From an optimization exercise on the open Yosys and OpenROAD flow, aimed at small area, a short achievable clock period and few clock cycles; shortcuts taken in it are not production practice. The RTL was checked by simulation tests, not by an equivalence proof against the original design. The series may have gaps, and a smaller design here may also do less where the tests do not look.

$ cat design/flow/design.v
`timescale 1ns / 1ps
module fmultiplier(
    input  wire        clk,
    input  wire        rst,
    input  wire        valid,       
    input  wire [31:0] a,
    input  wire [31:0] b,
    output reg  [31:0] z,
    output reg         out_valid    
);
    function automatic [4:0] lz24(input [23:0] x);
        integer i;
        reg found;
        begin
            lz24 = 5'd24;
            found = 1'b0;
            for (i = 23; i >= 0; i = i - 1)
                if (!found && x[i]) begin
                    lz24 = 5'd23 - i[4:0];
                    found = 1'b1;
                end
        end
    endfunction
    function automatic [4:0] tz24(input [23:0] x);
        integer i;
        reg found;
        begin
            tz24 = 5'd24;
            found = 1'b0;
            for (i = 0; i < 24; i = i + 1)
                if (!found && x[i]) begin
                    tz24 = i[4:0];
                    found = 1'b1;
                end
        end
    endfunction
    wire        sa = a[31], sb = b[31];
    wire [7:0]  ea = a[30:23], eb = b[30:23];
    wire [22:0] fa = a[22:0], fb = b[22:0];
    wire        sz = sa ^ sb;
    wire a_ez = (ea == 8'h00), b_ez = (eb == 8'h00);
    wire a_eo = (ea == 8'hFF), b_eo = (eb == 8'hFF);
    wire a_fz = (fa == 23'd0), b_fz = (fb == 23'd0);
    wire a_nan  = a_eo & ~a_fz, b_nan  = b_eo & ~b_fz;
    wire a_inf  = a_eo &  a_fz, b_inf  = b_eo &  b_fz;
    wire a_zero = a_ez &  a_fz, b_zero = b_ez &  b_fz;
    wire is_nan  = a_nan | b_nan | (a_inf & b_zero) | (b_inf & a_zero);
    wire is_inf  = a_inf | b_inf;
    wire is_zero = a_zero | b_zero;
    wire [23:0] ma = {~a_ez, fa};
    wire [23:0] mb = {~b_ez, fb};
    wire [7:0]  xa = {ea[7:1], ea[0] | a_ez};
    wire [7:0]  xb = {eb[7:1], eb[0] | b_ez};
    wire [47:0] p = ma * mb;
    wire [5:0] lzs = lz24(ma) + lz24(mb);           
    wire [5:0] tzs = tz24(ma) + tz24(mb);           
    wire signed [10:0] e0  = $signed({3'b000, xa}) + $signed({3'b000, xb}) - 11'sd127;
    wire signed [10:0] t1  = 11'sd23 - $signed({5'd0, lzs});
    wire signed [10:0] t2  = 11'sd24 - e0;
    wire signed [10:0] t   = (t1 > t2) ? t1 : t2;   
    wire [5:0]  tsh  = (t > 11'sd63) ? 6'd63 : t[5:0];
    wire signed [10:0] eadj = e0 - 11'sd24 + t;      
    wire        st1  = ({5'd0, tzs} < t);             
    wire        st0  = ({5'd0, tzs} < t - 11'sd1);    
    wire        ovf_hi = (eadj >= 11'sd254);
    wire        ovf_eq = (eadj == 11'sd253);
    wire [7:0]  e_0 = eadj[7:0];
    wire [7:0]  e_1 = eadj[7:0] + 8'd1;
    wire [7:0]  e_2 = eadj[7:0] + 8'd2;
    wire [70:0] x = {p, 23'd0};
    wire [70:0] qx = x >> tsh;
    wire [47:22] q = qx[47:22];
    wire [23:0] m  = q[47] ? q[47:24] : q[46:23];
    wire        g  = q[47] ? q[23] : q[22];
    wire        st = q[47] ? st1 : st0;
    wire [7:0]  ef = q[47] ? e_2 : (q[46] ? e_1 : e_0);
    wire        inc = g & (st | m[0]);
    wire [30:0] pk = {ef, m[22:0]} + {30'd0, inc};
    wire        ovf = ovf_hi | (ovf_eq & q[47]);
    reg [31:0] res;
    always @(*) begin
        if (is_nan)
            res = 32'h7FC0_0000;
        else if (is_inf | ovf)
            res = {sz, 8'hFF, 23'd0};
        else if (is_zero)
            res = {sz, 31'd0};
        else
            res = {sz, pk};
    end
    always @(posedge clk or posedge rst) begin
        if (rst)
            out_valid <= 1'b0;
        else
            out_valid <= valid;
    end
    always @(posedge clk) begin
        z <= res;
    end
endmodule
$ cat design/flow/run.sh
#!/bin/bash
# synth_recipe.tcl (not shown) runs the flow's synth.tcl, then flattens the netlist and writes it again
# the make line also repeats each setting of config.mk as NAME=value (left out here)
make -C /OpenROAD-flow-scripts/flow DESIGN_CONFIG=/design/flow/config.mk WORK_HOME=/design/flow/orfs CLKGATE_MAP_FILE= SYNTH_SCRIPT=/design/flow/synth_recipe.tcl finish
$ cat design/flow/config.mk
export PLATFORM = sky130hd
export DESIGN_NAME = fmultiplier
export DESIGN_NICKNAME = fmultiplier
export VERILOG_FILES = /design/flow/design.v
export SDC_FILE = /design/flow/constraint.sdc
export NUM_CORES = 4
export LEC_CHECK = 0
export CAP_MARGIN = 20
export CORE_MARGIN = 2
export CORE_UTILIZATION = 40
export PLACE_DENSITY = 0.6
export SLEW_MARGIN = 20
$ cat design/flow/constraint.sdc
create_clock -name core_clock -period 10.0 [get_ports {clk}]
set_input_delay 2.0000 -clock core_clock [delete_from_list [all_inputs] [get_ports {clk}]]
set_output_delay 2.0000 -clock core_clock [all_outputs]
set_load 0.01 [all_outputs]
==> run_1/layer_met1.png <==
Supply wires on this layer in gray.
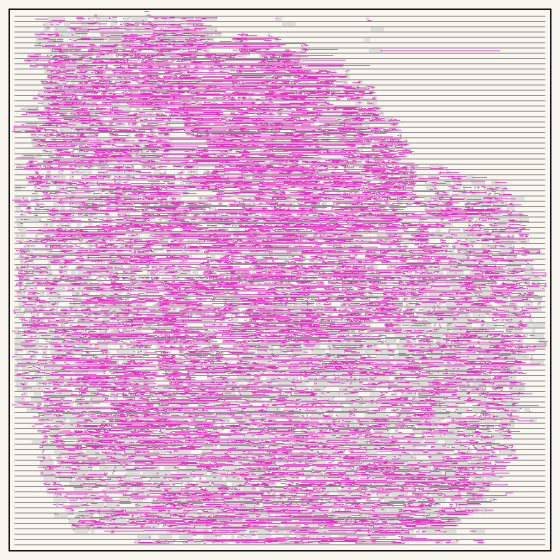
The layer holds 43% of the routed length. The longest straight run is 71.8 um.

==> run_1/layer_met2.png <==
Scale bar: 100 um.
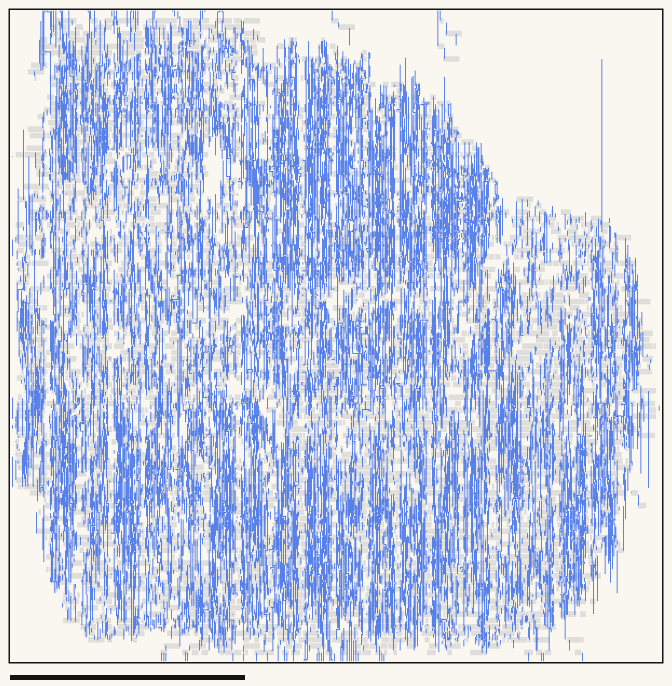
The layer holds 47% of the routed length. The wires run mostly vertical. 4850 nets have wire on it.
DR vias: 31.7k
met2 Use GR: 49.6%
Detailed Route WL: 116 mm

==> run_1/layer_met3.png <==
Scale bar: 100 um.
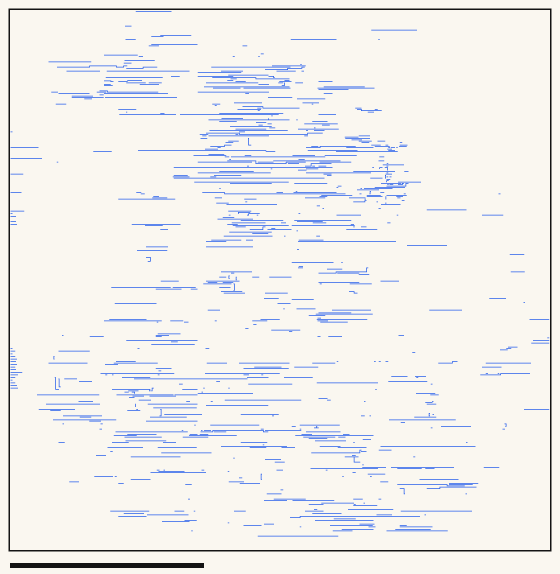
The longest straight run is 81.4 um. The wires run mostly horizontal. The layer holds 6.1% of the routed length. The layer carries 7110 um of wire. 455 nets have wire on it.
met3 track demand over resource: 2.04%

==> run_1/clk_routes.png <==
Scale bar: 100 um.
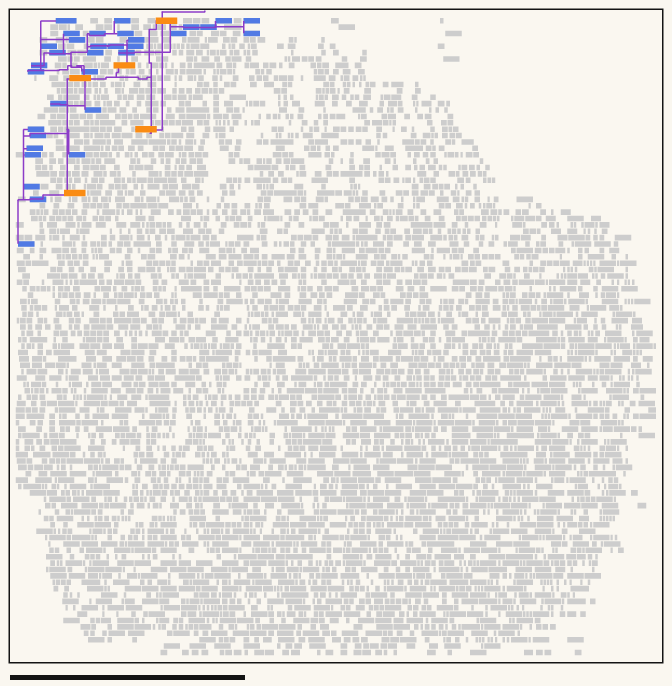
Key: blue = flip-flops [count 33]; orange = clock drivers [count 5]; purple = clock wires [length 628 um]
There are 6 routed clock nets.

## run 1: kinds of logic (layout without fill, tap and decap cells)
| group | after synthesis | after routing | share of synthesized area (%) |
|---|---|---|---|
| xor gates and xnor gates | 89 | 89 | 2.60 |
| adders and majority gates | 736 | 736 | 42.8 |
| and+or+nand+nor | 1336 | 1337 | 23.3 |
| AOI/OAI and AO/OA | 727 | 727 | 17.0 |
| muxes | 43 | 43 | 1.48 |
| buffers and inverters | 827 | 1780 | 10.6 |
| DFF | 33 | 33 | 2.22 |
## run 1: layout make-up
cell class | instances | area share (%)
Clock buffer | 5 | 0.290
Tap cell | 969 | 2.81
Multi-Input combinational cell | 2932 | 66.3
Clock inverter | 3 | 0.107
Timing Repair Buffer | 1174 | 23.7
Inverter | 598 | 5.23
Sequential cell | 33 | 1.54
## run 1: flip-flops by register name, summed over array words and instances, names as in the netlist
register   count
z             32
out_valid      1
==> metrics.yaml, run 1 <==
layout:
  final_common_cell: "buf_4"
  seq_area_sq_um: 666
  final_util_pct: 58.1
  area_growth_syn_to_layout_pct: 43.8
  nets: 5547
  nFillCells: 6728
  multiInputGateArea_sq_um: 28600
  drive_gt1_share_pct: 33.1
  final_area_sq_um: 43200
  n_antenna_cell: 0
  finalNonFillerCells: 5714
  most-common-layout-cells: "923 x buf_4, 574 x inv_1, 460 x fa_1, 414 x and2_1, 322 x nand2_1"
logic_synthesis:
  synthCells: 3791
  yosys_warnings: 1
  async_flop_share_pct: 3.03
  syn_nets: 4594
  synth_cell_types: 111
  netlist_area_sq_um: 30000
  synthTopCellsByArea: "fa_1 32%, ha_1 10%, and2_1 9.0%, inv_1 7.4%, nand2_1 4.2%"
  synthTopCellsByCount: "590 x inv_1, 486 x fa_1, 430 x and2_1, 339 x nand2_1, 250 x ha_1"
  synth.largest_area_cell: "fa_1"
  synthFlopType: "dfxtp_1"
  synth_edf_count: 0
  synth_top_area_share_pct: 32.4
  yosysMostFrequentCell: "inv_1"
  avgSynthCellArea_sq_um: 7.92
  ys_ff_latch: 33
  yosysSeqAreaShare_pct: 2.22
critical_path:
  cpLargestDelayFamily: "adder cells"
  cp-startpoint: "a[12]"
  path_common_cell: "fa_1"
  startpoint_type: "primary input"
  critPathKind: "primary input to register"
  arrival_ns: 11.28
  slowest_stage: "fa_1"
  cp.required_ns: 10.21
  endpoint: "z[30]$_SDFF_PP1_"
  cp.depth: 37
  cp_slowest_stage_delay_ns: 0.55
  critPathBufInv: 9
  crit_fanout: 10
  endpoint_kind: "register"
clock_network:
  path_clk_slew_ns: 0.06
  cts_num_sinks: 33
  cts_tree: "done"
  postCtsResizedCells: 420
  hold_buffers: 0
  cts_root_buf: "clkbuf_16"
  cts_buffer_depth: 2
  cts_buffers: 5
  cts.htree.levels: 2
  post-cts-setup-buffers: 61
grt:
  overflow: 0
  use_met1_pct: 41.0
  grt-busiest-layer: "met2"
  grt_pass1_wl_mm: 183
  grt_max_degree: 46
  grtUsageTotal_pct: 29.8
  grt_pass1_vias: 32900
  antenna_found_initial: 0
route:
  ant_nets: 0
  drtIter0Drc: 2357
  drc: 0
  wl_per_cell_um: 20.3
  firstDrtPassIters: 6
  wl_met2_mm: 54.3
  wl_met3_mm: 7.11
  avgViaCountPerCell: 5.55
  top_layer: "met4"
  m1WireLength_mm: 49.9
floorplan:
  placementRows: 100
  die_w_um: 278
  die-area_sq_um: 77200
  coreArea_sq_um: 74300
  fp.dieH_um: 278
  start_util_pct: 40.4
  ios: 100
sta:
  fmax_ghz: 0.0903
  fin_crit_sh_pct: 111
  finalWorstSetupSlack_ns: -1.07
  setup_viol: 31
  finalHoldViolCount: 0
  finalSetupTns_ns: -20.85
  drv_slew: 0
  tightest_slew_ns: 0.934
  relSlewSlack_pct: 36.9
  timing.hold.ws_ns: 1.83
  rsz0062_at_grt: "yes"
  fin_crit_ns: 11.07
status:
  status: "finished with violations"
  so.violations: "negative setup slack"
placement:
  dp.final_hpwl_mm: 93.7
  port_buffers: 99
  postPlaceCellArea_sq_um: 39300
  gp_congestion: 1.02
  dp_cells: 5584
  dp_slack_ns: -1.84
min_path:
  hold_class: "primary input to async pin"
flow_run:
  drv_cap: 0
Testbench counts for the RTL of run 1, summed over its fixed seeds: cycles 16,000.
==> run_1/congestion.png <==
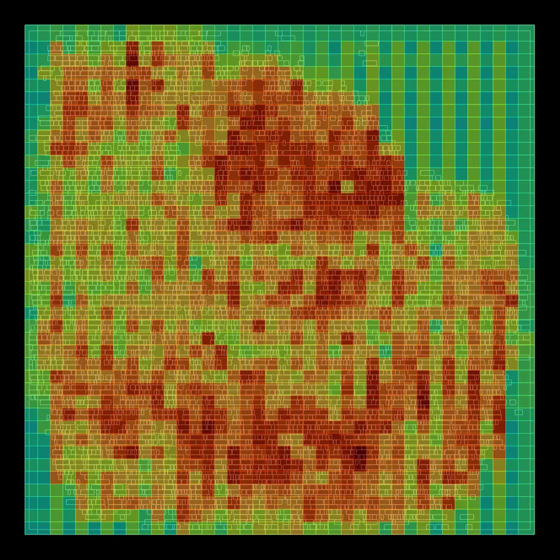

--- run 2 (changed files replaced; the others as in run 1) ---
==> design/flow/design.v <==
`timescale 1ns / 1ps
module fmultiplier(
    input  wire        clk,
    input  wire        rst,
    input  wire        valid,       
    input  wire [31:0] a,
    input  wire [31:0] b,
    output reg  [31:0] z,
    output reg         out_valid    
);
    function automatic [4:0] lz24(input [23:0] x);
        integer i;
        reg found;
        begin
            lz24 = 5'd24;
            found = 1'b0;
            for (i = 23; i >= 0; i = i - 1)
                if (!found && x[i]) begin
                    lz24 = 5'd23 - i[4:0];
                    found = 1'b1;
                end
        end
    endfunction
    function automatic [4:0] tz24(input [23:0] x);
        integer i;
        reg found;
        begin
            tz24 = 5'd24;
            found = 1'b0;
            for (i = 0; i < 24; i = i + 1)
                if (!found && x[i]) begin
                    tz24 = i[4:0];
                    found = 1'b1;
                end
        end
    endfunction
    wire        sa = a[31], sb = b[31];
    wire [7:0]  ea = a[30:23], eb = b[30:23];
    wire [22:0] fa = a[22:0], fb = b[22:0];
    wire a_ez = (ea == 8'h00), b_ez = (eb == 8'h00);
    wire a_eo = (ea == 8'hFF), b_eo = (eb == 8'hFF);
    wire a_fz = (fa == 23'd0), b_fz = (fb == 23'd0);
    wire a_nan  = a_eo & ~a_fz, b_nan  = b_eo & ~b_fz;
    wire a_inf  = a_eo &  a_fz, b_inf  = b_eo &  b_fz;
    wire a_zero = a_ez &  a_fz, b_zero = b_ez &  b_fz;
    wire is_nan  = a_nan | b_nan | (a_inf & b_zero) | (b_inf & a_zero);
    wire is_inf  = a_inf | b_inf;
    wire is_zero = a_zero | b_zero;
    wire [23:0] ma = {~a_ez, fa};
    wire [23:0] mb = {~b_ez, fb};
    wire [7:0]  xa = {ea[7:1], ea[0] | a_ez};
    wire [7:0]  xb = {eb[7:1], eb[0] | b_ez};
    wire [26:0] yb = {2'b00, mb, 1'b0};
    wire [12:0] bn;               
    wire [24:0] bm0, bm1, bm2, bm3, bm4, bm5, bm6, bm7, bm8, bm9, bm10, bm11, bm12;
    wire [24:0] bmx [0:12];
    genvar gi;
    generate
        for (gi = 0; gi < 13; gi = gi + 1) begin : g_booth
            wire d2 = yb[2*gi+2], d1 = yb[2*gi+1], d0 = yb[2*gi];
            wire one = d1 ^ d0;
            wire two = (d2 & ~d1 & ~d0) | (~d2 & d1 & d0);
            assign bn[gi] = d2 & ~(d1 & d0);
            assign bmx[gi] = (({25{one}} & {1'b0, ma}) | ({25{two}} & {ma, 1'b0})) ^ {25{bn[gi]}};
        end
    endgenerate
    assign bm0 = bmx[0];   assign bm1 = bmx[1];   assign bm2 = bmx[2];
    assign bm3 = bmx[3];   assign bm4 = bmx[4];   assign bm5 = bmx[5];
    assign bm6 = bmx[6];   assign bm7 = bmx[7];   assign bm8 = bmx[8];
    assign bm9 = bmx[9];   assign bm10 = bmx[10]; assign bm11 = bmx[11];
    assign bm12 = bmx[12];
    wire hs0 = bn[1] ^ bm0[2];
    wire hc0 = bn[1] & bm0[2];
    wire hs1 = bm0[3] ^ bm1[1];
    wire hc1 = bm0[3] & bm1[1];
    wire fs0 = bn[2] ^ bm0[4] ^ bm1[2];
    wire fc0 = (bn[2] & bm0[4]) | (bn[2] & bm1[2]) | (bm0[4] & bm1[2]);
    wire hs2 = bm2[0] ^ hc1;
    wire hc2 = bm2[0] & hc1;
    wire fs1 = bm0[5] ^ bm1[3] ^ bm2[1];
    wire fc1 = (bm0[5] & bm1[3]) | (bm0[5] & bm2[1]) | (bm1[3] & bm2[1]);
    wire hs3 = fc0 ^ fs1;
    wire hc3 = fc0 & fs1;
    wire fs2 = bn[3] ^ bm0[6] ^ bm1[4];
    wire fc2 = (bn[3] & bm0[6]) | (bn[3] & bm1[4]) | (bm0[6] & bm1[4]);
    wire fs3 = bm2[2] ^ bm3[0] ^ fc1;
    wire fc3 = (bm2[2] & bm3[0]) | (bm2[2] & fc1) | (bm3[0] & fc1);
    wire hs4 = fs2 ^ hc3;
    wire hc4 = fs2 & hc3;
    wire fs4 = bm0[7] ^ bm1[5] ^ bm2[3];
    wire fc4 = (bm0[7] & bm1[5]) | (bm0[7] & bm2[3]) | (bm1[5] & bm2[3]);
    wire fs5 = bm3[1] ^ fc2 ^ fs4;
    wire fc5 = (bm3[1] & fc2) | (bm3[1] & fs4) | (fc2 & fs4);
    wire hs5 = fc3 ^ fs5;
    wire hc5 = fc3 & fs5;
    wire fs6 = bn[4] ^ bm0[8] ^ bm1[6];
    wire fc6 = (bn[4] & bm0[8]) | (bn[4] & bm1[6]) | (bm0[8] & bm1[6]);
    wire fs7 = bm2[4] ^ bm3[2] ^ bm4[0];
    wire fc7 = (bm2[4] & bm3[2]) | (bm2[4] & bm4[0]) | (bm3[2] & bm4[0]);
    wire fs8 = fc4 ^ fs6 ^ fs7;
    wire fc8 = (fc4 & fs6) | (fc4 & fs7) | (fs6 & fs7);
    wire hs6 = fc5 ^ fs8;
    wire hc6 = fc5 & fs8;
    wire fs9 = bm0[9] ^ bm1[7] ^ bm2[5];
    wire fc9 = (bm0[9] & bm1[7]) | (bm0[9] & bm2[5]) | (bm1[7] & bm2[5]);
    wire fs10 = bm3[3] ^ bm4[1] ^ fc6;
    wire fc10 = (bm3[3] & bm4[1]) | (bm3[3] & fc6) | (bm4[1] & fc6);
    wire fs11 = fc7 ^ fs9 ^ fc8;
    wire fc11 = (fc7 & fs9) | (fc7 & fc8) | (fs9 & fc8);
    wire hs7 = fs10 ^ hc6;
    wire hc7 = fs10 & hc6;
    wire fs12 = bn[5] ^ bm0[10] ^ bm1[8];
    wire fc12 = (bn[5] & bm0[10]) | (bn[5] & bm1[8]) | (bm0[10] & bm1[8]);
    wire fs13 = bm2[6] ^ bm3[4] ^ bm4[2];
    wire fc13 = (bm2[6] & bm3[4]) | (bm2[6] & bm4[2]) | (bm3[4] & bm4[2]);
    wire fs14 = bm5[0] ^ fc9 ^ fs12;
    wire fc14 = (bm5[0] & fc9) | (bm5[0] & fs12) | (fc9 & fs12);
    wire fs15 = fs13 ^ fc10 ^ fs14;
    wire fc15 = (fs13 & fc10) | (fs13 & fs14) | (fc10 & fs14);
    wire hs8 = fc11 ^ fs15;
    wire hc8 = fc11 & fs15;
    wire fs16 = bm0[11] ^ bm1[9] ^ bm2[7];
    wire fc16 = (bm0[11] & bm1[9]) | (bm0[11] & bm2[7]) | (bm1[9] & bm2[7]);
    wire fs17 = bm3[5] ^ bm4[3] ^ bm5[1];
    wire fc17 = (bm3[5] & bm4[3]) | (bm3[5] & bm5[1]) | (bm4[3] & bm5[1]);
    wire fs18 = fc12 ^ fc13 ^ fs16;
    wire fc18 = (fc12 & fc13) | (fc12 & fs16) | (fc13 & fs16);
    wire fs19 = fs17 ^ fc14 ^ fs18;
    wire fc19 = (fs17 & fc14) | (fs17 & fs18) | (fc14 & fs18);
    wire hs9 = fc15 ^ fs19;
    wire hc9 = fc15 & fs19;
    wire fs20 = bn[6] ^ bm0[12] ^ bm1[10];
    wire fc20 = (bn[6] & bm0[12]) | (bn[6] & bm1[10]) | (bm0[12] & bm1[10]);
    wire fs21 = bm2[8] ^ bm3[6] ^ bm4[4];
    wire fc21 = (bm2[8] & bm3[6]) | (bm2[8] & bm4[4]) | (bm3[6] & bm4[4]);
    wire fs22 = bm5[2] ^ bm6[0] ^ fc16;
    wire fc22 = (bm5[2] & bm6[0]) | (bm5[2] & fc16) | (bm6[0] & fc16);
    wire fs23 = fc17 ^ fs20 ^ fs21;
    wire fc23 = (fc17 & fs20) | (fc17 & fs21) | (fs20 & fs21);
    wire fs24 = fc18 ^ fs22 ^ fs23;
    wire fc24 = (fc18 & fs22) | (fc18 & fs23) | (fs22 & fs23);
    wire hs10 = fc19 ^ fs24;
    wire hc10 = fc19 & fs24;
    wire fs25 = bm0[13] ^ bm1[11] ^ bm2[9];
    wire fc25 = (bm0[13] & bm1[11]) | (bm0[13] & bm2[9]) | (bm1[11] & bm2[9]);
    wire fs26 = bm3[7] ^ bm4[5] ^ bm5[3];
    wire fc26 = (bm3[7] & bm4[5]) | (bm3[7] & bm5[3]) | (bm4[5] & bm5[3]);
    wire fs27 = bm6[1] ^ fc20 ^ fc21;
    wire fc27 = (bm6[1] & fc20) | (bm6[1] & fc21) | (fc20 & fc21);
    wire fs28 = fs25 ^ fs26 ^ fc22;
    wire fc28 = (fs25 & fs26) | (fs25 & fc22) | (fs26 & fc22);
    wire fs29 = fc23 ^ fs27 ^ fs28;
    wire fc29 = (fc23 & fs27) | (fc23 & fs28) | (fs27 & fs28);
    wire hs11 = fc24 ^ hc10;
    wire hc11 = fc24 & hc10;
    wire fs30 = bn[7] ^ bm0[14] ^ bm1[12];
    wire fc30 = (bn[7] & bm0[14]) | (bn[7] & bm1[12]) | (bm0[14] & bm1[12]);
    wire fs31 = bm2[10] ^ bm3[8] ^ bm4[6];
    wire fc31 = (bm2[10] & bm3[8]) | (bm2[10] & bm4[6]) | (bm3[8] & bm4[6]);
    wire fs32 = bm5[4] ^ bm6[2] ^ bm7[0];
    wire fc32 = (bm5[4] & bm6[2]) | (bm5[4] & bm7[0]) | (bm6[2] & bm7[0]);
    wire fs33 = fc25 ^ fc26 ^ fs30;
    wire fc33 = (fc25 & fc26) | (fc25 & fs30) | (fc26 & fs30);
    wire fs34 = fs31 ^ fs32 ^ fc27;
    wire fc34 = (fs31 & fs32) | (fs31 & fc27) | (fs32 & fc27);
    wire fs35 = fs33 ^ fc28 ^ fs34;
    wire fc35 = (fs33 & fc28) | (fs33 & fs34) | (fc28 & fs34);
    wire hs12 = fc29 ^ fs35;
    wire hc12 = fc29 & fs35;
    wire fs36 = bm0[15] ^ bm1[13] ^ bm2[11];
    wire fc36 = (bm0[15] & bm1[13]) | (bm0[15] & bm2[11]) | (bm1[13] & bm2[11]);
    wire fs37 = bm3[9] ^ bm4[7] ^ bm5[5];
    wire fc37 = (bm3[9] & bm4[7]) | (bm3[9] & bm5[5]) | (bm4[7] & bm5[5]);
    wire fs38 = bm6[3] ^ bm7[1] ^ fc30;
    wire fc38 = (bm6[3] & bm7[1]) | (bm6[3] & fc30) | (bm7[1] & fc30);
    wire fs39 = fc31 ^ fc32 ^ fs36;
    wire fc39 = (fc31 & fc32) | (fc31 & fs36) | (fc32 & fs36);
    wire fs40 = fs37 ^ fc33 ^ fs38;
    wire fc40 = (fs37 & fc33) | (fs37 & fs38) | (fc33 & fs38);
    wire fs41 = fs39 ^ fc34 ^ fs40;
    wire fc41 = (fs39 & fc34) | (fs39 & fs40) | (fc34 & fs40);
    wire hs13 = fc35 ^ fs41;
    wire hc13 = fc35 & fs41;
    wire fs42 = bn[8] ^ bm0[16] ^ bm1[14];
    wire fc42 = (bn[8] & bm0[16]) | (bn[8] & bm1[14]) | (bm0[16] & bm1[14]);
    wire fs43 = bm2[12] ^ bm3[10] ^ bm4[8];
    wire fc43 = (bm2[12] & bm3[10]) | (bm2[12] & bm4[8]) | (bm3[10] & bm4[8]);
    wire fs44 = bm5[6] ^ bm6[4] ^ bm7[2];
    wire fc44 = (bm5[6] & bm6[4]) | (bm5[6] & bm7[2]) | (bm6[4] & bm7[2]);
    wire fs45 = bm8[0] ^ fc36 ^ fc37;
    wire fc45 = (bm8[0] & fc36) | (bm8[0] & fc37) | (fc36 & fc37);
    wire fs46 = fs42 ^ fs43 ^ fs44;
    wire fc46 = (fs42 & fs43) | (fs42 & fs44) | (fs43 & fs44);
    wire fs47 = fc38 ^ fc39 ^ fs45;
    wire fc47 = (fc38 & fc39) | (fc38 & fs45) | (fc39 & fs45);
    wire fs48 = fs46 ^ fc40 ^ fs47;
    wire fc48 = (fs46 & fc40) | (fs46 & fs47) | (fc40 & fs47);
    wire hs14 = fc41 ^ fs48;
    wire hc14 = fc41 & fs48;
    wire fs49 = bm0[17] ^ bm1[15] ^ bm2[13];
    wire fc49 = (bm0[17] & bm1[15]) | (bm0[17] & bm2[13]) | (bm1[15] & bm2[13]);
    wire fs50 = bm3[11] ^ bm4[9] ^ bm5[7];
    wire fc50 = (bm3[11] & bm4[9]) | (bm3[11] & bm5[7]) | (bm4[9] & bm5[7]);
    wire fs51 = bm6[5] ^ bm7[3] ^ bm8[1];
    wire fc51 = (bm6[5] & bm7[3]) | (bm6[5] & bm8[1]) | (bm7[3] & bm8[1]);
    wire fs52 = fc42 ^ fc43 ^ fc44;
    wire fc52 = (fc42 & fc43) | (fc42 & fc44) | (fc43 & fc44);
    wire fs53 = fs49 ^ fs50 ^ fs51;
    wire fc53 = (fs49 & fs50) | (fs49 & fs51) | (fs50 & fs51);
    wire fs54 = fc45 ^ fc46 ^ fs52;
    wire fc54 = (fc45 & fc46) | (fc45 & fs52) | (fc46 & fs52);
    wire fs55 = fs53 ^ fc47 ^ fs54;
    wire fc55 = (fs53 & fc47) | (fs53 & fs54) | (fc47 & fs54);
    wire hs15 = fc48 ^ fs55;
    wire hc15 = fc48 & fs55;
    wire fs56 = bn[9] ^ bm0[18] ^ bm1[16];
    wire fc56 = (bn[9] & bm0[18]) | (bn[9] & bm1[16]) | (bm0[18] & bm1[16]);
    wire fs57 = bm2[14] ^ bm3[12] ^ bm4[10];
    wire fc57 = (bm2[14] & bm3[12]) | (bm2[14] & bm4[10]) | (bm3[12] & bm4[10]);
    wire fs58 = bm5[8] ^ bm6[6] ^ bm7[4];
    wire fc58 = (bm5[8] & bm6[6]) | (bm5[8] & bm7[4]) | (bm6[6] & bm7[4]);
    wire fs59 = bm8[2] ^ bm9[0] ^ fc49;
    wire fc59 = (bm8[2] & bm9[0]) | (bm8[2] & fc49) | (bm9[0] & fc49);
    wire fs60 = fc50 ^ fc51 ^ fs56;
    wire fc60 = (fc50 & fc51) | (fc50 & fs56) | (fc51 & fs56);
    wire fs61 = fs57 ^ fs58 ^ fc52;
    wire fc61 = (fs57 & fs58) | (fs57 & fc52) | (fs58 & fc52);
    wire fs62 = fc53 ^ fs59 ^ fs60;
    wire fc62 = (fc53 & fs59) | (fc53 & fs60) | (fs59 & fs60);
    wire fs63 = fc54 ^ fs61 ^ fs62;
    wire fc63 = (fc54 & fs61) | (fc54 & fs62) | (fs61 & fs62);
    wire hs16 = fc55 ^ fs63;
    wire hc16 = fc55 & fs63;
    wire fs64 = bm0[19] ^ bm1[17] ^ bm2[15];
    wire fc64 = (bm0[19] & bm1[17]) | (bm0[19] & bm2[15]) | (bm1[17] & bm2[15]);
    wire fs65 = bm3[13] ^ bm4[11] ^ bm5[9];
    wire fc65 = (bm3[13] & bm4[11]) | (bm3[13] & bm5[9]) | (bm4[11] & bm5[9]);
    wire fs66 = bm6[7] ^ bm7[5] ^ bm8[3];
    wire fc66 = (bm6[7] & bm7[5]) | (bm6[7] & bm8[3]) | (bm7[5] & bm8[3]);
    wire fs67 = bm9[1] ^ fc56 ^ fc57;
    wire fc67 = (bm9[1] & fc56) | (bm9[1] & fc57) | (fc56 & fc57);
    wire fs68 = fc58 ^ fs64 ^ fs65;
    wire fc68 = (fc58 & fs64) | (fc58 & fs65) | (fs64 & fs65);
    wire fs69 = fs66 ^ fc59 ^ fc60;
    wire fc69 = (fs66 & fc59) | (fs66 & fc60) | (fc59 & fc60);
    wire fs70 = fs67 ^ fs68 ^ fc61;
    wire fc70 = (fs67 & fs68) | (fs67 & fc61) | (fs68 & fc61);
    wire fs71 = fc62 ^ fs69 ^ fs70;
    wire fc71 = (fc62 & fs69) | (fc62 & fs70) | (fs69 & fs70);
    wire hs17 = fc63 ^ hc16;
    wire hc17 = fc63 & hc16;
    wire fs72 = bn[10] ^ bm0[20] ^ bm1[18];
    wire fc72 = (bn[10] & bm0[20]) | (bn[10] & bm1[18]) | (bm0[20] & bm1[18]);
    wire fs73 = bm2[16] ^ bm3[14] ^ bm4[12];
    wire fc73 = (bm2[16] & bm3[14]) | (bm2[16] & bm4[12]) | (bm3[14] & bm4[12]);
    wire fs74 = bm5[10] ^ bm6[8] ^ bm7[6];
    wire fc74 = (bm5[10] & bm6[8]) | (bm5[10] & bm7[6]) | (bm6[8] & bm7[6]);
    wire fs75 = bm8[4] ^ bm9[2] ^ bm10[0];
    wire fc75 = (bm8[4] & bm9[2]) | (bm8[4] & bm10[0]) | (bm9[2] & bm10[0]);
    wire fs76 = fc64 ^ fc65 ^ fc66;
    wire fc76 = (fc64 & fc65) | (fc64 & fc66) | (fc65 & fc66);
    wire fs77 = fs72 ^ fs73 ^ fs74;
    wire fc77 = (fs72 & fs73) | (fs72 & fs74) | (fs73 & fs74);
    wire fs78 = fs75 ^ fc67 ^ fc68;
    wire fc78 = (fs75 & fc67) | (fs75 & fc68) | (fc67 & fc68);
    wire fs79 = fs76 ^ fs77 ^ fc69;
    wire fc79 = (fs76 & fs77) | (fs76 & fc69) | (fs77 & fc69);
    wire fs80 = fs78 ^ fc70 ^ fs79;
    wire fc80 = (fs78 & fc70) | (fs78 & fs79) | (fc70 & fs79);
    wire hs18 = fc71 ^ fs80;
    wire hc18 = fc71 & fs80;
    wire fs81 = bm0[21] ^ bm1[19] ^ bm2[17];
    wire fc81 = (bm0[21] & bm1[19]) | (bm0[21] & bm2[17]) | (bm1[19] & bm2[17]);
    wire fs82 = bm3[15] ^ bm4[13] ^ bm5[11];
    wire fc82 = (bm3[15] & bm4[13]) | (bm3[15] & bm5[11]) | (bm4[13] & bm5[11]);
    wire fs83 = bm6[9] ^ bm7[7] ^ bm8[5];
    wire fc83 = (bm6[9] & bm7[7]) | (bm6[9] & bm8[5]) | (bm7[7] & bm8[5]);
    wire fs84 = bm9[3] ^ bm10[1] ^ fc72;
    wire fc84 = (bm9[3] & bm10[1]) | (bm9[3] & fc72) | (bm10[1] & fc72);
    wire fs85 = fc73 ^ fc74 ^ fc75;
    wire fc85 = (fc73 & fc74) | (fc73 & fc75) | (fc74 & fc75);
    wire fs86 = fs81 ^ fs82 ^ fs83;
    wire fc86 = (fs81 & fs82) | (fs81 & fs83) | (fs82 & fs83);
    wire fs87 = fc76 ^ fc77 ^ fs84;
    wire fc87 = (fc76 & fc77) | (fc76 & fs84) | (fc77 & fs84);
    wire fs88 = fs85 ^ fs86 ^ fc78;
    wire fc88 = (fs85 & fs86) | (fs85 & fc78) | (fs86 & fc78);
    wire fs89 = fs87 ^ fc79 ^ fs88;
    wire fc89 = (fs87 & fc79) | (fs87 & fs88) | (fc79 & fs88);
    wire hs19 = fc80 ^ fs89;
    wire hc19 = fc80 & fs89;
    wire fs90 = bn[11] ^ bm0[22] ^ bm1[20];
    wire fc90 = (bn[11] & bm0[22]) | (bn[11] & bm1[20]) | (bm0[22] & bm1[20]);
    wire fs91 = bm2[18] ^ bm3[16] ^ bm4[14];
    wire fc91 = (bm2[18] & bm3[16]) | (bm2[18] & bm4[14]) | (bm3[16] & bm4[14]);
    wire fs92 = bm5[12] ^ bm6[10] ^ bm7[8];
    wire fc92 = (bm5[12] & bm6[10]) | (bm5[12] & bm7[8]) | (bm6[10] & bm7[8]);
    wire fs93 = bm8[6] ^ bm9[4] ^ bm10[2];
    wire fc93 = (bm8[6] & bm9[4]) | (bm8[6] & bm10[2]) | (bm9[4] & bm10[2]);
    wire fs94 = bm11[0] ^ fc81 ^ fc82;
    wire fc94 = (bm11[0] & fc81) | (bm11[0] & fc82) | (fc81 & fc82);
    wire fs95 = fc83 ^ fs90 ^ fs91;
    wire fc95 = (fc83 & fs90) | (fc83 & fs91) | (fs90 & fs91);
    wire fs96 = fs92 ^ fs93 ^ fc84;
    wire fc96 = (fs92 & fs93) | (fs92 & fc84) | (fs93 & fc84);
    wire fs97 = fc85 ^ fc86 ^ fs94;
    wire fc97 = (fc85 & fc86) | (fc85 & fs94) | (fc86 & fs94);
    wire fs98 = fs95 ^ fc87 ^ fs96;
    wire fc98 = (fs95 & fc87) | (fs95 & fs96) | (fc87 & fs96);
    wire fs99 = fs97 ^ fc88 ^ fs98;
    wire fc99 = (fs97 & fc88) | (fs97 & fs98) | (fc88 & fs98);
    wire hs20 = fc89 ^ fs99;
    wire hc20 = fc89 & fs99;
    wire fs100 = bm0[23] ^ bm1[21] ^ bm2[19];
    wire fc100 = (bm0[23] & bm1[21]) | (bm0[23] & bm2[19]) | (bm1[21] & bm2[19]);
    wire fs101 = bm3[17] ^ bm4[15] ^ bm5[13];
    wire fc101 = (bm3[17] & bm4[15]) | (bm3[17] & bm5[13]) | (bm4[15] & bm5[13]);
    wire fs102 = bm6[11] ^ bm7[9] ^ bm8[7];
    wire fc102 = (bm6[11] & bm7[9]) | (bm6[11] & bm8[7]) | (bm7[9] & bm8[7]);
    wire fs103 = bm9[5] ^ bm10[3] ^ bm11[1];
    wire fc103 = (bm9[5] & bm10[3]) | (bm9[5] & bm11[1]) | (bm10[3] & bm11[1]);
    wire fs104 = fc90 ^ fc91 ^ fc92;
    wire fc104 = (fc90 & fc91) | (fc90 & fc92) | (fc91 & fc92);
    wire fs105 = fc93 ^ fs100 ^ fs101;
    wire fc105 = (fc93 & fs100) | (fc93 & fs101) | (fs100 & fs101);
    wire fs106 = fs102 ^ fs103 ^ fc94;
    wire fc106 = (fs102 & fs103) | (fs102 & fc94) | (fs103 & fc94);
    wire fs107 = fc95 ^ fs104 ^ fs105;
    wire fc107 = (fc95 & fs104) | (fc95 & fs105) | (fs104 & fs105);
    wire fs108 = fc96 ^ fc97 ^ fs106;
    wire fc108 = (fc96 & fc97) | (fc96 & fs106) | (fc97 & fs106);
    wire fs109 = fs107 ^ fc98 ^ fs108;
    wire fc109 = (fs107 & fc98) | (fs107 & fs108) | (fc98 & fs108);
    wire hs21 = fc99 ^ fs109;
    wire hc21 = fc99 & fs109;
    wire fs110 = bn[12] ^ bm0[24] ^ bm1[22];
    wire fc110 = (bn[12] & bm0[24]) | (bn[12] & bm1[22]) | (bm0[24] & bm1[22]);
    wire fs111 = bm2[20] ^ bm3[18] ^ bm4[16];
    wire fc111 = (bm2[20] & bm3[18]) | (bm2[20] & bm4[16]) | (bm3[18] & bm4[16]);
    wire fs112 = bm5[14] ^ bm6[12] ^ bm7[10];
    wire fc112 = (bm5[14] & bm6[12]) | (bm5[14] & bm7[10]) | (bm6[12] & bm7[10]);
    wire fs113 = bm8[8] ^ bm9[6] ^ bm10[4];
    wire fc113 = (bm8[8] & bm9[6]) | (bm8[8] & bm10[4]) | (bm9[6] & bm10[4]);
    wire fs114 = bm11[2] ^ bm12[0] ^ fc100;
    wire fc114 = (bm11[2] & bm12[0]) | (bm11[2] & fc100) | (bm12[0] & fc100);
    wire fs115 = fc101 ^ fc102 ^ fc103;
    wire fc115 = (fc101 & fc102) | (fc101 & fc103) | (fc102 & fc103);
    wire fs116 = fs110 ^ fs111 ^ fs112;
    wire fc116 = (fs110 & fs111) | (fs110 & fs112) | (fs111 & fs112);
    wire fs117 = fs113 ^ fc104 ^ fc105;
    wire fc117 = (fs113 & fc104) | (fs113 & fc105) | (fc104 & fc105);
    wire fs118 = fs114 ^ fs115 ^ fs116;
    wire fc118 = (fs114 & fs115) | (fs114 & fs116) | (fs115 & fs116);
    wire fs119 = fc106 ^ fc107 ^ fs117;
    wire fc119 = (fc106 & fc107) | (fc106 & fs117) | (fc107 & fs117);
    wire fs120 = fs118 ^ fc108 ^ fs119;
    wire fc120 = (fs118 & fc108) | (fs118 & fs119) | (fc108 & fs119);
    wire hs22 = fc109 ^ fs120;
    wire hc22 = fc109 & fs120;
    wire fs121 = 1'b1 ^ ~bn[0] ^ bm1[23];
    wire fc121 = (1'b1 & ~bn[0]) | (1'b1 & bm1[23]) | (~bn[0] & bm1[23]);
    wire fs122 = bm2[21] ^ bm3[19] ^ bm4[17];
    wire fc122 = (bm2[21] & bm3[19]) | (bm2[21] & bm4[17]) | (bm3[19] & bm4[17]);
    wire fs123 = bm5[15] ^ bm6[13] ^ bm7[11];
    wire fc123 = (bm5[15] & bm6[13]) | (bm5[15] & bm7[11]) | (bm6[13] & bm7[11]);
    wire fs124 = bm8[9] ^ bm9[7] ^ bm10[5];
    wire fc124 = (bm8[9] & bm9[7]) | (bm8[9] & bm10[5]) | (bm9[7] & bm10[5]);
    wire fs125 = bm11[3] ^ bm12[1] ^ fc110;
    wire fc125 = (bm11[3] & bm12[1]) | (bm11[3] & fc110) | (bm12[1] & fc110);
    wire fs126 = fc111 ^ fc112 ^ fc113;
    wire fc126 = (fc111 & fc112) | (fc111 & fc113) | (fc112 & fc113);
    wire fs127 = fs121 ^ fs122 ^ fs123;
    wire fc127 = (fs121 & fs122) | (fs121 & fs123) | (fs122 & fs123);
    wire fs128 = fs124 ^ fc114 ^ fc115;
    wire fc128 = (fs124 & fc114) | (fs124 & fc115) | (fc114 & fc115);
    wire fs129 = fc116 ^ fs125 ^ fs126;
    wire fc129 = (fc116 & fs125) | (fc116 & fs126) | (fs125 & fs126);
    wire fs130 = fs127 ^ fc117 ^ fs128;
    wire fc130 = (fs127 & fc117) | (fs127 & fs128) | (fc117 & fs128);
    wire fs131 = fc118 ^ fs129 ^ fs130;
    wire fc131 = (fc118 & fs129) | (fc118 & fs130) | (fs129 & fs130);
    wire fs132 = fc119 ^ fs131 ^ fc120;
    wire fc132 = (fc119 & fs131) | (fc119 & fc120) | (fs131 & fc120);
    wire fs133 = 1'b1 ^ bm1[24] ^ bm2[22];
    wire fc133 = (1'b1 & bm1[24]) | (1'b1 & bm2[22]) | (bm1[24] & bm2[22]);
    wire fs134 = bm3[20] ^ bm4[18] ^ bm5[16];
    wire fc134 = (bm3[20] & bm4[18]) | (bm3[20] & bm5[16]) | (bm4[18] & bm5[16]);
    wire fs135 = bm6[14] ^ bm7[12] ^ bm8[10];
    wire fc135 = (bm6[14] & bm7[12]) | (bm6[14] & bm8[10]) | (bm7[12] & bm8[10]);
    wire fs136 = bm9[8] ^ bm10[6] ^ bm11[4];
    wire fc136 = (bm9[8] & bm10[6]) | (bm9[8] & bm11[4]) | (bm10[6] & bm11[4]);
    wire fs137 = bm12[2] ^ fc121 ^ fc122;
    wire fc137 = (bm12[2] & fc121) | (bm12[2] & fc122) | (fc121 & fc122);
    wire fs138 = fc123 ^ fc124 ^ fs133;
    wire fc138 = (fc123 & fc124) | (fc123 & fs133) | (fc124 & fs133);
    wire fs139 = fs134 ^ fs135 ^ fs136;
    wire fc139 = (fs134 & fs135) | (fs134 & fs136) | (fs135 & fs136);
    wire fs140 = fc125 ^ fc126 ^ fc127;
    wire fc140 = (fc125 & fc126) | (fc125 & fc127) | (fc126 & fc127);
    wire fs141 = fs137 ^ fs138 ^ fs139;
    wire fc141 = (fs137 & fs138) | (fs137 & fs139) | (fs138 & fs139);
    wire fs142 = fc128 ^ fc129 ^ fs140;
    wire fc142 = (fc128 & fc129) | (fc128 & fs140) | (fc129 & fs140);
    wire fs143 = fs141 ^ fc130 ^ fs142;
    wire fc143 = (fs141 & fc130) | (fs141 & fs142) | (fc130 & fs142);
    wire hs23 = fc131 ^ fs143;
    wire hc23 = fc131 & fs143;
    wire fs144 = ~bn[1] ^ bm2[23] ^ bm3[21];
    wire fc144 = (~bn[1] & bm2[23]) | (~bn[1] & bm3[21]) | (bm2[23] & bm3[21]);
    wire fs145 = bm4[19] ^ bm5[17] ^ bm6[15];
    wire fc145 = (bm4[19] & bm5[17]) | (bm4[19] & bm6[15]) | (bm5[17] & bm6[15]);
    wire fs146 = bm7[13] ^ bm8[11] ^ bm9[9];
    wire fc146 = (bm7[13] & bm8[11]) | (bm7[13] & bm9[9]) | (bm8[11] & bm9[9]);
    wire fs147 = bm10[7] ^ bm11[5] ^ bm12[3];
    wire fc147 = (bm10[7] & bm11[5]) | (bm10[7] & bm12[3]) | (bm11[5] & bm12[3]);
    wire fs148 = fc133 ^ fc134 ^ fc135;
    wire fc148 = (fc133 & fc134) | (fc133 & fc135) | (fc134 & fc135);
    wire fs149 = fc136 ^ fs144 ^ fs145;
    wire fc149 = (fc136 & fs144) | (fc136 & fs145) | (fs144 & fs145);
    wire fs150 = fs146 ^ fs147 ^ fc137;
    wire fc150 = (fs146 & fs147) | (fs146 & fc137) | (fs147 & fc137);
    wire fs151 = fc138 ^ fc139 ^ fs148;
    wire fc151 = (fc138 & fc139) | (fc138 & fs148) | (fc139 & fs148);
    wire fs152 = fs149 ^ fc140 ^ fs150;
    wire fc152 = (fs149 & fc140) | (fs149 & fs150) | (fc140 & fs150);
    wire fs153 = fc141 ^ fs151 ^ fs152;
    wire fc153 = (fc141 & fs151) | (fc141 & fs152) | (fs151 & fs152);
    wire fs154 = fc142 ^ fs153 ^ fc143;
    wire fc154 = (fc142 & fs153) | (fc142 & fc143) | (fs153 & fc143);
    wire fs155 = 1'b1 ^ bm2[24] ^ bm3[22];
    wire fc155 = (1'b1 & bm2[24]) | (1'b1 & bm3[22]) | (bm2[24] & bm3[22]);
    wire fs156 = bm4[20] ^ bm5[18] ^ bm6[16];
    wire fc156 = (bm4[20] & bm5[18]) | (bm4[20] & bm6[16]) | (bm5[18] & bm6[16]);
    wire fs157 = bm7[14] ^ bm8[12] ^ bm9[10];
    wire fc157 = (bm7[14] & bm8[12]) | (bm7[14] & bm9[10]) | (bm8[12] & bm9[10]);
    wire fs158 = bm10[8] ^ bm11[6] ^ bm12[4];
    wire fc158 = (bm10[8] & bm11[6]) | (bm10[8] & bm12[4]) | (bm11[6] & bm12[4]);
    wire fs159 = fc144 ^ fc145 ^ fc146;
    wire fc159 = (fc144 & fc145) | (fc144 & fc146) | (fc145 & fc146);
    wire fs160 = fc147 ^ fs155 ^ fs156;
    wire fc160 = (fc147 & fs155) | (fc147 & fs156) | (fs155 & fs156);
    wire fs161 = fs157 ^ fs158 ^ fc148;
    wire fc161 = (fs157 & fs158) | (fs157 & fc148) | (fs158 & fc148);
    wire fs162 = fc149 ^ fs159 ^ fs160;
    wire fc162 = (fc149 & fs159) | (fc149 & fs160) | (fs159 & fs160);
    wire fs163 = fc150 ^ fc151 ^ fs161;
    wire fc163 = (fc150 & fc151) | (fc150 & fs161) | (fc151 & fs161);
    wire fs164 = fs162 ^ fc152 ^ fs163;
    wire fc164 = (fs162 & fc152) | (fs162 & fs163) | (fc152 & fs163);
    wire hs24 = fc153 ^ fs164;
    wire hc24 = fc153 & fs164;
    wire fs165 = ~bn[2] ^ bm3[23] ^ bm4[21];
    wire fc165 = (~bn[2] & bm3[23]) | (~bn[2] & bm4[21]) | (bm3[23] & bm4[21]);
    wire fs166 = bm5[19] ^ bm6[17] ^ bm7[15];
    wire fc166 = (bm5[19] & bm6[17]) | (bm5[19] & bm7[15]) | (bm6[17] & bm7[15]);
    wire fs167 = bm8[13] ^ bm9[11] ^ bm10[9];
    wire fc167 = (bm8[13] & bm9[11]) | (bm8[13] & bm10[9]) | (bm9[11] & bm10[9]);
    wire fs168 = bm11[7] ^ bm12[5] ^ fc155;
    wire fc168 = (bm11[7] & bm12[5]) | (bm11[7] & fc155) | (bm12[5] & fc155);
    wire fs169 = fc156 ^ fc157 ^ fc158;
    wire fc169 = (fc156 & fc157) | (fc156 & fc158) | (fc157 & fc158);
    wire fs170 = fs165 ^ fs166 ^ fs167;
    wire fc170 = (fs165 & fs166) | (fs165 & fs167) | (fs166 & fs167);
    wire fs171 = fc159 ^ fc160 ^ fs168;
    wire fc171 = (fc159 & fc160) | (fc159 & fs168) | (fc160 & fs168);
    wire fs172 = fs169 ^ fs170 ^ fc161;
    wire fc172 = (fs169 & fs170) | (fs169 & fc161) | (fs170 & fc161);
    wire fs173 = fc162 ^ fs171 ^ fc163;
    wire fc173 = (fc162 & fs171) | (fc162 & fc163) | (fs171 & fc163);
    wire fs174 = fs172 ^ fc164 ^ fs173;
    wire fc174 = (fs172 & fc164) | (fs172 & fs173) | (fc164 & fs173);
    wire fs175 = 1'b1 ^ bm3[24] ^ bm4[22];
    wire fc175 = (1'b1 & bm3[24]) | (1'b1 & bm4[22]) | (bm3[24] & bm4[22]);
    wire fs176 = bm5[20] ^ bm6[18] ^ bm7[16];
    wire fc176 = (bm5[20] & bm6[18]) | (bm5[20] & bm7[16]) | (bm6[18] & bm7[16]);
    wire fs177 = bm8[14] ^ bm9[12] ^ bm10[10];
    wire fc177 = (bm8[14] & bm9[12]) | (bm8[14] & bm10[10]) | (bm9[12] & bm10[10]);
    wire fs178 = bm11[8] ^ bm12[6] ^ fc165;
    wire fc178 = (bm11[8] & bm12[6]) | (bm11[8] & fc165) | (bm12[6] & fc165);
    wire fs179 = fc166 ^ fc167 ^ fs175;
    wire fc179 = (fc166 & fc167) | (fc166 & fs175) | (fc167 & fs175);
    wire fs180 = fs176 ^ fs177 ^ fc168;
    wire fc180 = (fs176 & fs177) | (fs176 & fc168) | (fs177 & fc168);
    wire fs181 = fc169 ^ fc170 ^ fs178;
    wire fc181 = (fc169 & fc170) | (fc169 & fs178) | (fc170 & fs178);
    wire fs182 = fs179 ^ fc171 ^ fs180;
    wire fc182 = (fs179 & fc171) | (fs179 & fs180) | (fc171 & fs180);
    wire fs183 = fs181 ^ fc172 ^ fs182;
    wire fc183 = (fs181 & fc172) | (fs181 & fs182) | (fc172 & fs182);
    wire hs25 = fc173 ^ fs183;
    wire hc25 = fc173 & fs183;
    wire fs184 = ~bn[3] ^ bm4[23] ^ bm5[21];
    wire fc184 = (~bn[3] & bm4[23]) | (~bn[3] & bm5[21]) | (bm4[23] & bm5[21]);
    wire fs185 = bm6[19] ^ bm7[17] ^ bm8[15];
    wire fc185 = (bm6[19] & bm7[17]) | (bm6[19] & bm8[15]) | (bm7[17] & bm8[15]);
    wire fs186 = bm9[13] ^ bm10[11] ^ bm11[9];
    wire fc186 = (bm9[13] & bm10[11]) | (bm9[13] & bm11[9]) | (bm10[11] & bm11[9]);
    wire fs187 = bm12[7] ^ fc175 ^ fc176;
    wire fc187 = (bm12[7] & fc175) | (bm12[7] & fc176) | (fc175 & fc176);
    wire fs188 = fc177 ^ fs184 ^ fs185;
    wire fc188 = (fc177 & fs184) | (fc177 & fs185) | (fs184 & fs185);
    wire fs189 = fs186 ^ fc178 ^ fc179;
    wire fc189 = (fs186 & fc178) | (fs186 & fc179) | (fc178 & fc179);
    wire fs190 = fs187 ^ fs188 ^ fc180;
    wire fc190 = (fs187 & fs188) | (fs187 & fc180) | (fs188 & fc180);
    wire fs191 = fc181 ^ fs189 ^ fc182;
    wire fc191 = (fc181 & fs189) | (fc181 & fc182) | (fs189 & fc182);
    wire fs192 = fs190 ^ fc183 ^ fs191;
    wire fc192 = (fs190 & fc183) | (fs190 & fs191) | (fc183 & fs191);
    wire fs193 = 1'b1 ^ bm4[24] ^ bm5[22];
    wire fc193 = (1'b1 & bm4[24]) | (1'b1 & bm5[22]) | (bm4[24] & bm5[22]);
    wire fs194 = bm6[20] ^ bm7[18] ^ bm8[16];
    wire fc194 = (bm6[20] & bm7[18]) | (bm6[20] & bm8[16]) | (bm7[18] & bm8[16]);
    wire fs195 = bm9[14] ^ bm10[12] ^ bm11[10];
    wire fc195 = (bm9[14] & bm10[12]) | (bm9[14] & bm11[10]) | (bm10[12] & bm11[10]);
    wire fs196 = bm12[8] ^ fc184 ^ fc185;
    wire fc196 = (bm12[8] & fc184) | (bm12[8] & fc185) | (fc184 & fc185);
    wire fs197 = fc186 ^ fs193 ^ fs194;
    wire fc197 = (fc186 & fs193) | (fc186 & fs194) | (fs193 & fs194);
    wire fs198 = fs195 ^ fc187 ^ fc188;
    wire fc198 = (fs195 & fc187) | (fs195 & fc188) | (fc187 & fc188);
    wire fs199 = fs196 ^ fs197 ^ fc189;
    wire fc199 = (fs196 & fs197) | (fs196 & fc189) | (fs197 & fc189);
    wire fs200 = fs198 ^ fc190 ^ fs199;
    wire fc200 = (fs198 & fc190) | (fs198 & fs199) | (fc190 & fs199);
    wire hs26 = fc191 ^ fs200;
    wire hc26 = fc191 & fs200;
    wire fs201 = ~bn[4] ^ bm5[23] ^ bm6[21];
    wire fc201 = (~bn[4] & bm5[23]) | (~bn[4] & bm6[21]) | (bm5[23] & bm6[21]);
    wire fs202 = bm7[19] ^ bm8[17] ^ bm9[15];
    wire fc202 = (bm7[19] & bm8[17]) | (bm7[19] & bm9[15]) | (bm8[17] & bm9[15]);
    wire fs203 = bm10[13] ^ bm11[11] ^ bm12[9];
    wire fc203 = (bm10[13] & bm11[11]) | (bm10[13] & bm12[9]) | (bm11[11] & bm12[9]);
    wire fs204 = fc193 ^ fc194 ^ fc195;
    wire fc204 = (fc193 & fc194) | (fc193 & fc195) | (fc194 & fc195);
    wire fs205 = fs201 ^ fs202 ^ fs203;
    wire fc205 = (fs201 & fs202) | (fs201 & fs203) | (fs202 & fs203);
    wire fs206 = fc196 ^ fc197 ^ fs204;
    wire fc206 = (fc196 & fc197) | (fc196 & fs204) | (fc197 & fs204);
    wire fs207 = fs205 ^ fc198 ^ fs206;
    wire fc207 = (fs205 & fc198) | (fs205 & fs206) | (fc198 & fs206);
    wire fs208 = fc199 ^ fs207 ^ fc200;
    wire fc208 = (fc199 & fs207) | (fc199 & fc200) | (fs207 & fc200);
    wire fs209 = 1'b1 ^ bm5[24] ^ bm6[22];
    wire fc209 = (1'b1 & bm5[24]) | (1'b1 & bm6[22]) | (bm5[24] & bm6[22]);
    wire fs210 = bm7[20] ^ bm8[18] ^ bm9[16];
    wire fc210 = (bm7[20] & bm8[18]) | (bm7[20] & bm9[16]) | (bm8[18] & bm9[16]);
    wire fs211 = bm10[14] ^ bm11[12] ^ bm12[10];
    wire fc211 = (bm10[14] & bm11[12]) | (bm10[14] & bm12[10]) | (bm11[12] & bm12[10]);
    wire fs212 = fc201 ^ fc202 ^ fc203;
    wire fc212 = (fc201 & fc202) | (fc201 & fc203) | (fc202 & fc203);
    wire fs213 = fs209 ^ fs210 ^ fs211;
    wire fc213 = (fs209 & fs210) | (fs209 & fs211) | (fs210 & fs211);
    wire fs214 = fc204 ^ fc205 ^ fs212;
    wire fc214 = (fc204 & fc205) | (fc204 & fs212) | (fc205 & fs212);
    wire fs215 = fs213 ^ fc206 ^ fs214;
    wire fc215 = (fs213 & fc206) | (fs213 & fs214) | (fc206 & fs214);
    wire hs27 = fc207 ^ fs215;
    wire hc27 = fc207 & fs215;
    wire fs216 = ~bn[5] ^ bm6[23] ^ bm7[21];
    wire fc216 = (~bn[5] & bm6[23]) | (~bn[5] & bm7[21]) | (bm6[23] & bm7[21]);
    wire fs217 = bm8[19] ^ bm9[17] ^ bm10[15];
    wire fc217 = (bm8[19] & bm9[17]) | (bm8[19] & bm10[15]) | (bm9[17] & bm10[15]);
    wire fs218 = bm11[13] ^ bm12[11] ^ fc209;
    wire fc218 = (bm11[13] & bm12[11]) | (bm11[13] & fc209) | (bm12[11] & fc209);
    wire fs219 = fc210 ^ fc211 ^ fs216;
    wire fc219 = (fc210 & fc211) | (fc210 & fs216) | (fc211 & fs216);
    wire fs220 = fs217 ^ fc212 ^ fc213;
    wire fc220 = (fs217 & fc212) | (fs217 & fc213) | (fc212 & fc213);
    wire fs221 = fs218 ^ fs219 ^ fc214;
    wire fc221 = (fs218 & fs219) | (fs218 & fc214) | (fs219 & fc214);
    wire fs222 = fs220 ^ fs221 ^ fc215;
    wire fc222 = (fs220 & fs221) | (fs220 & fc215) | (fs221 & fc215);
    wire fs223 = 1'b1 ^ bm6[24] ^ bm7[22];
    wire fc223 = (1'b1 & bm6[24]) | (1'b1 & bm7[22]) | (bm6[24] & bm7[22]);
    wire fs224 = bm8[20] ^ bm9[18] ^ bm10[16];
    wire fc224 = (bm8[20] & bm9[18]) | (bm8[20] & bm10[16]) | (bm9[18] & bm10[16]);
    wire fs225 = bm11[14] ^ bm12[12] ^ fc216;
    wire fc225 = (bm11[14] & bm12[12]) | (bm11[14] & fc216) | (bm12[12] & fc216);
    wire fs226 = fc217 ^ fs223 ^ fs224;
    wire fc226 = (fc217 & fs223) | (fc217 & fs224) | (fs223 & fs224);
    wire fs227 = fc218 ^ fc219 ^ fs225;
    wire fc227 = (fc218 & fc219) | (fc218 & fs225) | (fc219 & fs225);
    wire fs228 = fs226 ^ fc220 ^ fs227;
    wire fc228 = (fs226 & fc220) | (fs226 & fs227) | (fc220 & fs227);
    wire hs28 = fc221 ^ fs228;
    wire hc28 = fc221 & fs228;
    wire fs229 = ~bn[6] ^ bm7[23] ^ bm8[21];
    wire fc229 = (~bn[6] & bm7[23]) | (~bn[6] & bm8[21]) | (bm7[23] & bm8[21]);
    wire fs230 = bm9[19] ^ bm10[17] ^ bm11[15];
    wire fc230 = (bm9[19] & bm10[17]) | (bm9[19] & bm11[15]) | (bm10[17] & bm11[15]);
    wire fs231 = bm12[13] ^ fc223 ^ fc224;
    wire fc231 = (bm12[13] & fc223) | (bm12[13] & fc224) | (fc223 & fc224);
    wire fs232 = fs229 ^ fs230 ^ fc225;
    wire fc232 = (fs229 & fs230) | (fs229 & fc225) | (fs230 & fc225);
    wire fs233 = fc226 ^ fs231 ^ fc227;
    wire fc233 = (fc226 & fs231) | (fc226 & fc227) | (fs231 & fc227);
    wire fs234 = fs232 ^ fs233 ^ fc228;
    wire fc234 = (fs232 & fs233) | (fs232 & fc228) | (fs233 & fc228);
    wire fs235 = 1'b1 ^ bm7[24] ^ bm8[22];
    wire fc235 = (1'b1 & bm7[24]) | (1'b1 & bm8[22]) | (bm7[24] & bm8[22]);
    wire fs236 = bm9[20] ^ bm10[18] ^ bm11[16];
    wire fc236 = (bm9[20] & bm10[18]) | (bm9[20] & bm11[16]) | (bm10[18] & bm11[16]);
    wire fs237 = bm12[14] ^ fc229 ^ fc230;
    wire fc237 = (bm12[14] & fc229) | (bm12[14] & fc230) | (fc229 & fc230);
    wire fs238 = fs235 ^ fs236 ^ fc231;
    wire fc238 = (fs235 & fs236) | (fs235 & fc231) | (fs236 & fc231);
    wire fs239 = fs237 ^ fc232 ^ fs238;
    wire fc239 = (fs237 & fc232) | (fs237 & fs238) | (fc232 & fs238);
    wire hs29 = fc233 ^ fs239;
    wire hc29 = fc233 & fs239;
    wire fs240 = ~bn[7] ^ bm8[23] ^ bm9[21];
    wire fc240 = (~bn[7] & bm8[23]) | (~bn[7] & bm9[21]) | (bm8[23] & bm9[21]);
    wire fs241 = bm10[19] ^ bm11[17] ^ bm12[15];
    wire fc241 = (bm10[19] & bm11[17]) | (bm10[19] & bm12[15]) | (bm11[17] & bm12[15]);
    wire fs242 = fc235 ^ fc236 ^ fs240;
    wire fc242 = (fc235 & fc236) | (fc235 & fs240) | (fc236 & fs240);
    wire fs243 = fs241 ^ fc237 ^ fs242;
    wire fc243 = (fs241 & fc237) | (fs241 & fs242) | (fc237 & fs242);
    wire fs244 = fc238 ^ fs243 ^ fc239;
    wire fc244 = (fc238 & fs243) | (fc238 & fc239) | (fs243 & fc239);
    wire fs245 = 1'b1 ^ bm8[24] ^ bm9[22];
    wire fc245 = (1'b1 & bm8[24]) | (1'b1 & bm9[22]) | (bm8[24] & bm9[22]);
    wire fs246 = bm10[20] ^ bm11[18] ^ bm12[16];
    wire fc246 = (bm10[20] & bm11[18]) | (bm10[20] & bm12[16]) | (bm11[18] & bm12[16]);
    wire fs247 = fc240 ^ fc241 ^ fs245;
    wire fc247 = (fc240 & fc241) | (fc240 & fs245) | (fc241 & fs245);
    wire fs248 = fs246 ^ fc242 ^ fs247;
    wire fc248 = (fs246 & fc242) | (fs246 & fs247) | (fc242 & fs247);
    wire hs30 = fc243 ^ fs248;
    wire hc30 = fc243 & fs248;
    wire fs249 = ~bn[8] ^ bm9[23] ^ bm10[21];
    wire fc249 = (~bn[8] & bm9[23]) | (~bn[8] & bm10[21]) | (bm9[23] & bm10[21]);
    wire fs250 = bm11[19] ^ bm12[17] ^ fc245;
    wire fc250 = (bm11[19] & bm12[17]) | (bm11[19] & fc245) | (bm12[17] & fc245);
    wire fs251 = fc246 ^ fs249 ^ fc247;
    wire fc251 = (fc246 & fs249) | (fc246 & fc247) | (fs249 & fc247);
    wire fs252 = fs250 ^ fc248 ^ fs251;
    wire fc252 = (fs250 & fc248) | (fs250 & fs251) | (fc248 & fs251);
    wire fs253 = 1'b1 ^ bm9[24] ^ bm10[22];
    wire fc253 = (1'b1 & bm9[24]) | (1'b1 & bm10[22]) | (bm9[24] & bm10[22]);
    wire fs254 = bm11[20] ^ bm12[18] ^ fc249;
    wire fc254 = (bm11[20] & bm12[18]) | (bm11[20] & fc249) | (bm12[18] & fc249);
    wire fs255 = fs253 ^ fc250 ^ fs254;
    wire fc255 = (fs253 & fc250) | (fs253 & fs254) | (fc250 & fs254);
    wire hs31 = fc251 ^ fs255;
    wire hc31 = fc251 & fs255;
    wire fs256 = ~bn[9] ^ bm10[23] ^ bm11[21];
    wire fc256 = (~bn[9] & bm10[23]) | (~bn[9] & bm11[21]) | (bm10[23] & bm11[21]);
    wire fs257 = bm12[19] ^ fc253 ^ fs256;
    wire fc257 = (bm12[19] & fc253) | (bm12[19] & fs256) | (fc253 & fs256);
    wire fs258 = fc254 ^ fs257 ^ fc255;
    wire fc258 = (fc254 & fs257) | (fc254 & fc255) | (fs257 & fc255);
    wire fs259 = 1'b1 ^ bm10[24] ^ bm11[22];
    wire fc259 = (1'b1 & bm10[24]) | (1'b1 & bm11[22]) | (bm10[24] & bm11[22]);
    wire fs260 = bm12[20] ^ fc256 ^ fs259;
    wire fc260 = (bm12[20] & fc256) | (bm12[20] & fs259) | (fc256 & fs259);
    wire hs32 = fc257 ^ fs260;
    wire hc32 = fc257 & fs260;
    wire fs261 = ~bn[10] ^ bm11[23] ^ bm12[21];
    wire fc261 = (~bn[10] & bm11[23]) | (~bn[10] & bm12[21]) | (bm11[23] & bm12[21]);
    wire fs262 = fc259 ^ fs261 ^ fc260;
    wire fc262 = (fc259 & fs261) | (fc259 & fc260) | (fs261 & fc260);
    wire fs263 = 1'b1 ^ bm11[24] ^ bm12[22];
    wire fc263 = (1'b1 & bm11[24]) | (1'b1 & bm12[22]) | (bm11[24] & bm12[22]);
    wire hs33 = fc261 ^ fs263;
    wire hc33 = fc261 & fs263;
    wire fs264 = ~bn[11] ^ bm12[23] ^ fc263;
    wire fc264 = (~bn[11] & bm12[23]) | (~bn[11] & fc263) | (bm12[23] & fc263);
    wire [47:0] s_row = {hc33, hs33, hc32, hs32, hc31, hs31, hc30, hs30, hc29, hs29, hc28, hs28, hc27, hs27, hc26, hs26, hc25, hs25, hc24, hs24, hc23, hs23, hc22, hc21, hc20, hc19, hc18, hc17, fs71, hc15, hc14, hc13, hc12, hc11, fs29, hc9, hc8, hc7, fs11, hc5, hc4, fs3, hc2, fs0, hc0, bm1[0], bm0[1], bn[0]};
    wire [47:0] c_row = {fs264, fc262, fs262, fc258, fs258, fc252, fs252, fc244, fs244, fc234, fs234, fc222, fs222, fc208, fs208, fc192, fs192, fc174, fs174, fc154, fs154, fc132, fs132, hs22, hs21, hs20, hs19, hs18, hs17, hs16, hs15, hs14, hs13, hs12, hs11, hs10, hs9, hs8, hs7, hs6, hs5, hs4, hs3, hs2, hs1, hs0, 1'b0, bm0[0]};
    wire [23:0] mn  = a_ez ? ma : mb;
    wire [4:0]  lzs = lz24(mn);                     
    wire [5:0]  tzs = tz24(ma) + tz24(mb);          
    wire [8:0]  xs  = {1'b0, xa} + {1'b0, xb};
    wire signed [10:0] u  = $signed({2'b00, xs}) - $signed({6'd0, lzs}) - 11'sd128;
    wire        nrm = ~u[10];                       
    wire [4:0]  t1  = 5'd23 - lzs;                  
    wire signed [10:0] t2 = 11'sd151 - $signed({2'b00, xs});    
    wire [5:0]  t2c = (t2 > 11'sd63) ? 6'd63 : t2[5:0];
    wire [5:0]  tsh = nrm ? {1'b0, t1} : t2c;       
    wire [7:0]  e_0 = nrm ? u[7:0] : 8'd0;          
    wire [5:0]  tzl = tzs + {1'b0, lzs};
    wire        st1 = nrm ? (tzl < 6'd23) : ($signed({5'd0, tzs}) < t2);
    wire        st0 = nrm ? (tzl < 6'd22) : ($signed({5'd0, tzs}) + 11'sd1 < t2);
    wire        ovf_hi = nrm & (u >= 11'sd254);
    wire        ovf_eq = nrm & (u == 11'sd253);
    reg [47:0] r_s, r_c;
    reg [5:0]  r_tsh;
    reg [7:0]  r_e0;
    reg        r_st1, r_st0, r_ovh, r_ove, r_sz, r_nan, r_inf, r_zero;
    always @(posedge clk) begin
        r_s    <= s_row;
        r_c    <= c_row;
        r_tsh  <= tsh;
        r_e0   <= e_0;
        r_st1  <= st1;
        r_st0  <= st0;
        r_ovh  <= ovf_hi & ~is_zero;
        r_ove  <= ovf_eq & ~is_zero;
        r_sz   <= sa ^ sb;
        r_nan  <= is_nan;
        r_inf  <= is_inf;
        r_zero <= is_zero;
    end
    always @(posedge clk or posedge rst) begin
        if (rst)
            out_valid <= 1'b0;
        else
            out_valid <= valid;
    end
    wire [47:0] p = r_s + r_c;
    wire [70:0] x  = {p, 23'd0};
    wire [70:0] qx = x >> r_tsh;
    wire [47:22] q = qx[47:22];
    wire [7:0]  e_1 = r_e0 + 8'd1;
    wire [7:0]  e_2 = r_e0 + 8'd2;
    wire [23:0] m  = q[47] ? q[47:24] : q[46:23];
    wire        g  = q[47] ? q[23] : q[22];
    wire        st = q[47] ? r_st1 : r_st0;
    wire [7:0]  ef = q[47] ? e_2 : (q[46] ? e_1 : r_e0);
    wire        inc = g & (st | m[0]);
    wire [30:0] pk0 = {ef, m[22:0]};
    wire [30:0] pk1 = pk0 + 31'd1;
    wire [30:0] pk  = inc ? pk1 : pk0;
    wire        ovf = r_ovh | (r_ove & q[47]);
    always @(*) begin
        if (r_nan)
            z = 32'h7FC0_0000;
        else if (r_inf | ovf)
            z = {r_sz, 8'hFF, 23'd0};
        else if (r_zero)
            z = {r_sz, 31'd0};
        else
            z = {r_sz, pk};
    end
endmodule
==> run_2/congestion.png <==
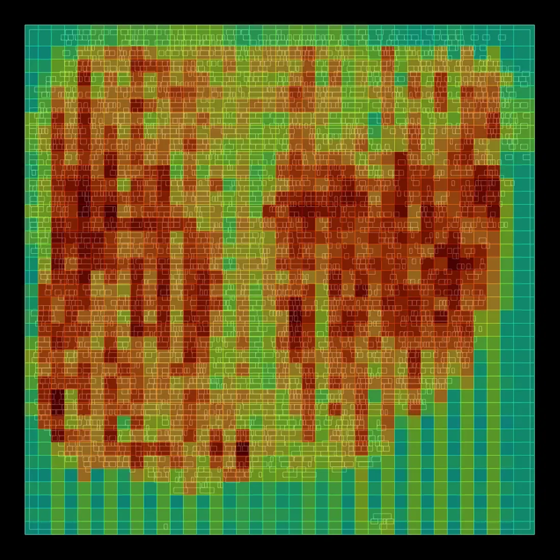
Final Util: 43.8%
gr usage total: 30.9%
busiest layer in global routing: met2

==> run_2/layer_met2.png <==
Scale bar: 100 um.
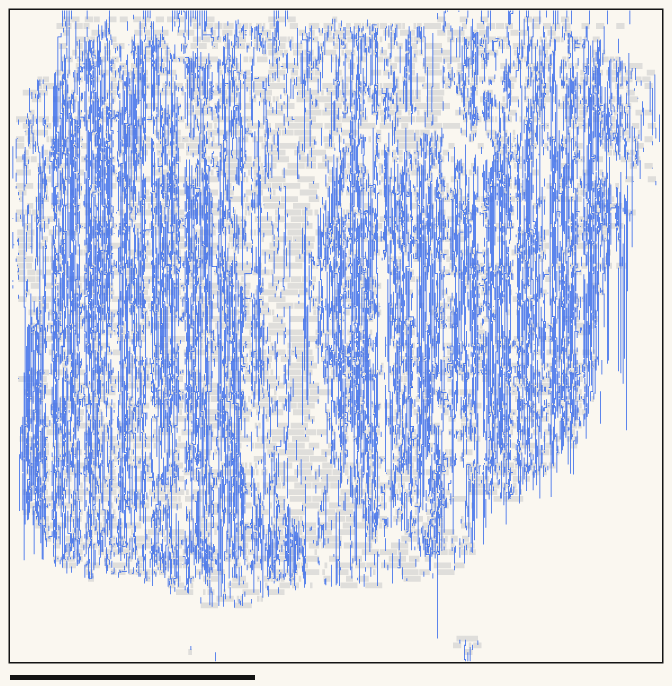
The wires run mostly vertical. 3175 nets have wire on it.
DR vias: 27.8k
Detailed Route WL: 111 mm
met2 Use GR: 47.9%

==> metrics.yaml, run 2 <==
status:
  status: "timing/DRC/antenna clean"
critical_path:
  startpoint_type: "register"
  cpLargestDelayFamily: "simple AND/OR/NAND/NOR gates"
  path_common_cell: "nor3_2"
  cp_slowest_stage_delay_ns: 0.61  # +0.06 ns
  critPathKind: "register to primary output"
  critPathBufInv: 1  # -8
  endpoint: "z[15]"
placement:
  dp_slack_ns: 0.913  # +2.75 ns
  postPlaceCellArea_sq_um: 29300  # -26%
  dp_cells: 4306  # -23%
  gp_congestion: 1.02  # +0.28%
  dp.final_hpwl_mm: 81.6  # -13%
clock_network:
  hold_buffers: 0  # unchanged
  postCtsResizedCells: 0  # -100%
  post-cts-setup-buffers: 0  # -100%
  cts.htree.levels: 4  # +2
  cts_num_sinks: 118  # +260%
  cts_root_buf: "clkbuf_16"
route:
  avgViaCountPerCell: 6.42  # +16%
  firstDrtPassIters: 6  # unchanged
  wl_met3_mm: 10.4  # +46%
  top_layer: "met4"
  m1WireLength_mm: 45.5  # -8.9%
  wl_met2_mm: 48.3  # -11%
  ant_nets: 0  # unchanged
  drtIter0Drc: 3018  # +28%
  wl_per_cell_um: 25.6  # +26%
layout:
  seq_area_sq_um: 2370  # +260%
  num-nonclk-buffers: 192  # -84%
  nClkBuffers: 21  # +16
  multiInputGateArea_sq_um: 23000  # -20%
  most-common-layout-cells: "307 x inv_1, 274 x a22oi_1, 255 x fa_1, 241 x nand2_1, 234 x nor2_1"
  largestClassByArea: "multi-input combinational cells"
  n_antenna_cell: 0  # unchanged
  buffer_area_share_pct: 5.56  # -18 points
  regMostFlops: "r_s"
  nets: 3911  # -29%
  final_common_cell: "inv_1"
  multi_input_cells: 2800  # -4.5%
  final_area_sq_um: 29900  # -31%
  clock_area_share_pct: 2.06  # +1.7 points
  top_regs: "r_s x48, r_c x47, r_e0 x8"
  drive_gt1_share_pct: 6.74  # -26 points
  seq_share_pct: 7.92  # +6.4 points
grt:
  grt_pass1_vias: 27600  # -16%
  grt_max_degree: 59  # +28%
  grt_pass1_wl_mm: 169  # -7.3%
  antenna_found_initial: 0  # unchanged
floorplan:
  ios: 100  # unchanged
  die_w_um: 266  # -4.2%
  placementRows: 96  # -4.0%
logic_synthesis:
  synthTopCellsByArea: "fa_1 19%, dfxtp_1 8.5%, a22oi_1 7.5%, xnor2_1 6.7%, ha_1 6.6%"
  yosysMostFrequentCell: "inv_1"
  synth_edf_count: 0  # unchanged
  synth.largest_area_cell: "fa_1"
  netlist_area_sq_um: 27500  # -8.3%
  synthFlopType: "dfxtp_1"
  yosysSeqAreaShare_pct: 8.60  # +6.4 points
  synth_cell_types: 106  # -4.5%
  async_flop_share_pct: 0.847  # -2.2 points
sta:
  tightest_slew_ns: 1.23  # +0.294 ns
  finalSetupTns_ns: 0  # +20.85 ns
  fmax_ghz: 0.106  # +18%
  drv_slew: 0  # unchanged
  rsz0062_at_grt: "no"
  setup_viol: 0  # -100%
  fin_crit_ns: 9.40  # -1.67 ns
  timing.hold.ws_ns: 1.70  # -0.128 ns
  finalHoldViolCount: 0  # unchanged
  relSlewSlack_pct: 18.1  # -19 points
Testbench counts for the RTL of run 2, summed over its fixed seeds: cycles 16,000.
==> run_2/layer_met1.png <==
Supply wires on this layer in gray.
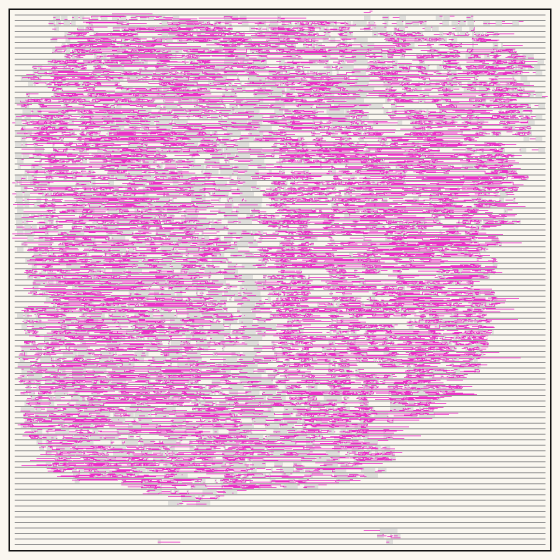
The layer holds 41% of the routed length. The layer carries 45.5 mm of wire. The wires run mostly horizontal. 3644 nets have wire on it.
met1 Track Usage GR: 40.6%

[run 2: cell count changes in the layout (fill, tap and decap cells not counted), moves of 150 or more]
| cell | delta |
|---|---|
| a22oi_1 | +264 |
| and2_1 | -383 |
| buf_4 | -830 |
| fa_1 | -205 |
| inv_1 | -267 |
| xnor2_1 | +158 |
| xor2_1 | +150 |
[run 2: stage by stage]
step | util (%)
final | 43.8
after global routing | 43.8
after CTS | 43.8
after detailed placement | 42.9
after global placement | 42.9
after floorplan | -
[run 2: kinds of logic (layout without fill, tap and decap cells)]
| kind of cell | count (synthesis) | in the layout | synth area share (%) |
|---|---|---|---|
| AO/OA/AOI/OAI | 1009 | 1009 | 25.9 |
| XOR/XNOR | 383 | 383 | 12.2 |
| adder cells (fa/ha/maj) | 401 | 401 | 25.2 |
| buffers and inverters | 596 | 538 | 8.33 |
| flip-flops | 118 | 118 | 8.60 |
| multiplexers | 61 | 61 | 2.74 |
| AND/OR/NAND/NOR | 946 | 946 | 17.0 |
==> run_2/layer_met3.png <==
Scale bar: 100 um.
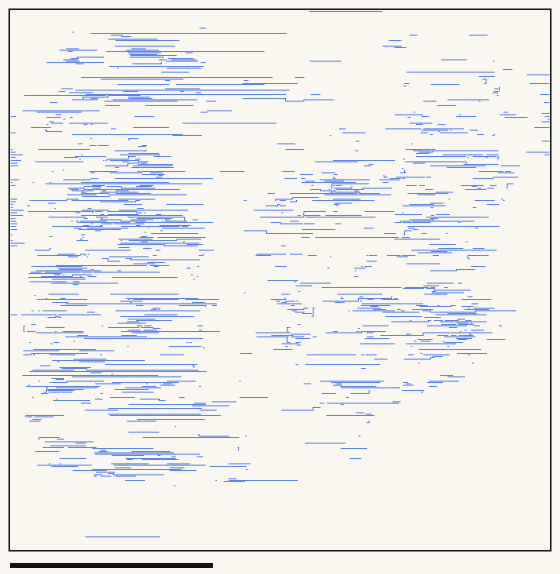

==> run 3: changes to the inputs <==
--- a/design/flow/design.v
+++ b/design/flow/design.v
@@ -686,11 +686,17 @@
     wire        ovf_hi = nrm & (u >= 11'sd254);
     wire        ovf_eq = nrm & (u == 11'sd253);
-    reg [47:0] r_s, r_c;
+    localparam K = 24;
+    wire [K:0]  p_lo = {1'b0, s_row[K-1:0]} + {1'b0, c_row[K-1:0]};
+    reg [47:K] r_s, r_c;
+    reg [K-1:0] r_plo;
+    reg        r_cy;
     reg [5:0]  r_tsh;
     reg [7:0]  r_e0;
     reg        r_st1, r_st0, r_ovh, r_ove, r_sz, r_nan, r_inf, r_zero;
     always @(posedge clk) begin
-        r_s    <= s_row;
-        r_c    <= c_row;
+        r_s    <= s_row[47:K];
+        r_c    <= c_row[47:K];
+        r_plo  <= p_lo[K-1:0];
+        r_cy   <= p_lo[K];
         r_tsh  <= tsh;
         r_e0   <= e_0;
@@ -710,5 +716,6 @@
             out_valid <= valid;
     end
-    wire [47:0] p = r_s + r_c;
+    wire [47:K] p_hi = r_s + r_c + {{(47-K){1'b0}}, r_cy};
+    wire [47:0] p = {p_hi, r_plo};
     wire [70:0] x  = {p, 23'd0};
     wire [70:0] qx = x >> r_tsh;
@@ -716,13 +723,14 @@
     wire [7:0]  e_1 = r_e0 + 8'd1;
     wire [7:0]  e_2 = r_e0 + 8'd2;
-    wire [23:0] m  = q[47] ? q[47:24] : q[46:23];
-    wire        g  = q[47] ? q[23] : q[22];
-    wire        st = q[47] ? r_st1 : r_st0;
-    wire [7:0]  ef = q[47] ? e_2 : (q[46] ? e_1 : r_e0);
-    wire        inc = g & (st | m[0]);
-    wire [30:0] pk0 = {ef, m[22:0]};
-    wire [30:0] pk1 = pk0 + 31'd1;
-    wire [30:0] pk  = inc ? pk1 : pk0;
-    wire        ovf = r_ovh | (r_ove & q[47]);
+    wire        inc_h = q[23] & (r_st1 | q[24]);
+    wire [30:0] pk_h0 = {e_2, q[46:24]};
+    wire [30:0] pk_h1 = pk_h0 + 31'd1;
+    wire [30:0] pk_h  = inc_h ? pk_h1 : pk_h0;
+    wire        inc_l = q[22] & (r_st0 | q[23]);
+    wire [30:0] pk_l0 = {(q[46] ? e_1 : r_e0), q[45:23]};
+    wire [30:0] pk_l1 = pk_l0 + 31'd1;
+    wire [30:0] pk_l  = inc_l ? pk_l1 : pk_l0;
+    wire [30:0] pk    = q[47] ? pk_h : pk_l;
+    wire        ovf   = r_ovh | (r_ove & q[47]);
     always @(*) begin
         if (r_nan)
==> run_3/layer_met3.png <==
Scale bar: 100 um.
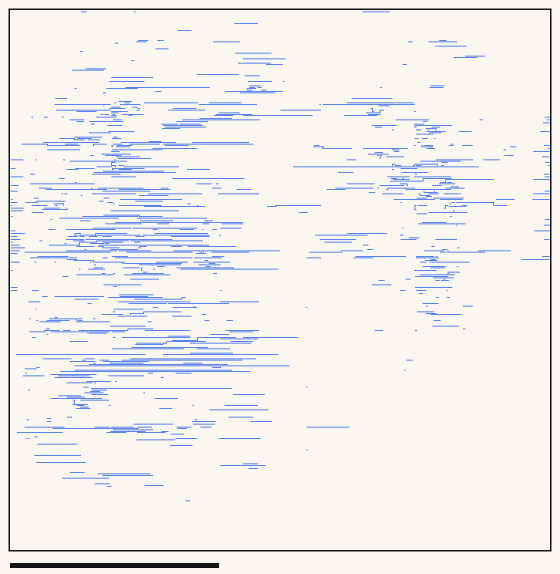
363 nets have wire on it. The wires run mostly horizontal. The longest straight run is 90.6 um. The layer holds 7.9% of the routed length. The layer carries 7390 um of wire.

==> run_3/congestion.png <==
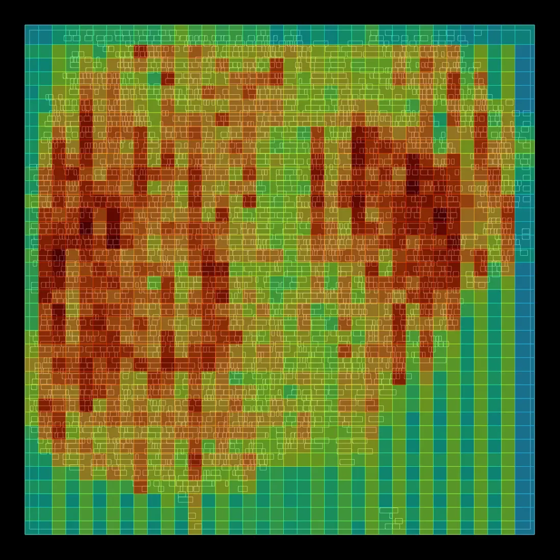
met1 Track Usage GR: 38.5%
met3 track demand over resource: 3.69%

==> run_3/clk_routes.png <==
Scale bar: 100 um.
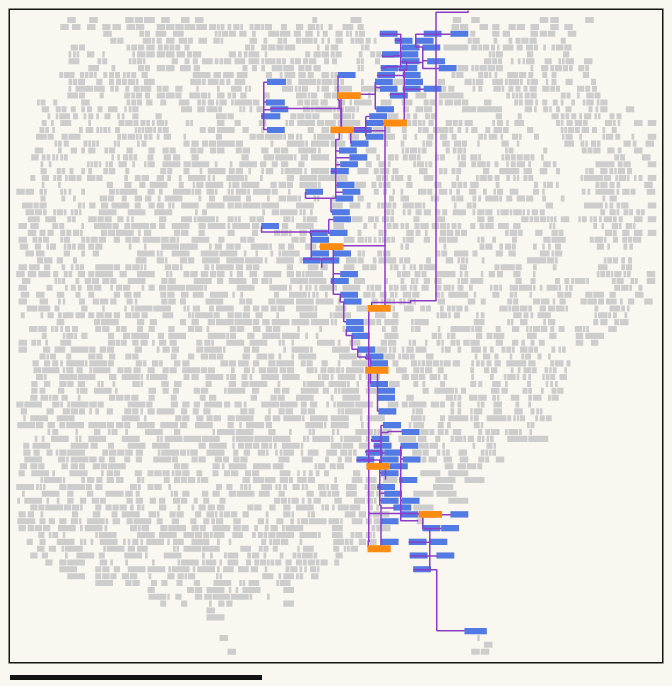
Key: orange = clock drivers [count 9]; blue = flip-flops [count 96]; purple = clock wires [length 1150 um]
There are 10 routed clock nets.

==> metrics.yaml, run 3 <==
layout:
  num-nonclk-buffers: 187  # -2.6%
  clock_area_share_pct: 1.13  # -0.93 points
  drive_gt1_share_pct: 7.38  # +0.63 points
  top_regs: "r_c x24, r_plo x24, r_s x24"
  multi_input_cells: 2520  # -10%
  finalNonFillerCells: 4016
  seq_share_pct: 6.90  # -1.0 points
  final_common_cell: "inv_1"
  n_all_inverters: 340
  design.seq.count: 96
  nClkBuffers: 9  # -57%
  final_util_pct: 43.6  # -0.22 points
  nFillCells: 6576
  buffer_area_share_pct: 5.93  # +0.37 points
  seq_area_sq_um: 1930  # -19%
  multiInputGateArea_sq_um: 21700  # -5.5%
  nets: 3627  # -7.3%
  n_antenna_cell: 2  # +2
  most-common-layout-cells: "336 x inv_1, 263 x a22oi_1, 257 x fa_1, 253 x xnor2_1, 197 x nand2_1"
  final_area_sq_um: 28000  # -6.5%
  largestClassByArea: "multi-input combinational cells"
logic_synthesis:
  async_flop_share_pct: 1.04  # +0.19 points
  synthTopCellsByCount: "336 x inv_1, 263 x a22oi_1, 257 x fa_1, 253 x xnor2_1, 198 x nand2_1"
  yosysMostFrequentCell: "inv_1"
  synthTopCellsByArea: "fa_1 20%, xnor2_1 8.6%, a22oi_1 7.6%, dfxtp_1 7.4%, ha_1 7.2%"
  ys_ff_latch: 96
  synth_cell_types: 114  # +7.5%
  synth.largest_area_cell: "fa_1"
  synth_top_area_share_pct: 19.9
  yosysSeqAreaShare_pct: 7.45  # -1.2 points
  netlist_area_sq_um: 25900  # -6.0%
  synthFlopType: "dfxtp_1"
  synth_edf_count: 0  # unchanged
min_path:
  hold_class: "primary input to async pin"
route:
  wl_per_cell_um: 23.2  # -9.3%
  ant_nets: 0  # unchanged
  wl_mm: 93.2  # -16%
  drtIter0Drc: 2821  # -6.5%
  firstDrtPassIters: 6  # unchanged
  top_layer: "met4"
  wl_met3_mm: 7.39  # -29%
  drc: 0
  num_vias: 24200  # -13%
  m1WireLength_mm: 41.0  # -9.8%
  avgViaCountPerCell: 6.04  # -5.9%
  wl_met2_mm: 40.5  # -16%
critical_path:
  critPathBufInv: 2  # +1
  endpoint: "r_tsh[0]$_DFF_P_"
  path_common_cell: "nor2_1"
  cp.depth: 25
  cpLargestDelayFamily: "compound AO/OA/AOI/OAI gates"
  slowest_stage: "a22oi_1"
  critPathKind: "primary input to register"
  startpoint_type: "primary input"
  cp_slowest_stage_delay_ns: 0.75  # +0.14 ns
  arrival_ns: 9.07
grt:
  overflow: 0
  grt_pass1_vias: 23400  # -15%
  grt-busiest-layer: "met2"
  grtUsageTotal_pct: 27.5  # -3.4 points
  met2_usage_pct: 42.6  # -5.3 points
  grt_max_degree: 54  # -8.5%
  grt_pass1_wl_mm: 144  # -15%
  antenna_found_initial: 2  # +2
status:
  status: "timing/DRC/antenna clean"
floorplan:
  ios: 100  # unchanged
  coreArea_sq_um: 64200
  die-area_sq_um: 66700
  placementRows: 93  # -3.1%
  die_w_um: 258  # -3.0%
  start_util_pct: 40.3
  fp.dieH_um: 258
placement:
  dp_slack_ns: 0.992  # +0.0790 ns
  port_buffers: 99
  dp.final_hpwl_mm: 71.5  # -12%
  dp_cells: 3998  # -7.2%
  postPlaceCellArea_sq_um: 27700  # -5.6%
  gp_congestion: 1.02  # about the same
sta:
  fin_crit_ns: 8.80  # -0.602 ns
  finalSetupTns_ns: 0  # unchanged
  timing.hold.ws_ns: 1.78  # +0.0741 ns
  finalHoldViolCount: 0  # unchanged
  tightest_slew_ns: 1.06  # -0.166 ns
  drv_slew: 0  # unchanged
  relSlewSlack_pct: 29.2  # +11 points
  finalWorstSetupSlack_ns: 1.20
  fmax_ghz: 0.114  # +6.8%
  rsz0062_at_grt: "no"
  setup_viol: 0  # unchanged
clock_network:
  cts_root_buf: "clkbuf_16"
  path_clk_slew_ns: 0.08
  cts.htree.levels: 3  # -1
  cts_tree: "done"
  cts_buffer_depth: 2
  hold_buffers: 0  # unchanged
  postCtsResizedCells: 0  # unchanged
  post-cts-setup-buffers: 0  # unchanged
  cts_num_sinks: 96  # -19%
flow_run:
  drv_cap: 0
Testbench counts for the RTL of run 3, summed over its fixed seeds: cycles 16,000.
-- run 3: cell count changes after synthesis, sizes merged, moves of 30 or more --
cell / before / now
nand2: 242 / 198
inv: 310 / 340
clkbuf: 196 / 166
xnor2: 212 / 254
o21ai: 134 / 92
nor2: 236 / 197
a21oi: 188 / 158
-- run 3: cell families (layout without fill, tap and decap cells) --
group	count (synthesis)	in the layout	share of synthesized area [%]
AO/OA/AOI/OAI	839	839	23.4
AND/OR/NAND/NOR	794	794	15.6
buffers and inverters	586	543	8.83
XOR/XNOR	413	413	14.1
adder cells (fa/ha/maj)	406	406	27.1
flip-flops	96	96	7.45
multiplexers	68	68	3.55
other	0	2	0
-- run 3: worst min-delay path by stage --
stage | from | to | slack [ns] | depth (start not counted)
2_1_floorplan | rst | out_valid$_DFF_PP0_ | 1.73 | 1
3_3_place_gp | rst | out_valid$_DFF_PP0_ | 2.15 | 2
3_5_place_dp | rst | out_valid$_DFF_PP0_ | 2.15 | 2
4_1_cts | rst | out_valid$_DFF_PP0_ | 1.76 | 2
5_1_grt | rst | out_valid$_DFF_PP0_ | 1.78 | 2
6_report | rst | out_valid$_DFF_PP0_ | 1.78 | 2
==> run_3/layer_met2.png <==
Scale bar: 100 um.
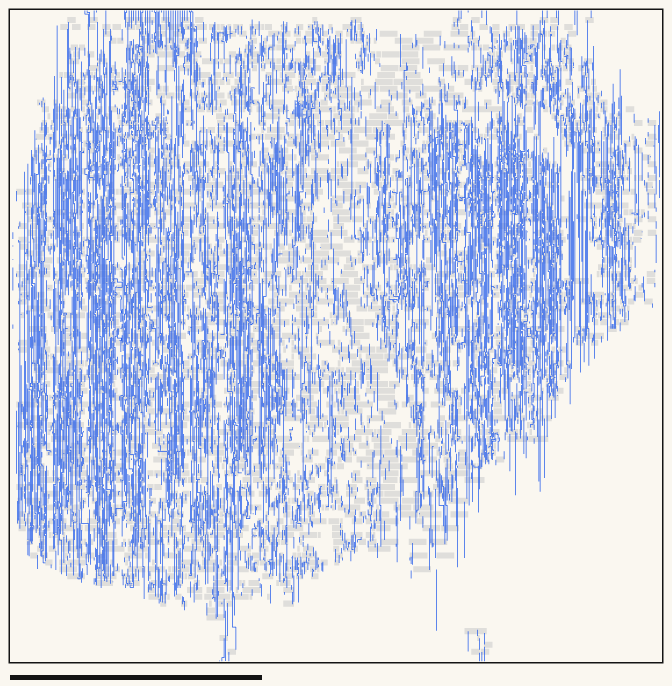

==> run 4: changes to the inputs <==
--- a/design/flow/design.v
+++ b/design/flow/design.v
@@ -9,15 +9,10 @@
     output reg         out_valid    
 );
-    function automatic [4:0] lz24(input [23:0] x);
+    function automatic [4:0] msb23(input [22:0] x);
         integer i;
-        reg found;
         begin
-            lz24 = 5'd24;
-            found = 1'b0;
-            for (i = 23; i >= 0; i = i - 1)
-                if (!found && x[i]) begin
-                    lz24 = 5'd23 - i[4:0];
-                    found = 1'b1;
-                end
+            msb23 = 5'd0;
+            for (i = 0; i < 23; i = i + 1)
+                if (x[i]) msb23 = i[4:0];
         end
     endfunction
@@ -670,18 +665,20 @@
     wire [47:0] s_row = {hc33, hs33, hc32, hs32, hc31, hs31, hc30, hs30, hc29, hs29, hc28, hs28, hc27, hs27, hc26, hs26, hc25, hs25, hc24, hs24, hc23, hs23, hc22, hc21, hc20, hc19, hc18, hc17, fs71, hc15, hc14, hc13, hc12, hc11, fs29, hc9, hc8, hc7, fs11, hc5, hc4, fs3, hc2, fs0, hc0, bm1[0], bm0[1], bn[0]};
     wire [47:0] c_row = {fs264, fc262, fs262, fc258, fs258, fc252, fs252, fc244, fs244, fc234, fs234, fc222, fs222, fc208, fs208, fc192, fs192, fc174, fs174, fc154, fs154, fc132, fs132, hs22, hs21, hs20, hs19, hs18, hs17, hs16, hs15, hs14, hs13, hs12, hs11, hs10, hs9, hs8, hs7, hs6, hs5, hs4, hs3, hs2, hs1, hs0, 1'b0, bm0[0]};
-    wire [23:0] mn  = a_ez ? ma : mb;
-    wire [4:0]  lzs = lz24(mn);                     
+    wire [4:0]  ka  = msb23(fa), kb = msb23(fb);    
     wire [5:0]  tzs = tz24(ma) + tz24(mb);          
     wire [8:0]  xs  = {1'b0, xa} + {1'b0, xb};
-    wire signed [10:0] u  = $signed({2'b00, xs}) - $signed({6'd0, lzs}) - 11'sd128;
+    wire signed [10:0] u_nn = $signed({2'b00, xs}) - 11'sd128;
+    wire signed [10:0] u_an = $signed({3'b000, xb}) + $signed({6'd0, ka}) - 11'sd150;
+    wire signed [10:0] u_bn = $signed({3'b000, xa}) + $signed({6'd0, kb}) - 11'sd150;
+    wire signed [10:0] u  = a_ez ? u_an : (b_ez ? u_bn : u_nn);
     wire        nrm = ~u[10];                       
-    wire [4:0]  t1  = 5'd23 - lzs;                  
+    wire [4:0]  t1  = a_ez ? ka : (b_ez ? kb : 5'd23);    
     wire signed [10:0] t2 = 11'sd151 - $signed({2'b00, xs});    
-    wire [5:0]  t2c = (t2 > 11'sd63) ? 6'd63 : t2[5:0];
+    wire        t2big = (xs < 9'd88);               
+    wire [5:0]  t2c = t2big ? 6'd63 : t2[5:0];
     wire [5:0]  tsh = nrm ? {1'b0, t1} : t2c;       
     wire [7:0]  e_0 = nrm ? u[7:0] : 8'd0;          
-    wire [5:0]  tzl = tzs + {1'b0, lzs};
-    wire        st1 = nrm ? (tzl < 6'd23) : ($signed({5'd0, tzs}) < t2);
-    wire        st0 = nrm ? (tzl < 6'd22) : ($signed({5'd0, tzs}) + 11'sd1 < t2);
+    wire        st1 = nrm ? (tzs < {1'b0, t1}) : (t2big | (tzs < t2[5:0]));
+    wire        st0 = nrm ? (tzs + 6'd1 < {1'b0, t1}) : (t2big | (tzs + 6'd1 < t2[5:0]));
     wire        ovf_hi = nrm & (u >= 11'sd254);
     wire        ovf_eq = nrm & (u == 11'sd253);
==> design/flow/flow/run.sh (new file) <==
#!/bin/bash
# Standard layout, with the ports buffered by buf cells instead of the delay
# buffer that buffer_ports picks by default.
export BUFFER_PORTS_ARGS="-buffer_cell sky130_fd_sc_hd__buf_2"
bash standard.sh > standard.log 2>&1
==> design/flow/standard.sh (new file) <==
#!/bin/bash
# synth_recipe.tcl (not shown) runs the flow's synth.tcl, then flattens the netlist and writes it again
# the make line also repeats each setting of config.mk as NAME=value (left out here)
make -C /OpenROAD-flow-scripts/flow DESIGN_CONFIG=/design/flow/config.mk WORK_HOME=/design/flow/orfs CLKGATE_MAP_FILE= SYNTH_SCRIPT=/design/flow/synth_recipe.tcl "${@:-finish}"
removed: design/flow/run.sh
==> run_4/layer_met2.png <==
Scale bar: 100 um.
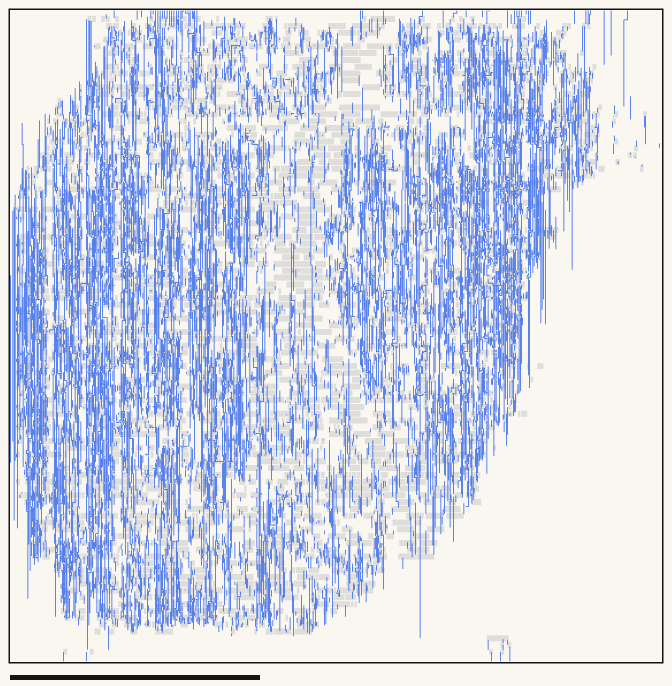
The wires run mostly vertical. The layer carries 40.2 mm of wire.

==> run_4/layer_met1.png <==
Supply wires on this layer in gray.
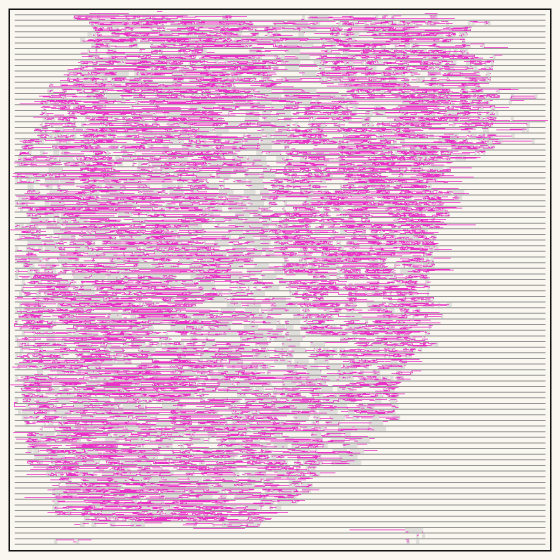
The wires run mostly horizontal. The longest straight run is 58.9 um.
Detailed Route WL: 94.0 mm
DR vias: 25.0k
met1 Track Usage GR: 37.3%

==> metrics.yaml, run 4 <==
status:
  status: "timing/DRC/antenna clean"
floorplan:
  coreArea_sq_um: 65500  # +2.0%
  fp.dieH_um: 261  # +0.92%
  die_w_um: 261  # +0.92%
  ios: 100  # unchanged
  die-area_sq_um: 68000  # +1.8%
  placementRows: 94  # +1.1%
  start_util_pct: 40.2  # -0.047 points
logic_synthesis:
  synth_top_family_by_area: "adder cells"
  synth_edf_count: 0  # unchanged
  yosys_warnings: 1
  async_flop_share_pct: 1.04  # unchanged
  avgSynthCellArea_sq_um: 7.92
  synthTopCellsByArea: "fa_1 20%, ha_1 8.2%, xnor2_1 8.2%, dfxtp_1 7.2%, a22oi_1 6.7%"
  synth_adder_area_share_pct: 27.7  # +0.64 points
  synth_top_area_share_pct: 19.5  # -0.37 points
  synth_cell_types: 103  # -9.6%
  synthFlopType: "dfxtp_1"
  synth_simple_gate_area_share_pct: 15.8  # +0.26 points
  netlist_area_sq_um: 26400  # +1.9%
  synth_compound_area_share_pct: 23.6  # +0.20 points
  ys_ff_latch: 96  # unchanged
  synth_mux_area_share_pct: 3.68  # +0.13 points
  yosysMostFrequentCell: "inv_1"
  yosysSeqAreaShare_pct: 7.31  # -0.14 points
  synthCells: 3328
  syn_nets: 3825
  synth.largest_area_cell: "fa_1"
  synthTopCellsByCount: "360 x inv_1, 257 x fa_1, 246 x xnor2_1, 236 x a22oi_1, 222 x nand2_1"
  synth-xor-area-share_pct: 12.9  # -1.2 points
grt:
  grtUsageTotal_pct: 27.4  # -0.16 points
  overflow: 0  # unchanged
  antenna_found_initial: 0  # -2
  grt_pass1_vias: 24000  # +2.3%
  grt_pass1_wl_mm: 145  # +0.47%
  grt_max_degree: 57  # +5.6%
clock_network:
  cts.htree.levels: 3  # unchanged
  cts_root_buf: "clkbuf_16"
  cts_buffers: 9
  cts_buffer_depth: 2  # unchanged
  path_clk_slew_ns: 0.07  # about the same
  hold_buffers: 0  # unchanged
  post-cts-setup-buffers: 0  # unchanged
  cts_num_sinks: 96  # unchanged
  postCtsResizedCells: 0  # unchanged
  cts_tree: "done"
sta:
  rsz0062_at_grt: "no"
  relSlewSlack_pct: 20.7  # -8.5 points
  setup_viol: 0  # unchanged
  tightest_slew_ns: 1.18  # +0.116 ns
  finalWorstSetupSlack_ns: 1.86  # +0.664 ns
  fin_crit_sh_pct: 81.4
  drv_slew: 0  # unchanged
  timing.hold.ws_ns: 1.45  # -0.326 ns
  fin_crit_ns: 8.14  # -0.664 ns
  finalHoldViolCount: 0  # unchanged
  fmax_ghz: 0.123  # +8.2%
  finalSetupTns_ns: 0  # unchanged
layout:
  finalNonFillerCells: 4135  # +3.0%
  seq_area_sq_um: 1930  # unchanged
  drive_gt1_share_pct: 9.17  # +1.8 points
  most-common-layout-cells: "360 x inv_1, 257 x fa_1, 246 x xnor2_1, 236 x a22oi_1, 221 x nand2_1"
  nets: 3762  # +3.7%
  final_area_sq_um: 27900  # -0.18%
  top_regs: "r_c x24, r_plo x24, r_s x24"
  final_common_cell: "inv_1"
  area_growth_syn_to_layout_pct: 6.04
  nFillCells: 6628  # +0.79%
  multiInputGateArea_sq_um: 22200  # +2.0%
  final_util_pct: 42.7  # -0.93 points
min_path:
  hold_class: "primary input to async pin"
route:
  firstDrtPassIters: 7  # +1
  avgViaCountPerCell: 6.06  # +0.33%
  wl_per_cell_um: 22.7  # -2.0%
  drc: 0  # unchanged
  ant_nets: 0  # unchanged
  drtIter0Drc: 2560  # -9.3%
critical_path:
  cp.required_ns: 8.00
  slowest_stage: "nor4_1"
  endpoint_kind: "primary output"
  arrival_ns: 6.14  # -2.93 ns
  cp-startpoint: "r_cy$_DFF_P_"
  cp_slowest_stage_delay_ns: 0.71  # -0.04 ns
  cpLargestDelayFamily: "compound AO/OA/AOI/OAI gates"
  crit_fanout: 10
  critPathKind: "register to primary output"
  startpoint_type: "register"
  critPathBufInv: 2  # unchanged
  crit_chain: "fa_1, inv_1, fa_1, nand2b_1, a21o_1, o211ai_1, nand2_1, xnor2_1, o22ai_1, nor3_1, a2bb2oi_1, o211a_1, a21o_1, ha_1, o2111ai_2, nor4_1, nand3_1, xnor2_1, o221ai_1, buf_2"
flow_run:
  drv_cap: 0  # unchanged
placement:
  gp_congestion: 0.997  # -2.4%
  dp_cells: 4117  # +3.0%
  dp_slack_ns: 2.28  # +1.29 ns
  port_buffers: 99  # unchanged
  dp.final_hpwl_mm: 70.9  # -0.87%
  postPlaceCellArea_sq_um: 27600  # -0.17%
Testbench counts for the RTL of run 4, summed over its fixed seeds: cycles 16,000.
==> run_4/layer_met3.png <==
Scale bar: 100 um.
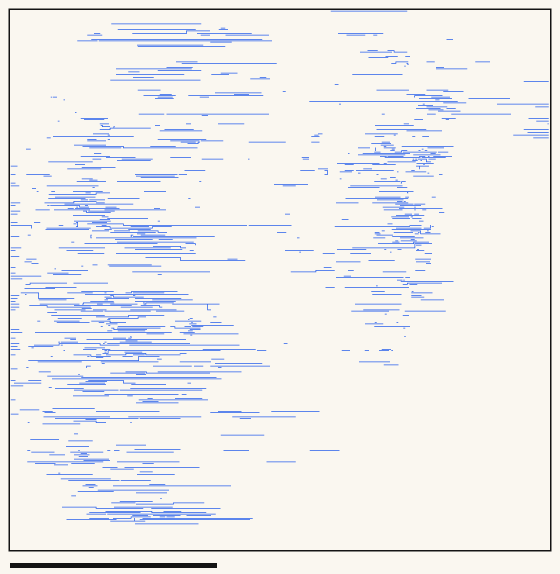
The longest straight run is 83.3 um. The wires run mostly horizontal. The layer carries 8680 um of wire. The layer holds 9.2% of the routed length.
met3 track demand over resource: 4.82%

==> run 4: layer usage <==
layer,GRT usage (%),wire length [um],up-vias
met1,37.3,40000,12000
met4,13.3,5170,0
met5,0,0,-
met2,41.8,40200,1313
met3,4.82,8680,278
li1,-,-,11500
==> run 4: cell type report <==
type,instances,share of cell area [%]
Antenna cell,1,0.00895
Clock buffer,9,0.806
Clock inverter,7,0.309
Inverter,366,4.92
Multi-Input combinational cell,2616,79.4
Sequential cell,96,6.91
Tap cell,864,3.87
Timing Repair Buffer,176,3.83
==> run 4: worst max path at each step <==
stage	to	cells past startpoint
6_report	z[24]	20
5_1_grt	z[26]	19
3_3_place_gp	r_plo[23]$_DFF_P_	19
2_1_floorplan	r_plo[23]$_DFF_P_	23
3_5_place_dp	r_plo[23]$_DFF_P_	19
4_1_cts	z[26]	20
==> run_4/clk_routes.png <==
Scale bar: 100 um.
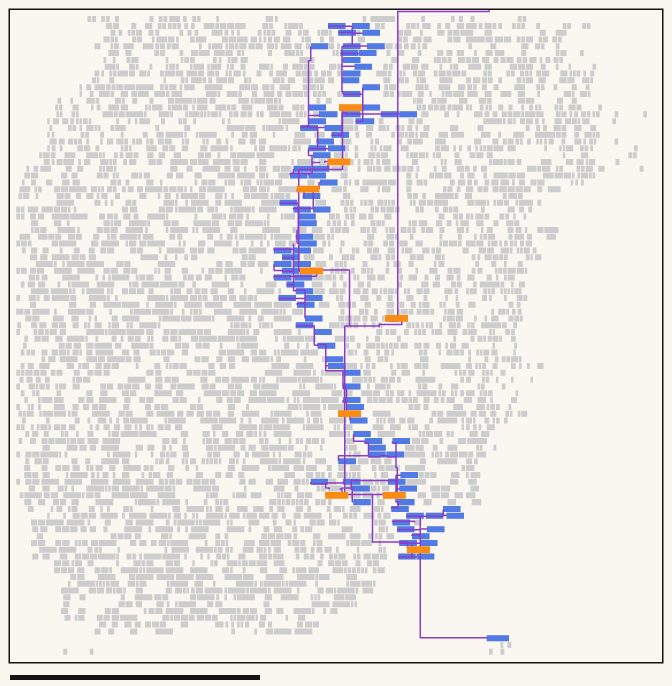

==> run 5: changes to the inputs <==
--- a/design/flow/config.mk
+++ b/design/flow/config.mk
@@ -6,4 +6,5 @@
 export NUM_CORES = 4
 export LEC_CHECK = 0
+export ABC_AREA = 1
 export CAP_MARGIN = 20
 export CORE_MARGIN = 2
==> run_5/clk_routes.png <==
Scale bar: 100 um.
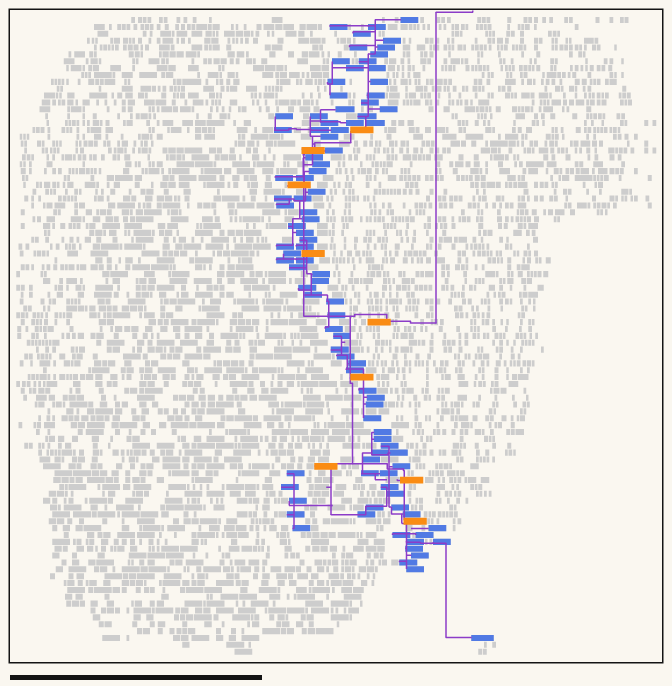
Key: blue = flip-flops [count 96]; orange = clock drivers [count 9]; purple = clock wires [length 1200 um]
Position of the flops: a column down the middle.

==> run_5/layer_met2.png <==
Scale bar: 100 um.
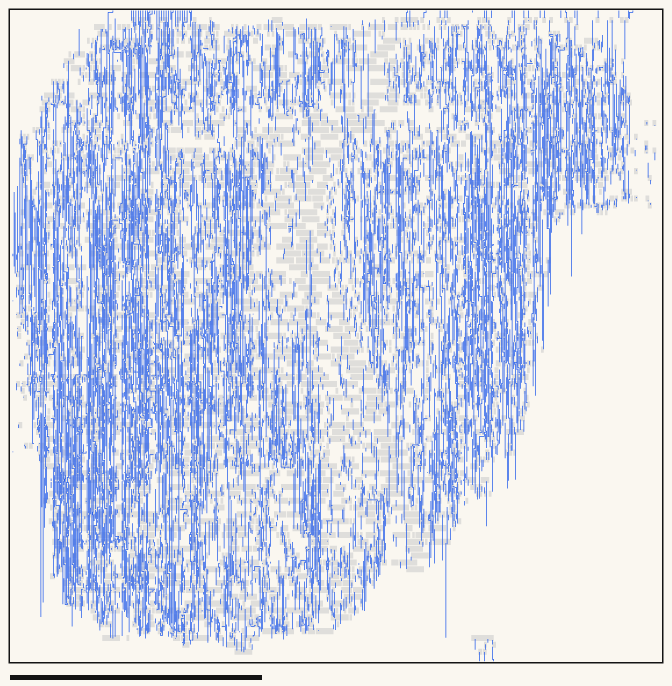
The layer carries 39.5 mm of wire. The layer holds 43% of the routed length. The wires run mostly vertical. 3329 nets have wire on it.
DR vias: 25.6k
Detailed Route WL: 90.9 mm
met2 Use GR: 41.9%

==> metrics.yaml, run 5 <==
status:
  status: "timing/DRC/antenna clean"
layout:
  area_growth_syn_to_layout_pct: 6.60
  top_regs: "r_c x24, r_plo x24, r_s x24"
  most-common-layout-cells: "623 x nand2_1, 620 x inv_1, 337 x xor2_1, 306 x nand3_1, 280 x o22ai_1"
  final_common_cell: "nand2_1"
  nFillCells: 6880  # +3.8%
  drive_gt1_share_pct: 9.81  # +0.63 points
  finalNonFillerCells: 4628  # +12%
  final_area_sq_um: 27600  # -1.3%
  nets: 4264  # +13%
sta:
  relSlewSlack_pct: 37.5  # +17 points
  timing.hold.ws_ns: 1.46  # +0.00802 ns
  rsz0062_at_grt: "no"
  finalWorstSetupSlack_ns: 2.56  # +0.696 ns
  fin_crit_ns: 7.44  # -0.696 ns
  fmax_ghz: 0.134  # +9.4%
  finalSetupTns_ns: 0  # unchanged
  fin_crit_sh_pct: 74.4  # -7.0 points
  finalHoldViolCount: 0  # unchanged
  tightest_slew_ns: 0.935  # -0.244 ns
  setup_viol: 0  # unchanged
  drv_slew: 0  # unchanged
logic_synthesis:
  synth.largest_area_cell: "fa_1"
  yosys_warnings: 1  # unchanged
  synth_top_area_share_pct: 19.9  # +0.37 points
  netlist_area_sq_um: 25900  # -1.8%
  ys_ff_latch: 96  # unchanged
  synth_edf_count: 0  # unchanged
  synth_simple_gate_area_share_pct: 24.6  # +8.7 points
  synth_cell_types: 60  # -42%
  synth_adder_area_share_pct: 28.3  # +0.52 points
  yosysSeqAreaShare_pct: 7.45  # +0.14 points
  avgSynthCellArea_sq_um: 6.87  # -13%
  syn_nets: 4260  # +11%
  synth_compound_area_share_pct: 14.7  # -8.9 points
  synth_top_family_by_area: "adder cells"
  yosysMostFrequentCell: "nand2_1"
  synthTopCellsByArea: "fa_1 20%, xor2_1 11%, nand2_1 9.0%, inv_1 9.0%, ha_1 8.4%"
  synth_mux_area_share_pct: 0.426  # -3.3 points
  synthFlopType: "dfxtp_1"
  synth-xor-area-share_pct: 12.0  # -0.94 points
  synthTopCellsByCount: "623 x nand2_1, 620 x inv_1, 337 x xor2_1, 306 x nand3_1, 280 x o22ai_1"
  async_flop_share_pct: 1.04  # unchanged
  synthCells: 3763  # +13%
route:
  ant_nets: 0  # unchanged
  m1WireLength_mm: 39.4  # -1.3%
  top_layer: "met5"
  wl_met3_mm: 8.03  # -7.5%
  firstDrtPassIters: 6  # -1
  wl_met2_mm: 39.5  # -1.8%
  drtIter0Drc: 2572  # +0.47%
  avgViaCountPerCell: 5.54  # -8.5%
  drc: 0  # unchanged
clock_network:
  path_clk_slew_ns: 0.07  # about the same
  post-cts-setup-buffers: 0  # unchanged
  cts_buffer_depth: 2  # unchanged
  cts_tree: "done"
  cts_buffers: 9  # unchanged
  cts_num_sinks: 96  # unchanged
  hold_buffers: 0  # unchanged
  cts.htree.levels: 3  # unchanged
  postCtsResizedCells: 0  # unchanged
  cts_root_buf: "clkbuf_16"
floorplan:
  coreArea_sq_um: 64200  # -2.0%
  start_util_pct: 40.3  # +0.047 points
  ios: 100  # unchanged
  die-area_sq_um: 66700  # -1.8%
  die_w_um: 258  # -0.91%
  placementRows: 93  # -1.1%
  fp.dieH_um: 258  # -0.91%
critical_path:
  cpLargestDelayFamily: "adder cells"
  cp-startpoint: "b[1]"
  arrival_ns: 7.73  # +1.59 ns
  cp_slowest_stage_delay_ns: 0.73  # +0.02 ns
  startpoint_type: "primary input"
  critPathKind: "primary input to register"
  endpoint_kind: "register"
  crit_chain: "buf_2, nand2_1, o22ai_1, xor2_1, fa_1, inv_1, fa_1, inv_1, fa_1, inv_1, fa_1, inv_1, ha_1, ha_1, nand4_1, o221ai_1, a21boi_0, o21ai_0, nand3_1, nand2_1, xor2_1"
  endpoint: "r_plo[22]$_DFF_P_"
  crit_fanout: 22  # +12
  critPathBufInv: 5  # +3
  cp.depth: 21  # +5.0%
  cp.required_ns: 10.29  # +2.29 ns
  slowest_stage: "nand2_1"
min_path:
  hold_class: "primary input to async pin"
grt:
  grt_max_degree: 58  # +1.8%
  overflow: 0  # unchanged
  grt-busiest-layer: "met2"
  antenna_found_initial: 5  # +5
  grt_pass1_vias: 24700  # +3.3%
  grt_util_met3_pct: 4.76  # -0.054 points
  grt_pass1_wl_mm: 142  # -2.0%
placement:
  dp_cells: 4611  # +12%
  dp_slack_ns: 2.31  # +0.0254 ns
  dp.final_hpwl_mm: 70.1  # -1.1%
  port_buffers: 99  # unchanged
  gp_congestion: 0.961  # -3.7%
  postPlaceCellArea_sq_um: 27300  # -1.3%
flow_run:
  drv_cap: 0  # unchanged
==> run_5/congestion.png <==
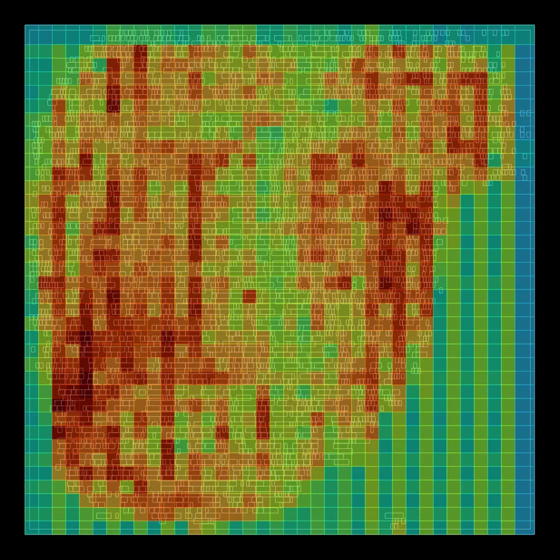
gr usage total: 26.8%
Final Util: 42.9%
met1 Track Usage GR: 36.5%
WL per Instance: 19.6 um

run 5: changes by cell type after synthesis, sizes merged, moves of 76 or more:
cell / change
nand3: +254
xor2: +195
nand2: +460
a22oi: -231
xnor2: -230
o22ai: +261
clkbuf: -76
nor2: +98
inv: +296
run 5: layout make-up:
cell class / count / area (sq um) / share of cell area, %
Antenna cell: 1 / 2.50 / 0.00907
Clock buffer: 9 / 225 / 0.817
Clock inverter: 7 / 86.3 / 0.313
Inverter: 675 / 2530 / 9.19
Multi-Input combinational cell: 2813 / 20700 / 75.0
Sequential cell: 96 / 1930 / 7.00
Tap cell: 855 / 1070 / 3.88
Timing Repair Buffer: 172 / 1040 / 3.78
run 5: worst min-delay path by stage:
stage	startpoint	to	depth (start not counted)
6_report	rst	out_valid$_DFF_PP0_	2
5_1_grt	rst	out_valid$_DFF_PP0_	2
4_1_cts	rst	out_valid$_DFF_PP0_	2
3_5_place_dp	rst	out_valid$_DFF_PP0_	2
3_3_place_gp	rst	out_valid$_DFF_PP0_	2
2_1_floorplan	rst	out_valid$_DFF_PP0_	1
run 5: logic make-up after synthesis:
group | Yosys count
compound gates | 638
xor+xnor | 353
fa+ha+maj | 430
buf+inv | 854
flops | 96
mux | 11
simple gates | 1381
==> run_5/clocks.png <==
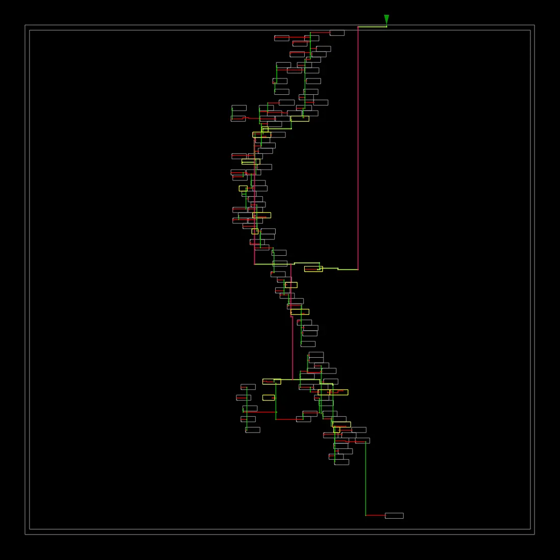

==> run 6: changes to the inputs <==
--- a/design/flow/config.mk
+++ b/design/flow/config.mk
@@ -6,8 +6,7 @@
 export NUM_CORES = 4
 export LEC_CHECK = 0
-export ABC_AREA = 1
 export CAP_MARGIN = 20
 export CORE_MARGIN = 2
-export CORE_UTILIZATION = 40
-export PLACE_DENSITY = 0.6
+export CORE_UTILIZATION = 60
+export PLACE_DENSITY = 0.75
 export SLEW_MARGIN = 20
==> run_6/clocks.png <==
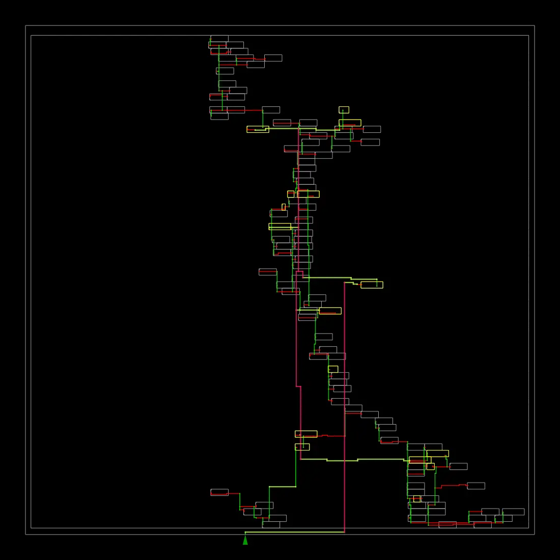
CTS buffer count: 9
total clock sinks: 96

==> run_6/layer_met3.png <==
Scale bar: 50 um.
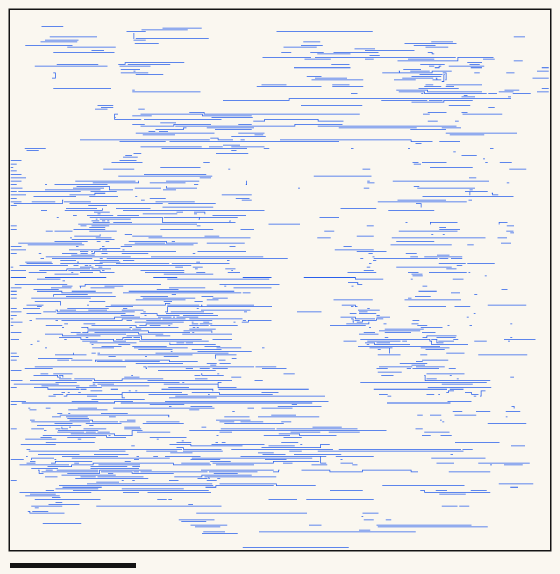
The longest straight run is 87.6 um. The layer carries 11800 um of wire. The layer holds 12% of the routed length. 491 nets have wire on it. The wires run mostly horizontal.
met3 track demand over resource: 10.4%
DR vias: 26.2k

==> metrics.yaml, run 6 <==
sta:
  finalSetupTns_ns: 0  # unchanged
  timing.hold.ws_ns: 1.45  # -0.00923 ns
  rsz0062_at_grt: "no"
  fmax_ghz: 0.121  # -9.9%
  relSlewSlack_pct: 26.8  # -11 points
  setup_viol: 0  # unchanged
placement:
  dp_slack_ns: 2.03  # -0.282 ns
  port_buffers: 99  # unchanged
  gp_congestion: 1.07  # +12%
  postPlaceCellArea_sq_um: 27200  # -0.33%
  dp_cells: 3829  # -17%
  dp.final_hpwl_mm: 71.2  # +1.5%
status:
  status: "timing/DRC/antenna clean"
min_path:
  hold_class: "primary input to async pin"
logic_synthesis:
  synthTopCellsByArea: "fa_1 20%, ha_1 8.2%, xnor2_1 8.2%, dfxtp_1 7.2%, a22oi_1 6.7%"
  netlist_area_sq_um: 26400  # +1.9%
  synthCells: 3328  # -12%
  synth.largest_area_cell: "fa_1"
  synth_cell_types: 103  # +72%
  yosysSeqAreaShare_pct: 7.31  # -0.14 points
  syn_nets: 3825  # -10%
  synth_edf_count: 0  # unchanged
  yosysMostFrequentCell: "inv_1"
  avgSynthCellArea_sq_um: 7.92  # +15%
  ys_ff_latch: 96  # unchanged
clock_network:
  cts_buffer_depth: 2  # unchanged
  hold_buffers: 0  # unchanged
  cts.htree.levels: 3  # unchanged
  cts_tree: "done"
  postCtsResizedCells: 0  # unchanged
  cts_root_buf: "clkbuf_16"
  path_clk_slew_ns: 0.07  # about the same
critical_path:
  critPathKind: "register to primary output"
  critPathBufInv: 1  # -4
  cp.required_ns: 8.00  # -2.29 ns
  cp_slowest_stage_delay_ns: 0.88  # +0.15 ns
  crit_chain: "fa_1, a211oi_2, nor3_1, o21ai_1, o21ai_1, and4b_1, o41ai_1, mux4_2, nor2_1, a31oi_2, a21oi_1, nand4_1, nor3_1, xnor2_1, a211oi_1, buf_2"
  crit_fanout: 13  # -41%
  slowest_stage: "o41ai_1"
  arrival_ns: 6.26  # -1.47 ns
grt:
  grtUsageTotal_pct: 42.2  # +15 points
  grt_max_degree: 56  # -3.4%
  grt_pass1_wl_mm: 148  # +4.3%
  antenna_found_initial: 2  # -3
  overflow: 0  # unchanged
layout:
  multiInputGateArea_sq_um: 22100  # +7.0%
  final_area_sq_um: 27500  # -0.40%
  nets: 3752  # -12%
  most-common-layout-cells: "360 x inv_1, 257 x fa_1, 246 x xnor2_1, 236 x a22oi_1, 222 x nand2_1"
  finalNonFillerCells: 3846  # -17%
  drive_gt1_share_pct: 8.56  # -1.3 points
  final_common_cell: "inv_1"
  nFillCells: 3845  # -44%
  final_util_pct: 63.6  # +21 points
floorplan:
  coreArea_sq_um: 43200  # -33%
  start_util_pct: 61.0  # +21 points
  ios: 100  # unchanged
  placementRows: 76  # -18%
  die-area_sq_um: 45600  # -32%
route:
  ant_nets: 0  # unchanged
  firstDrtPassIters: 9  # +3
  drtIter0Drc: 3305  # +28%
  avgViaCountPerCell: 6.81  # +23%
==> run_6/clk_routes.png <==
Scale bar: 50 um.
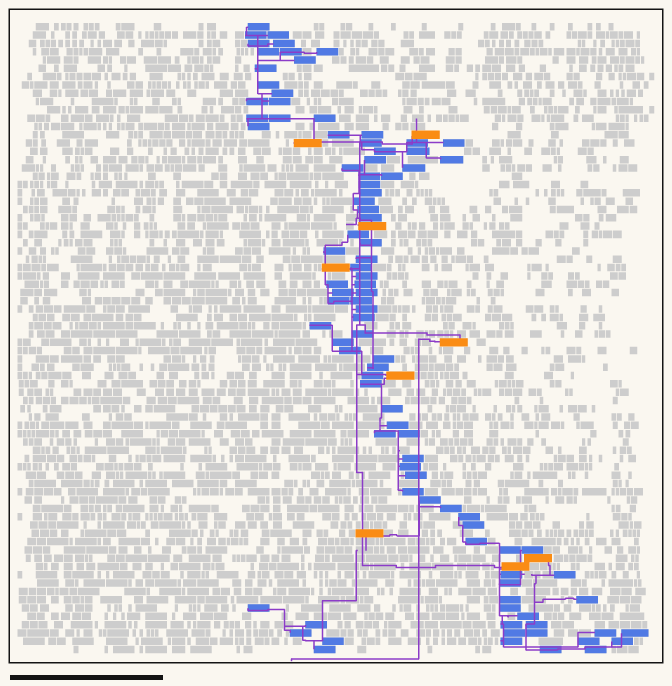
Key: blue = flip-flops [count 96]; purple = clock wires [length 1300 um]; orange = clock drivers [count 9]
There are 10 routed clock nets.

==> run 6: path summary, 6_finish.rpt <==
check / to / start / depth (start not counted)
max: z[20] / r_s[24]$_DFF_P_ / 16
min: out_valid$_DFF_PP0_ / rst / 2
max in group asynchronous: out_valid$_DFF_PP0_ / rst / 2
min in group core_clock: out_valid$_DFF_PP0_ / valid / 1
==> run 6: layout make-up <==
class | instances | share of cell area [%]
well taps | 585 | 2.66
repair buffers | 166 | 3.64
clock inverters | 6 | 0.228
multi-input cells | 2616 | 80.6
clock buffers | 10 | 0.834
inverters | 366 | 5.00
diodes | 1 | 0.00911
flip-flops and latches | 96 | 7.03
==> run 6: layer usage <==
metal / track usage (%) / vias to the layer above / share of wire, %
met3: 10.4 / 408 / 12
met5: 0 / - / 0
met1: 55.0 / 12500 / 38
met4: 23.8 / 0 / 6.6
li1: - / 11400 / -
met2: 64.2 / 1878 / 43
==> run 6: logic make-up (layout without fill, tap and decap cells) <==
logic type      after synthesis  in the layout  share of synthesized area, %
fa+ha+maj                   430            430                          27.7
mux                          79             79                          3.68
flops                        96             96                          7.31
xor+xnor                    388            388                          12.9
other cells                   0              1                             0
buf+inv                     616            548                          8.89
simple gates                827            827                          15.8
compound gates              892            892                          23.6
==> run_6/congestion.png <==
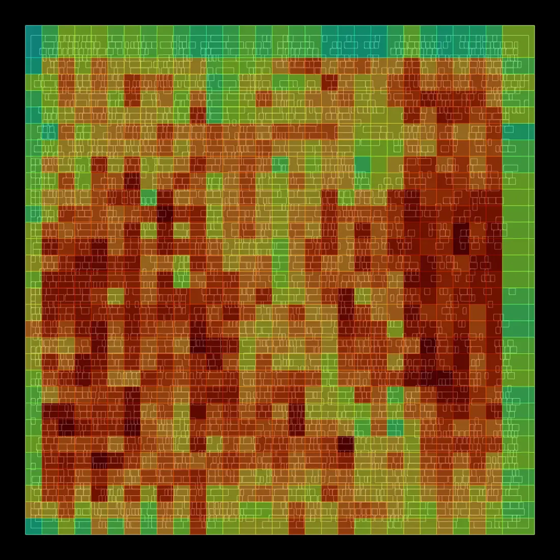

==> run 7: changes to the inputs <==
==> design/flow/run.sh (new file) <==
#!/bin/bash
# synth_recipe.tcl (not shown) runs the flow's synth.tcl, then flattens the netlist and writes it again
# the make line also repeats each setting of config.mk as NAME=value (left out here)
make -C /OpenROAD-flow-scripts/flow DESIGN_CONFIG=/design/flow/config.mk WORK_HOME=/design/flow/orfs CLKGATE_MAP_FILE= SYNTH_SCRIPT=/design/flow/synth_recipe.tcl finish
--- a/design/flow/config.mk
+++ b/design/flow/config.mk
@@ -8,5 +8,5 @@
 export CAP_MARGIN = 20
 export CORE_MARGIN = 2
-export CORE_UTILIZATION = 60
-export PLACE_DENSITY = 0.75
+export CORE_UTILIZATION = 40
+export PLACE_DENSITY = 0.6
 export SLEW_MARGIN = 20
removed: design/flow/flow/run.sh
removed: design/flow/standard.sh
==> run_7/congestion.png <==
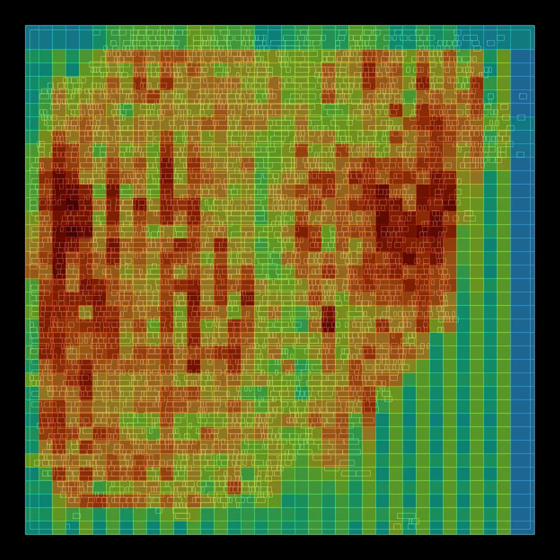
met3 track demand over resource: 3.12%
Final Util: 43.5%

==> run_7/clk_routes.png <==
Scale bar: 100 um.
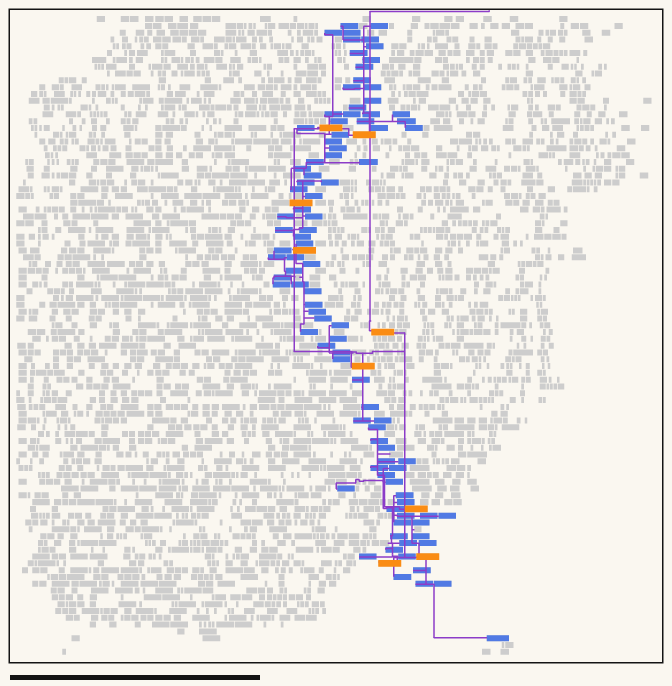
Key: purple = clock wires [length 1220 um]; orange = clock drivers [count 9]; blue = flip-flops [count 96]
Position of the flops: a column down the middle.

==> run_7/layer_met2.png <==
Scale bar: 100 um.
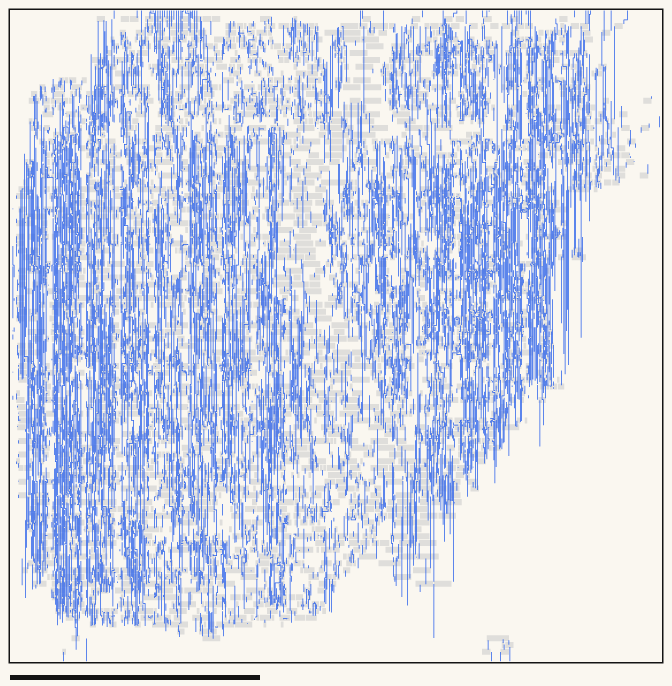
The layer carries 40.7 mm of wire. The longest straight run is 83.6 um. The wires run mostly vertical. The layer holds 43% of the routed length. 2986 nets have wire on it.

==> metrics.yaml, run 7 <==
status:
  status: "timing/DRC/antenna clean"
layout:
  final_area_sq_um: 28500  # +3.8%
  most-common-layout-cells: "360 x inv_1, 257 x fa_1, 246 x xnor2_1, 236 x a22oi_1, 221 x nand2_1"
  drive_gt1_share_pct: 6.44  # -2.1 points
logic_synthesis:
  synth_cell_types: 103  # unchanged
  yosysMostFrequentCell: "inv_1"
  yosysSeqAreaShare_pct: 7.31  # unchanged
  ys_ff_latch: 96  # unchanged
  syn_nets: 3825  # unchanged
  synthTopCellsByArea: "fa_1 20%, ha_1 8.2%, xnor2_1 8.2%, dfxtp_1 7.2%, a22oi_1 6.7%"
  synth.largest_area_cell: "fa_1"
sta:
  fmax_ghz: 0.118  # -2.6%
  relSlewSlack_pct: 18.6  # -8.3 points
floorplan:
  placementRows: 94  # +24%
  start_util_pct: 40.2  # -21 points
  die-area_sq_um: 68000  # +49%
  ios: 100  # unchanged
critical_path:
  crit_chain: "clkinv_1, nand2_1, buf_4, nor4_1, nor4_1, o2111ai_1, a32oi_1, nor2_1, a211oi_1, nand2_1, nor4_1, nand4_1, xor2_1, o211ai_1, clkdlybuf4s50_1"
  crit_fanout: 27  # +14
  cp.required_ns: 8.00  # about the same
  arrival_ns: 6.48  # +0.22 ns
grt:
  antenna_found_initial: 0  # -2
  grt_pass1_wl_mm: 144  # -2.5%
  grt_max_degree: 51  # -8.9%
route:
  ant_nets: 0  # unchanged
clock_network:
  path_clk_slew_ns: 0.07  # about the same
  cts_num_sinks: 96  # unchanged
  cts_root_buf: "clkbuf_16"
min_path:
  hold_class: "primary input to async pin"
placement:
  dp_cells: 4125  # +7.7%
  port_buffers: 99  # unchanged
-- run 7: path summary, 6_finish.rpt --
kind	start	to	slack [ns]	cells past startpoint
setup / recovery	r_tsh[1]$_DFF_P_	z[25]	1.52	15
hold / removal	rst	out_valid$_DFF_PP0_	1.77	2
max in group asynchronous	rst	out_valid$_DFF_PP0_	8.15	2
min in group core_clock	valid	out_valid$_DFF_PP0_	2.08	1
-- run 7: routing by layer --
layer	GRT usage, %	vias to the layer above	wire [um]
met4	11.8	0	4210
met5	0	-	0
met1	38.5	11900	41200
li1	-	11500	-
met2	41.8	1256	40700
met3	3.12	202	7410
-- run 7: cells by family (layout without fill, tap and decap cells) --
kind of cell	after synthesis	in the layout	synth area share (%)
AOI/OAI and AO/OA	892	892	23.6
xor gates and xnor gates	388	388	12.9
adders and majority gates	430	430	27.7
buffers and inverters	616	566	8.89
DFF	96	96	7.31
muxes	79	79	3.68
and+or+nand+nor	827	827	15.8
-- run 7: final cells by class --
type,count,share of cell area (%)
multi-input combinational,2616,77.8
tap,864,3.79
inverter,366,4.82
sequential,96,6.77
clock buffer,9,0.790
timing repair buffer,184,5.70
clock inverter,7,0.303

[separate check: timing with driven ports]
How much do the figures lean on ideal ports? The routed layouts below were timed once more, with nothing changed but the port constraints.
Step 1 sets driving cells, clkbuf_16 on the clock port and buf_2 on the other inputs (assumed; they add their load-dependent delay and slew).
Step 2 times the ports against the registers' clock, not the clock port: input delays grow and output delays shrink by t, the midpoint of the rising clock arrivals with the driver on.
Slacks: ideal ports / drivers / drivers and shift; pairs: ideal ports / drivers.
run | shift t [ns] | slack for setup (ns) | hold slack, ns | latest minus earliest clock arrival (ns) | slew at the worst register clock pin (ns)
run 1 | 0.328 | -1.074 / -1.064 / -1.392 | 1.831 / 1.819 / 2.147 | 0.006 / 0.006 | 0.06 / 0.06
run 2 | 0.465 | 0.598 / 0.550 / 0.965 | 1.703 / 1.675 / 2.140 | 0.019 / 0.019 | 0.06 / 0.06
run 3 | 0.406 | 1.200 / 1.224 / 0.818 | 1.777 / 1.745 / 2.151 | 0.014 / 0.014 | 0.08 / 0.08
run 4 | 0.407 | 1.865 / 1.814 / 2.222 | 1.451 / 1.418 / 1.826 | 0.010 / 0.011 | 0.07 / 0.07
run 5 | 0.401 | 2.561 / 2.586 / 2.185 | 1.459 / 1.425 / 1.826 | 0.013 / 0.013 | 0.08 / 0.08
run 6 | 0.411 | 1.743 / 1.694 / 1.913 | 1.450 / 1.432 / 1.843 | 0.010 / 0.010 | 0.07 / 0.07
run 7 | 0.408 | 1.522 / 1.471 / 1.721 | 1.767 / 1.737 / 2.145 | 0.008 / 0.008 | 0.07 / 0.07
For run 3, which loses most, drivers alone change the setup slack by +0.024 ns; drivers and shift together by -0.382 ns.
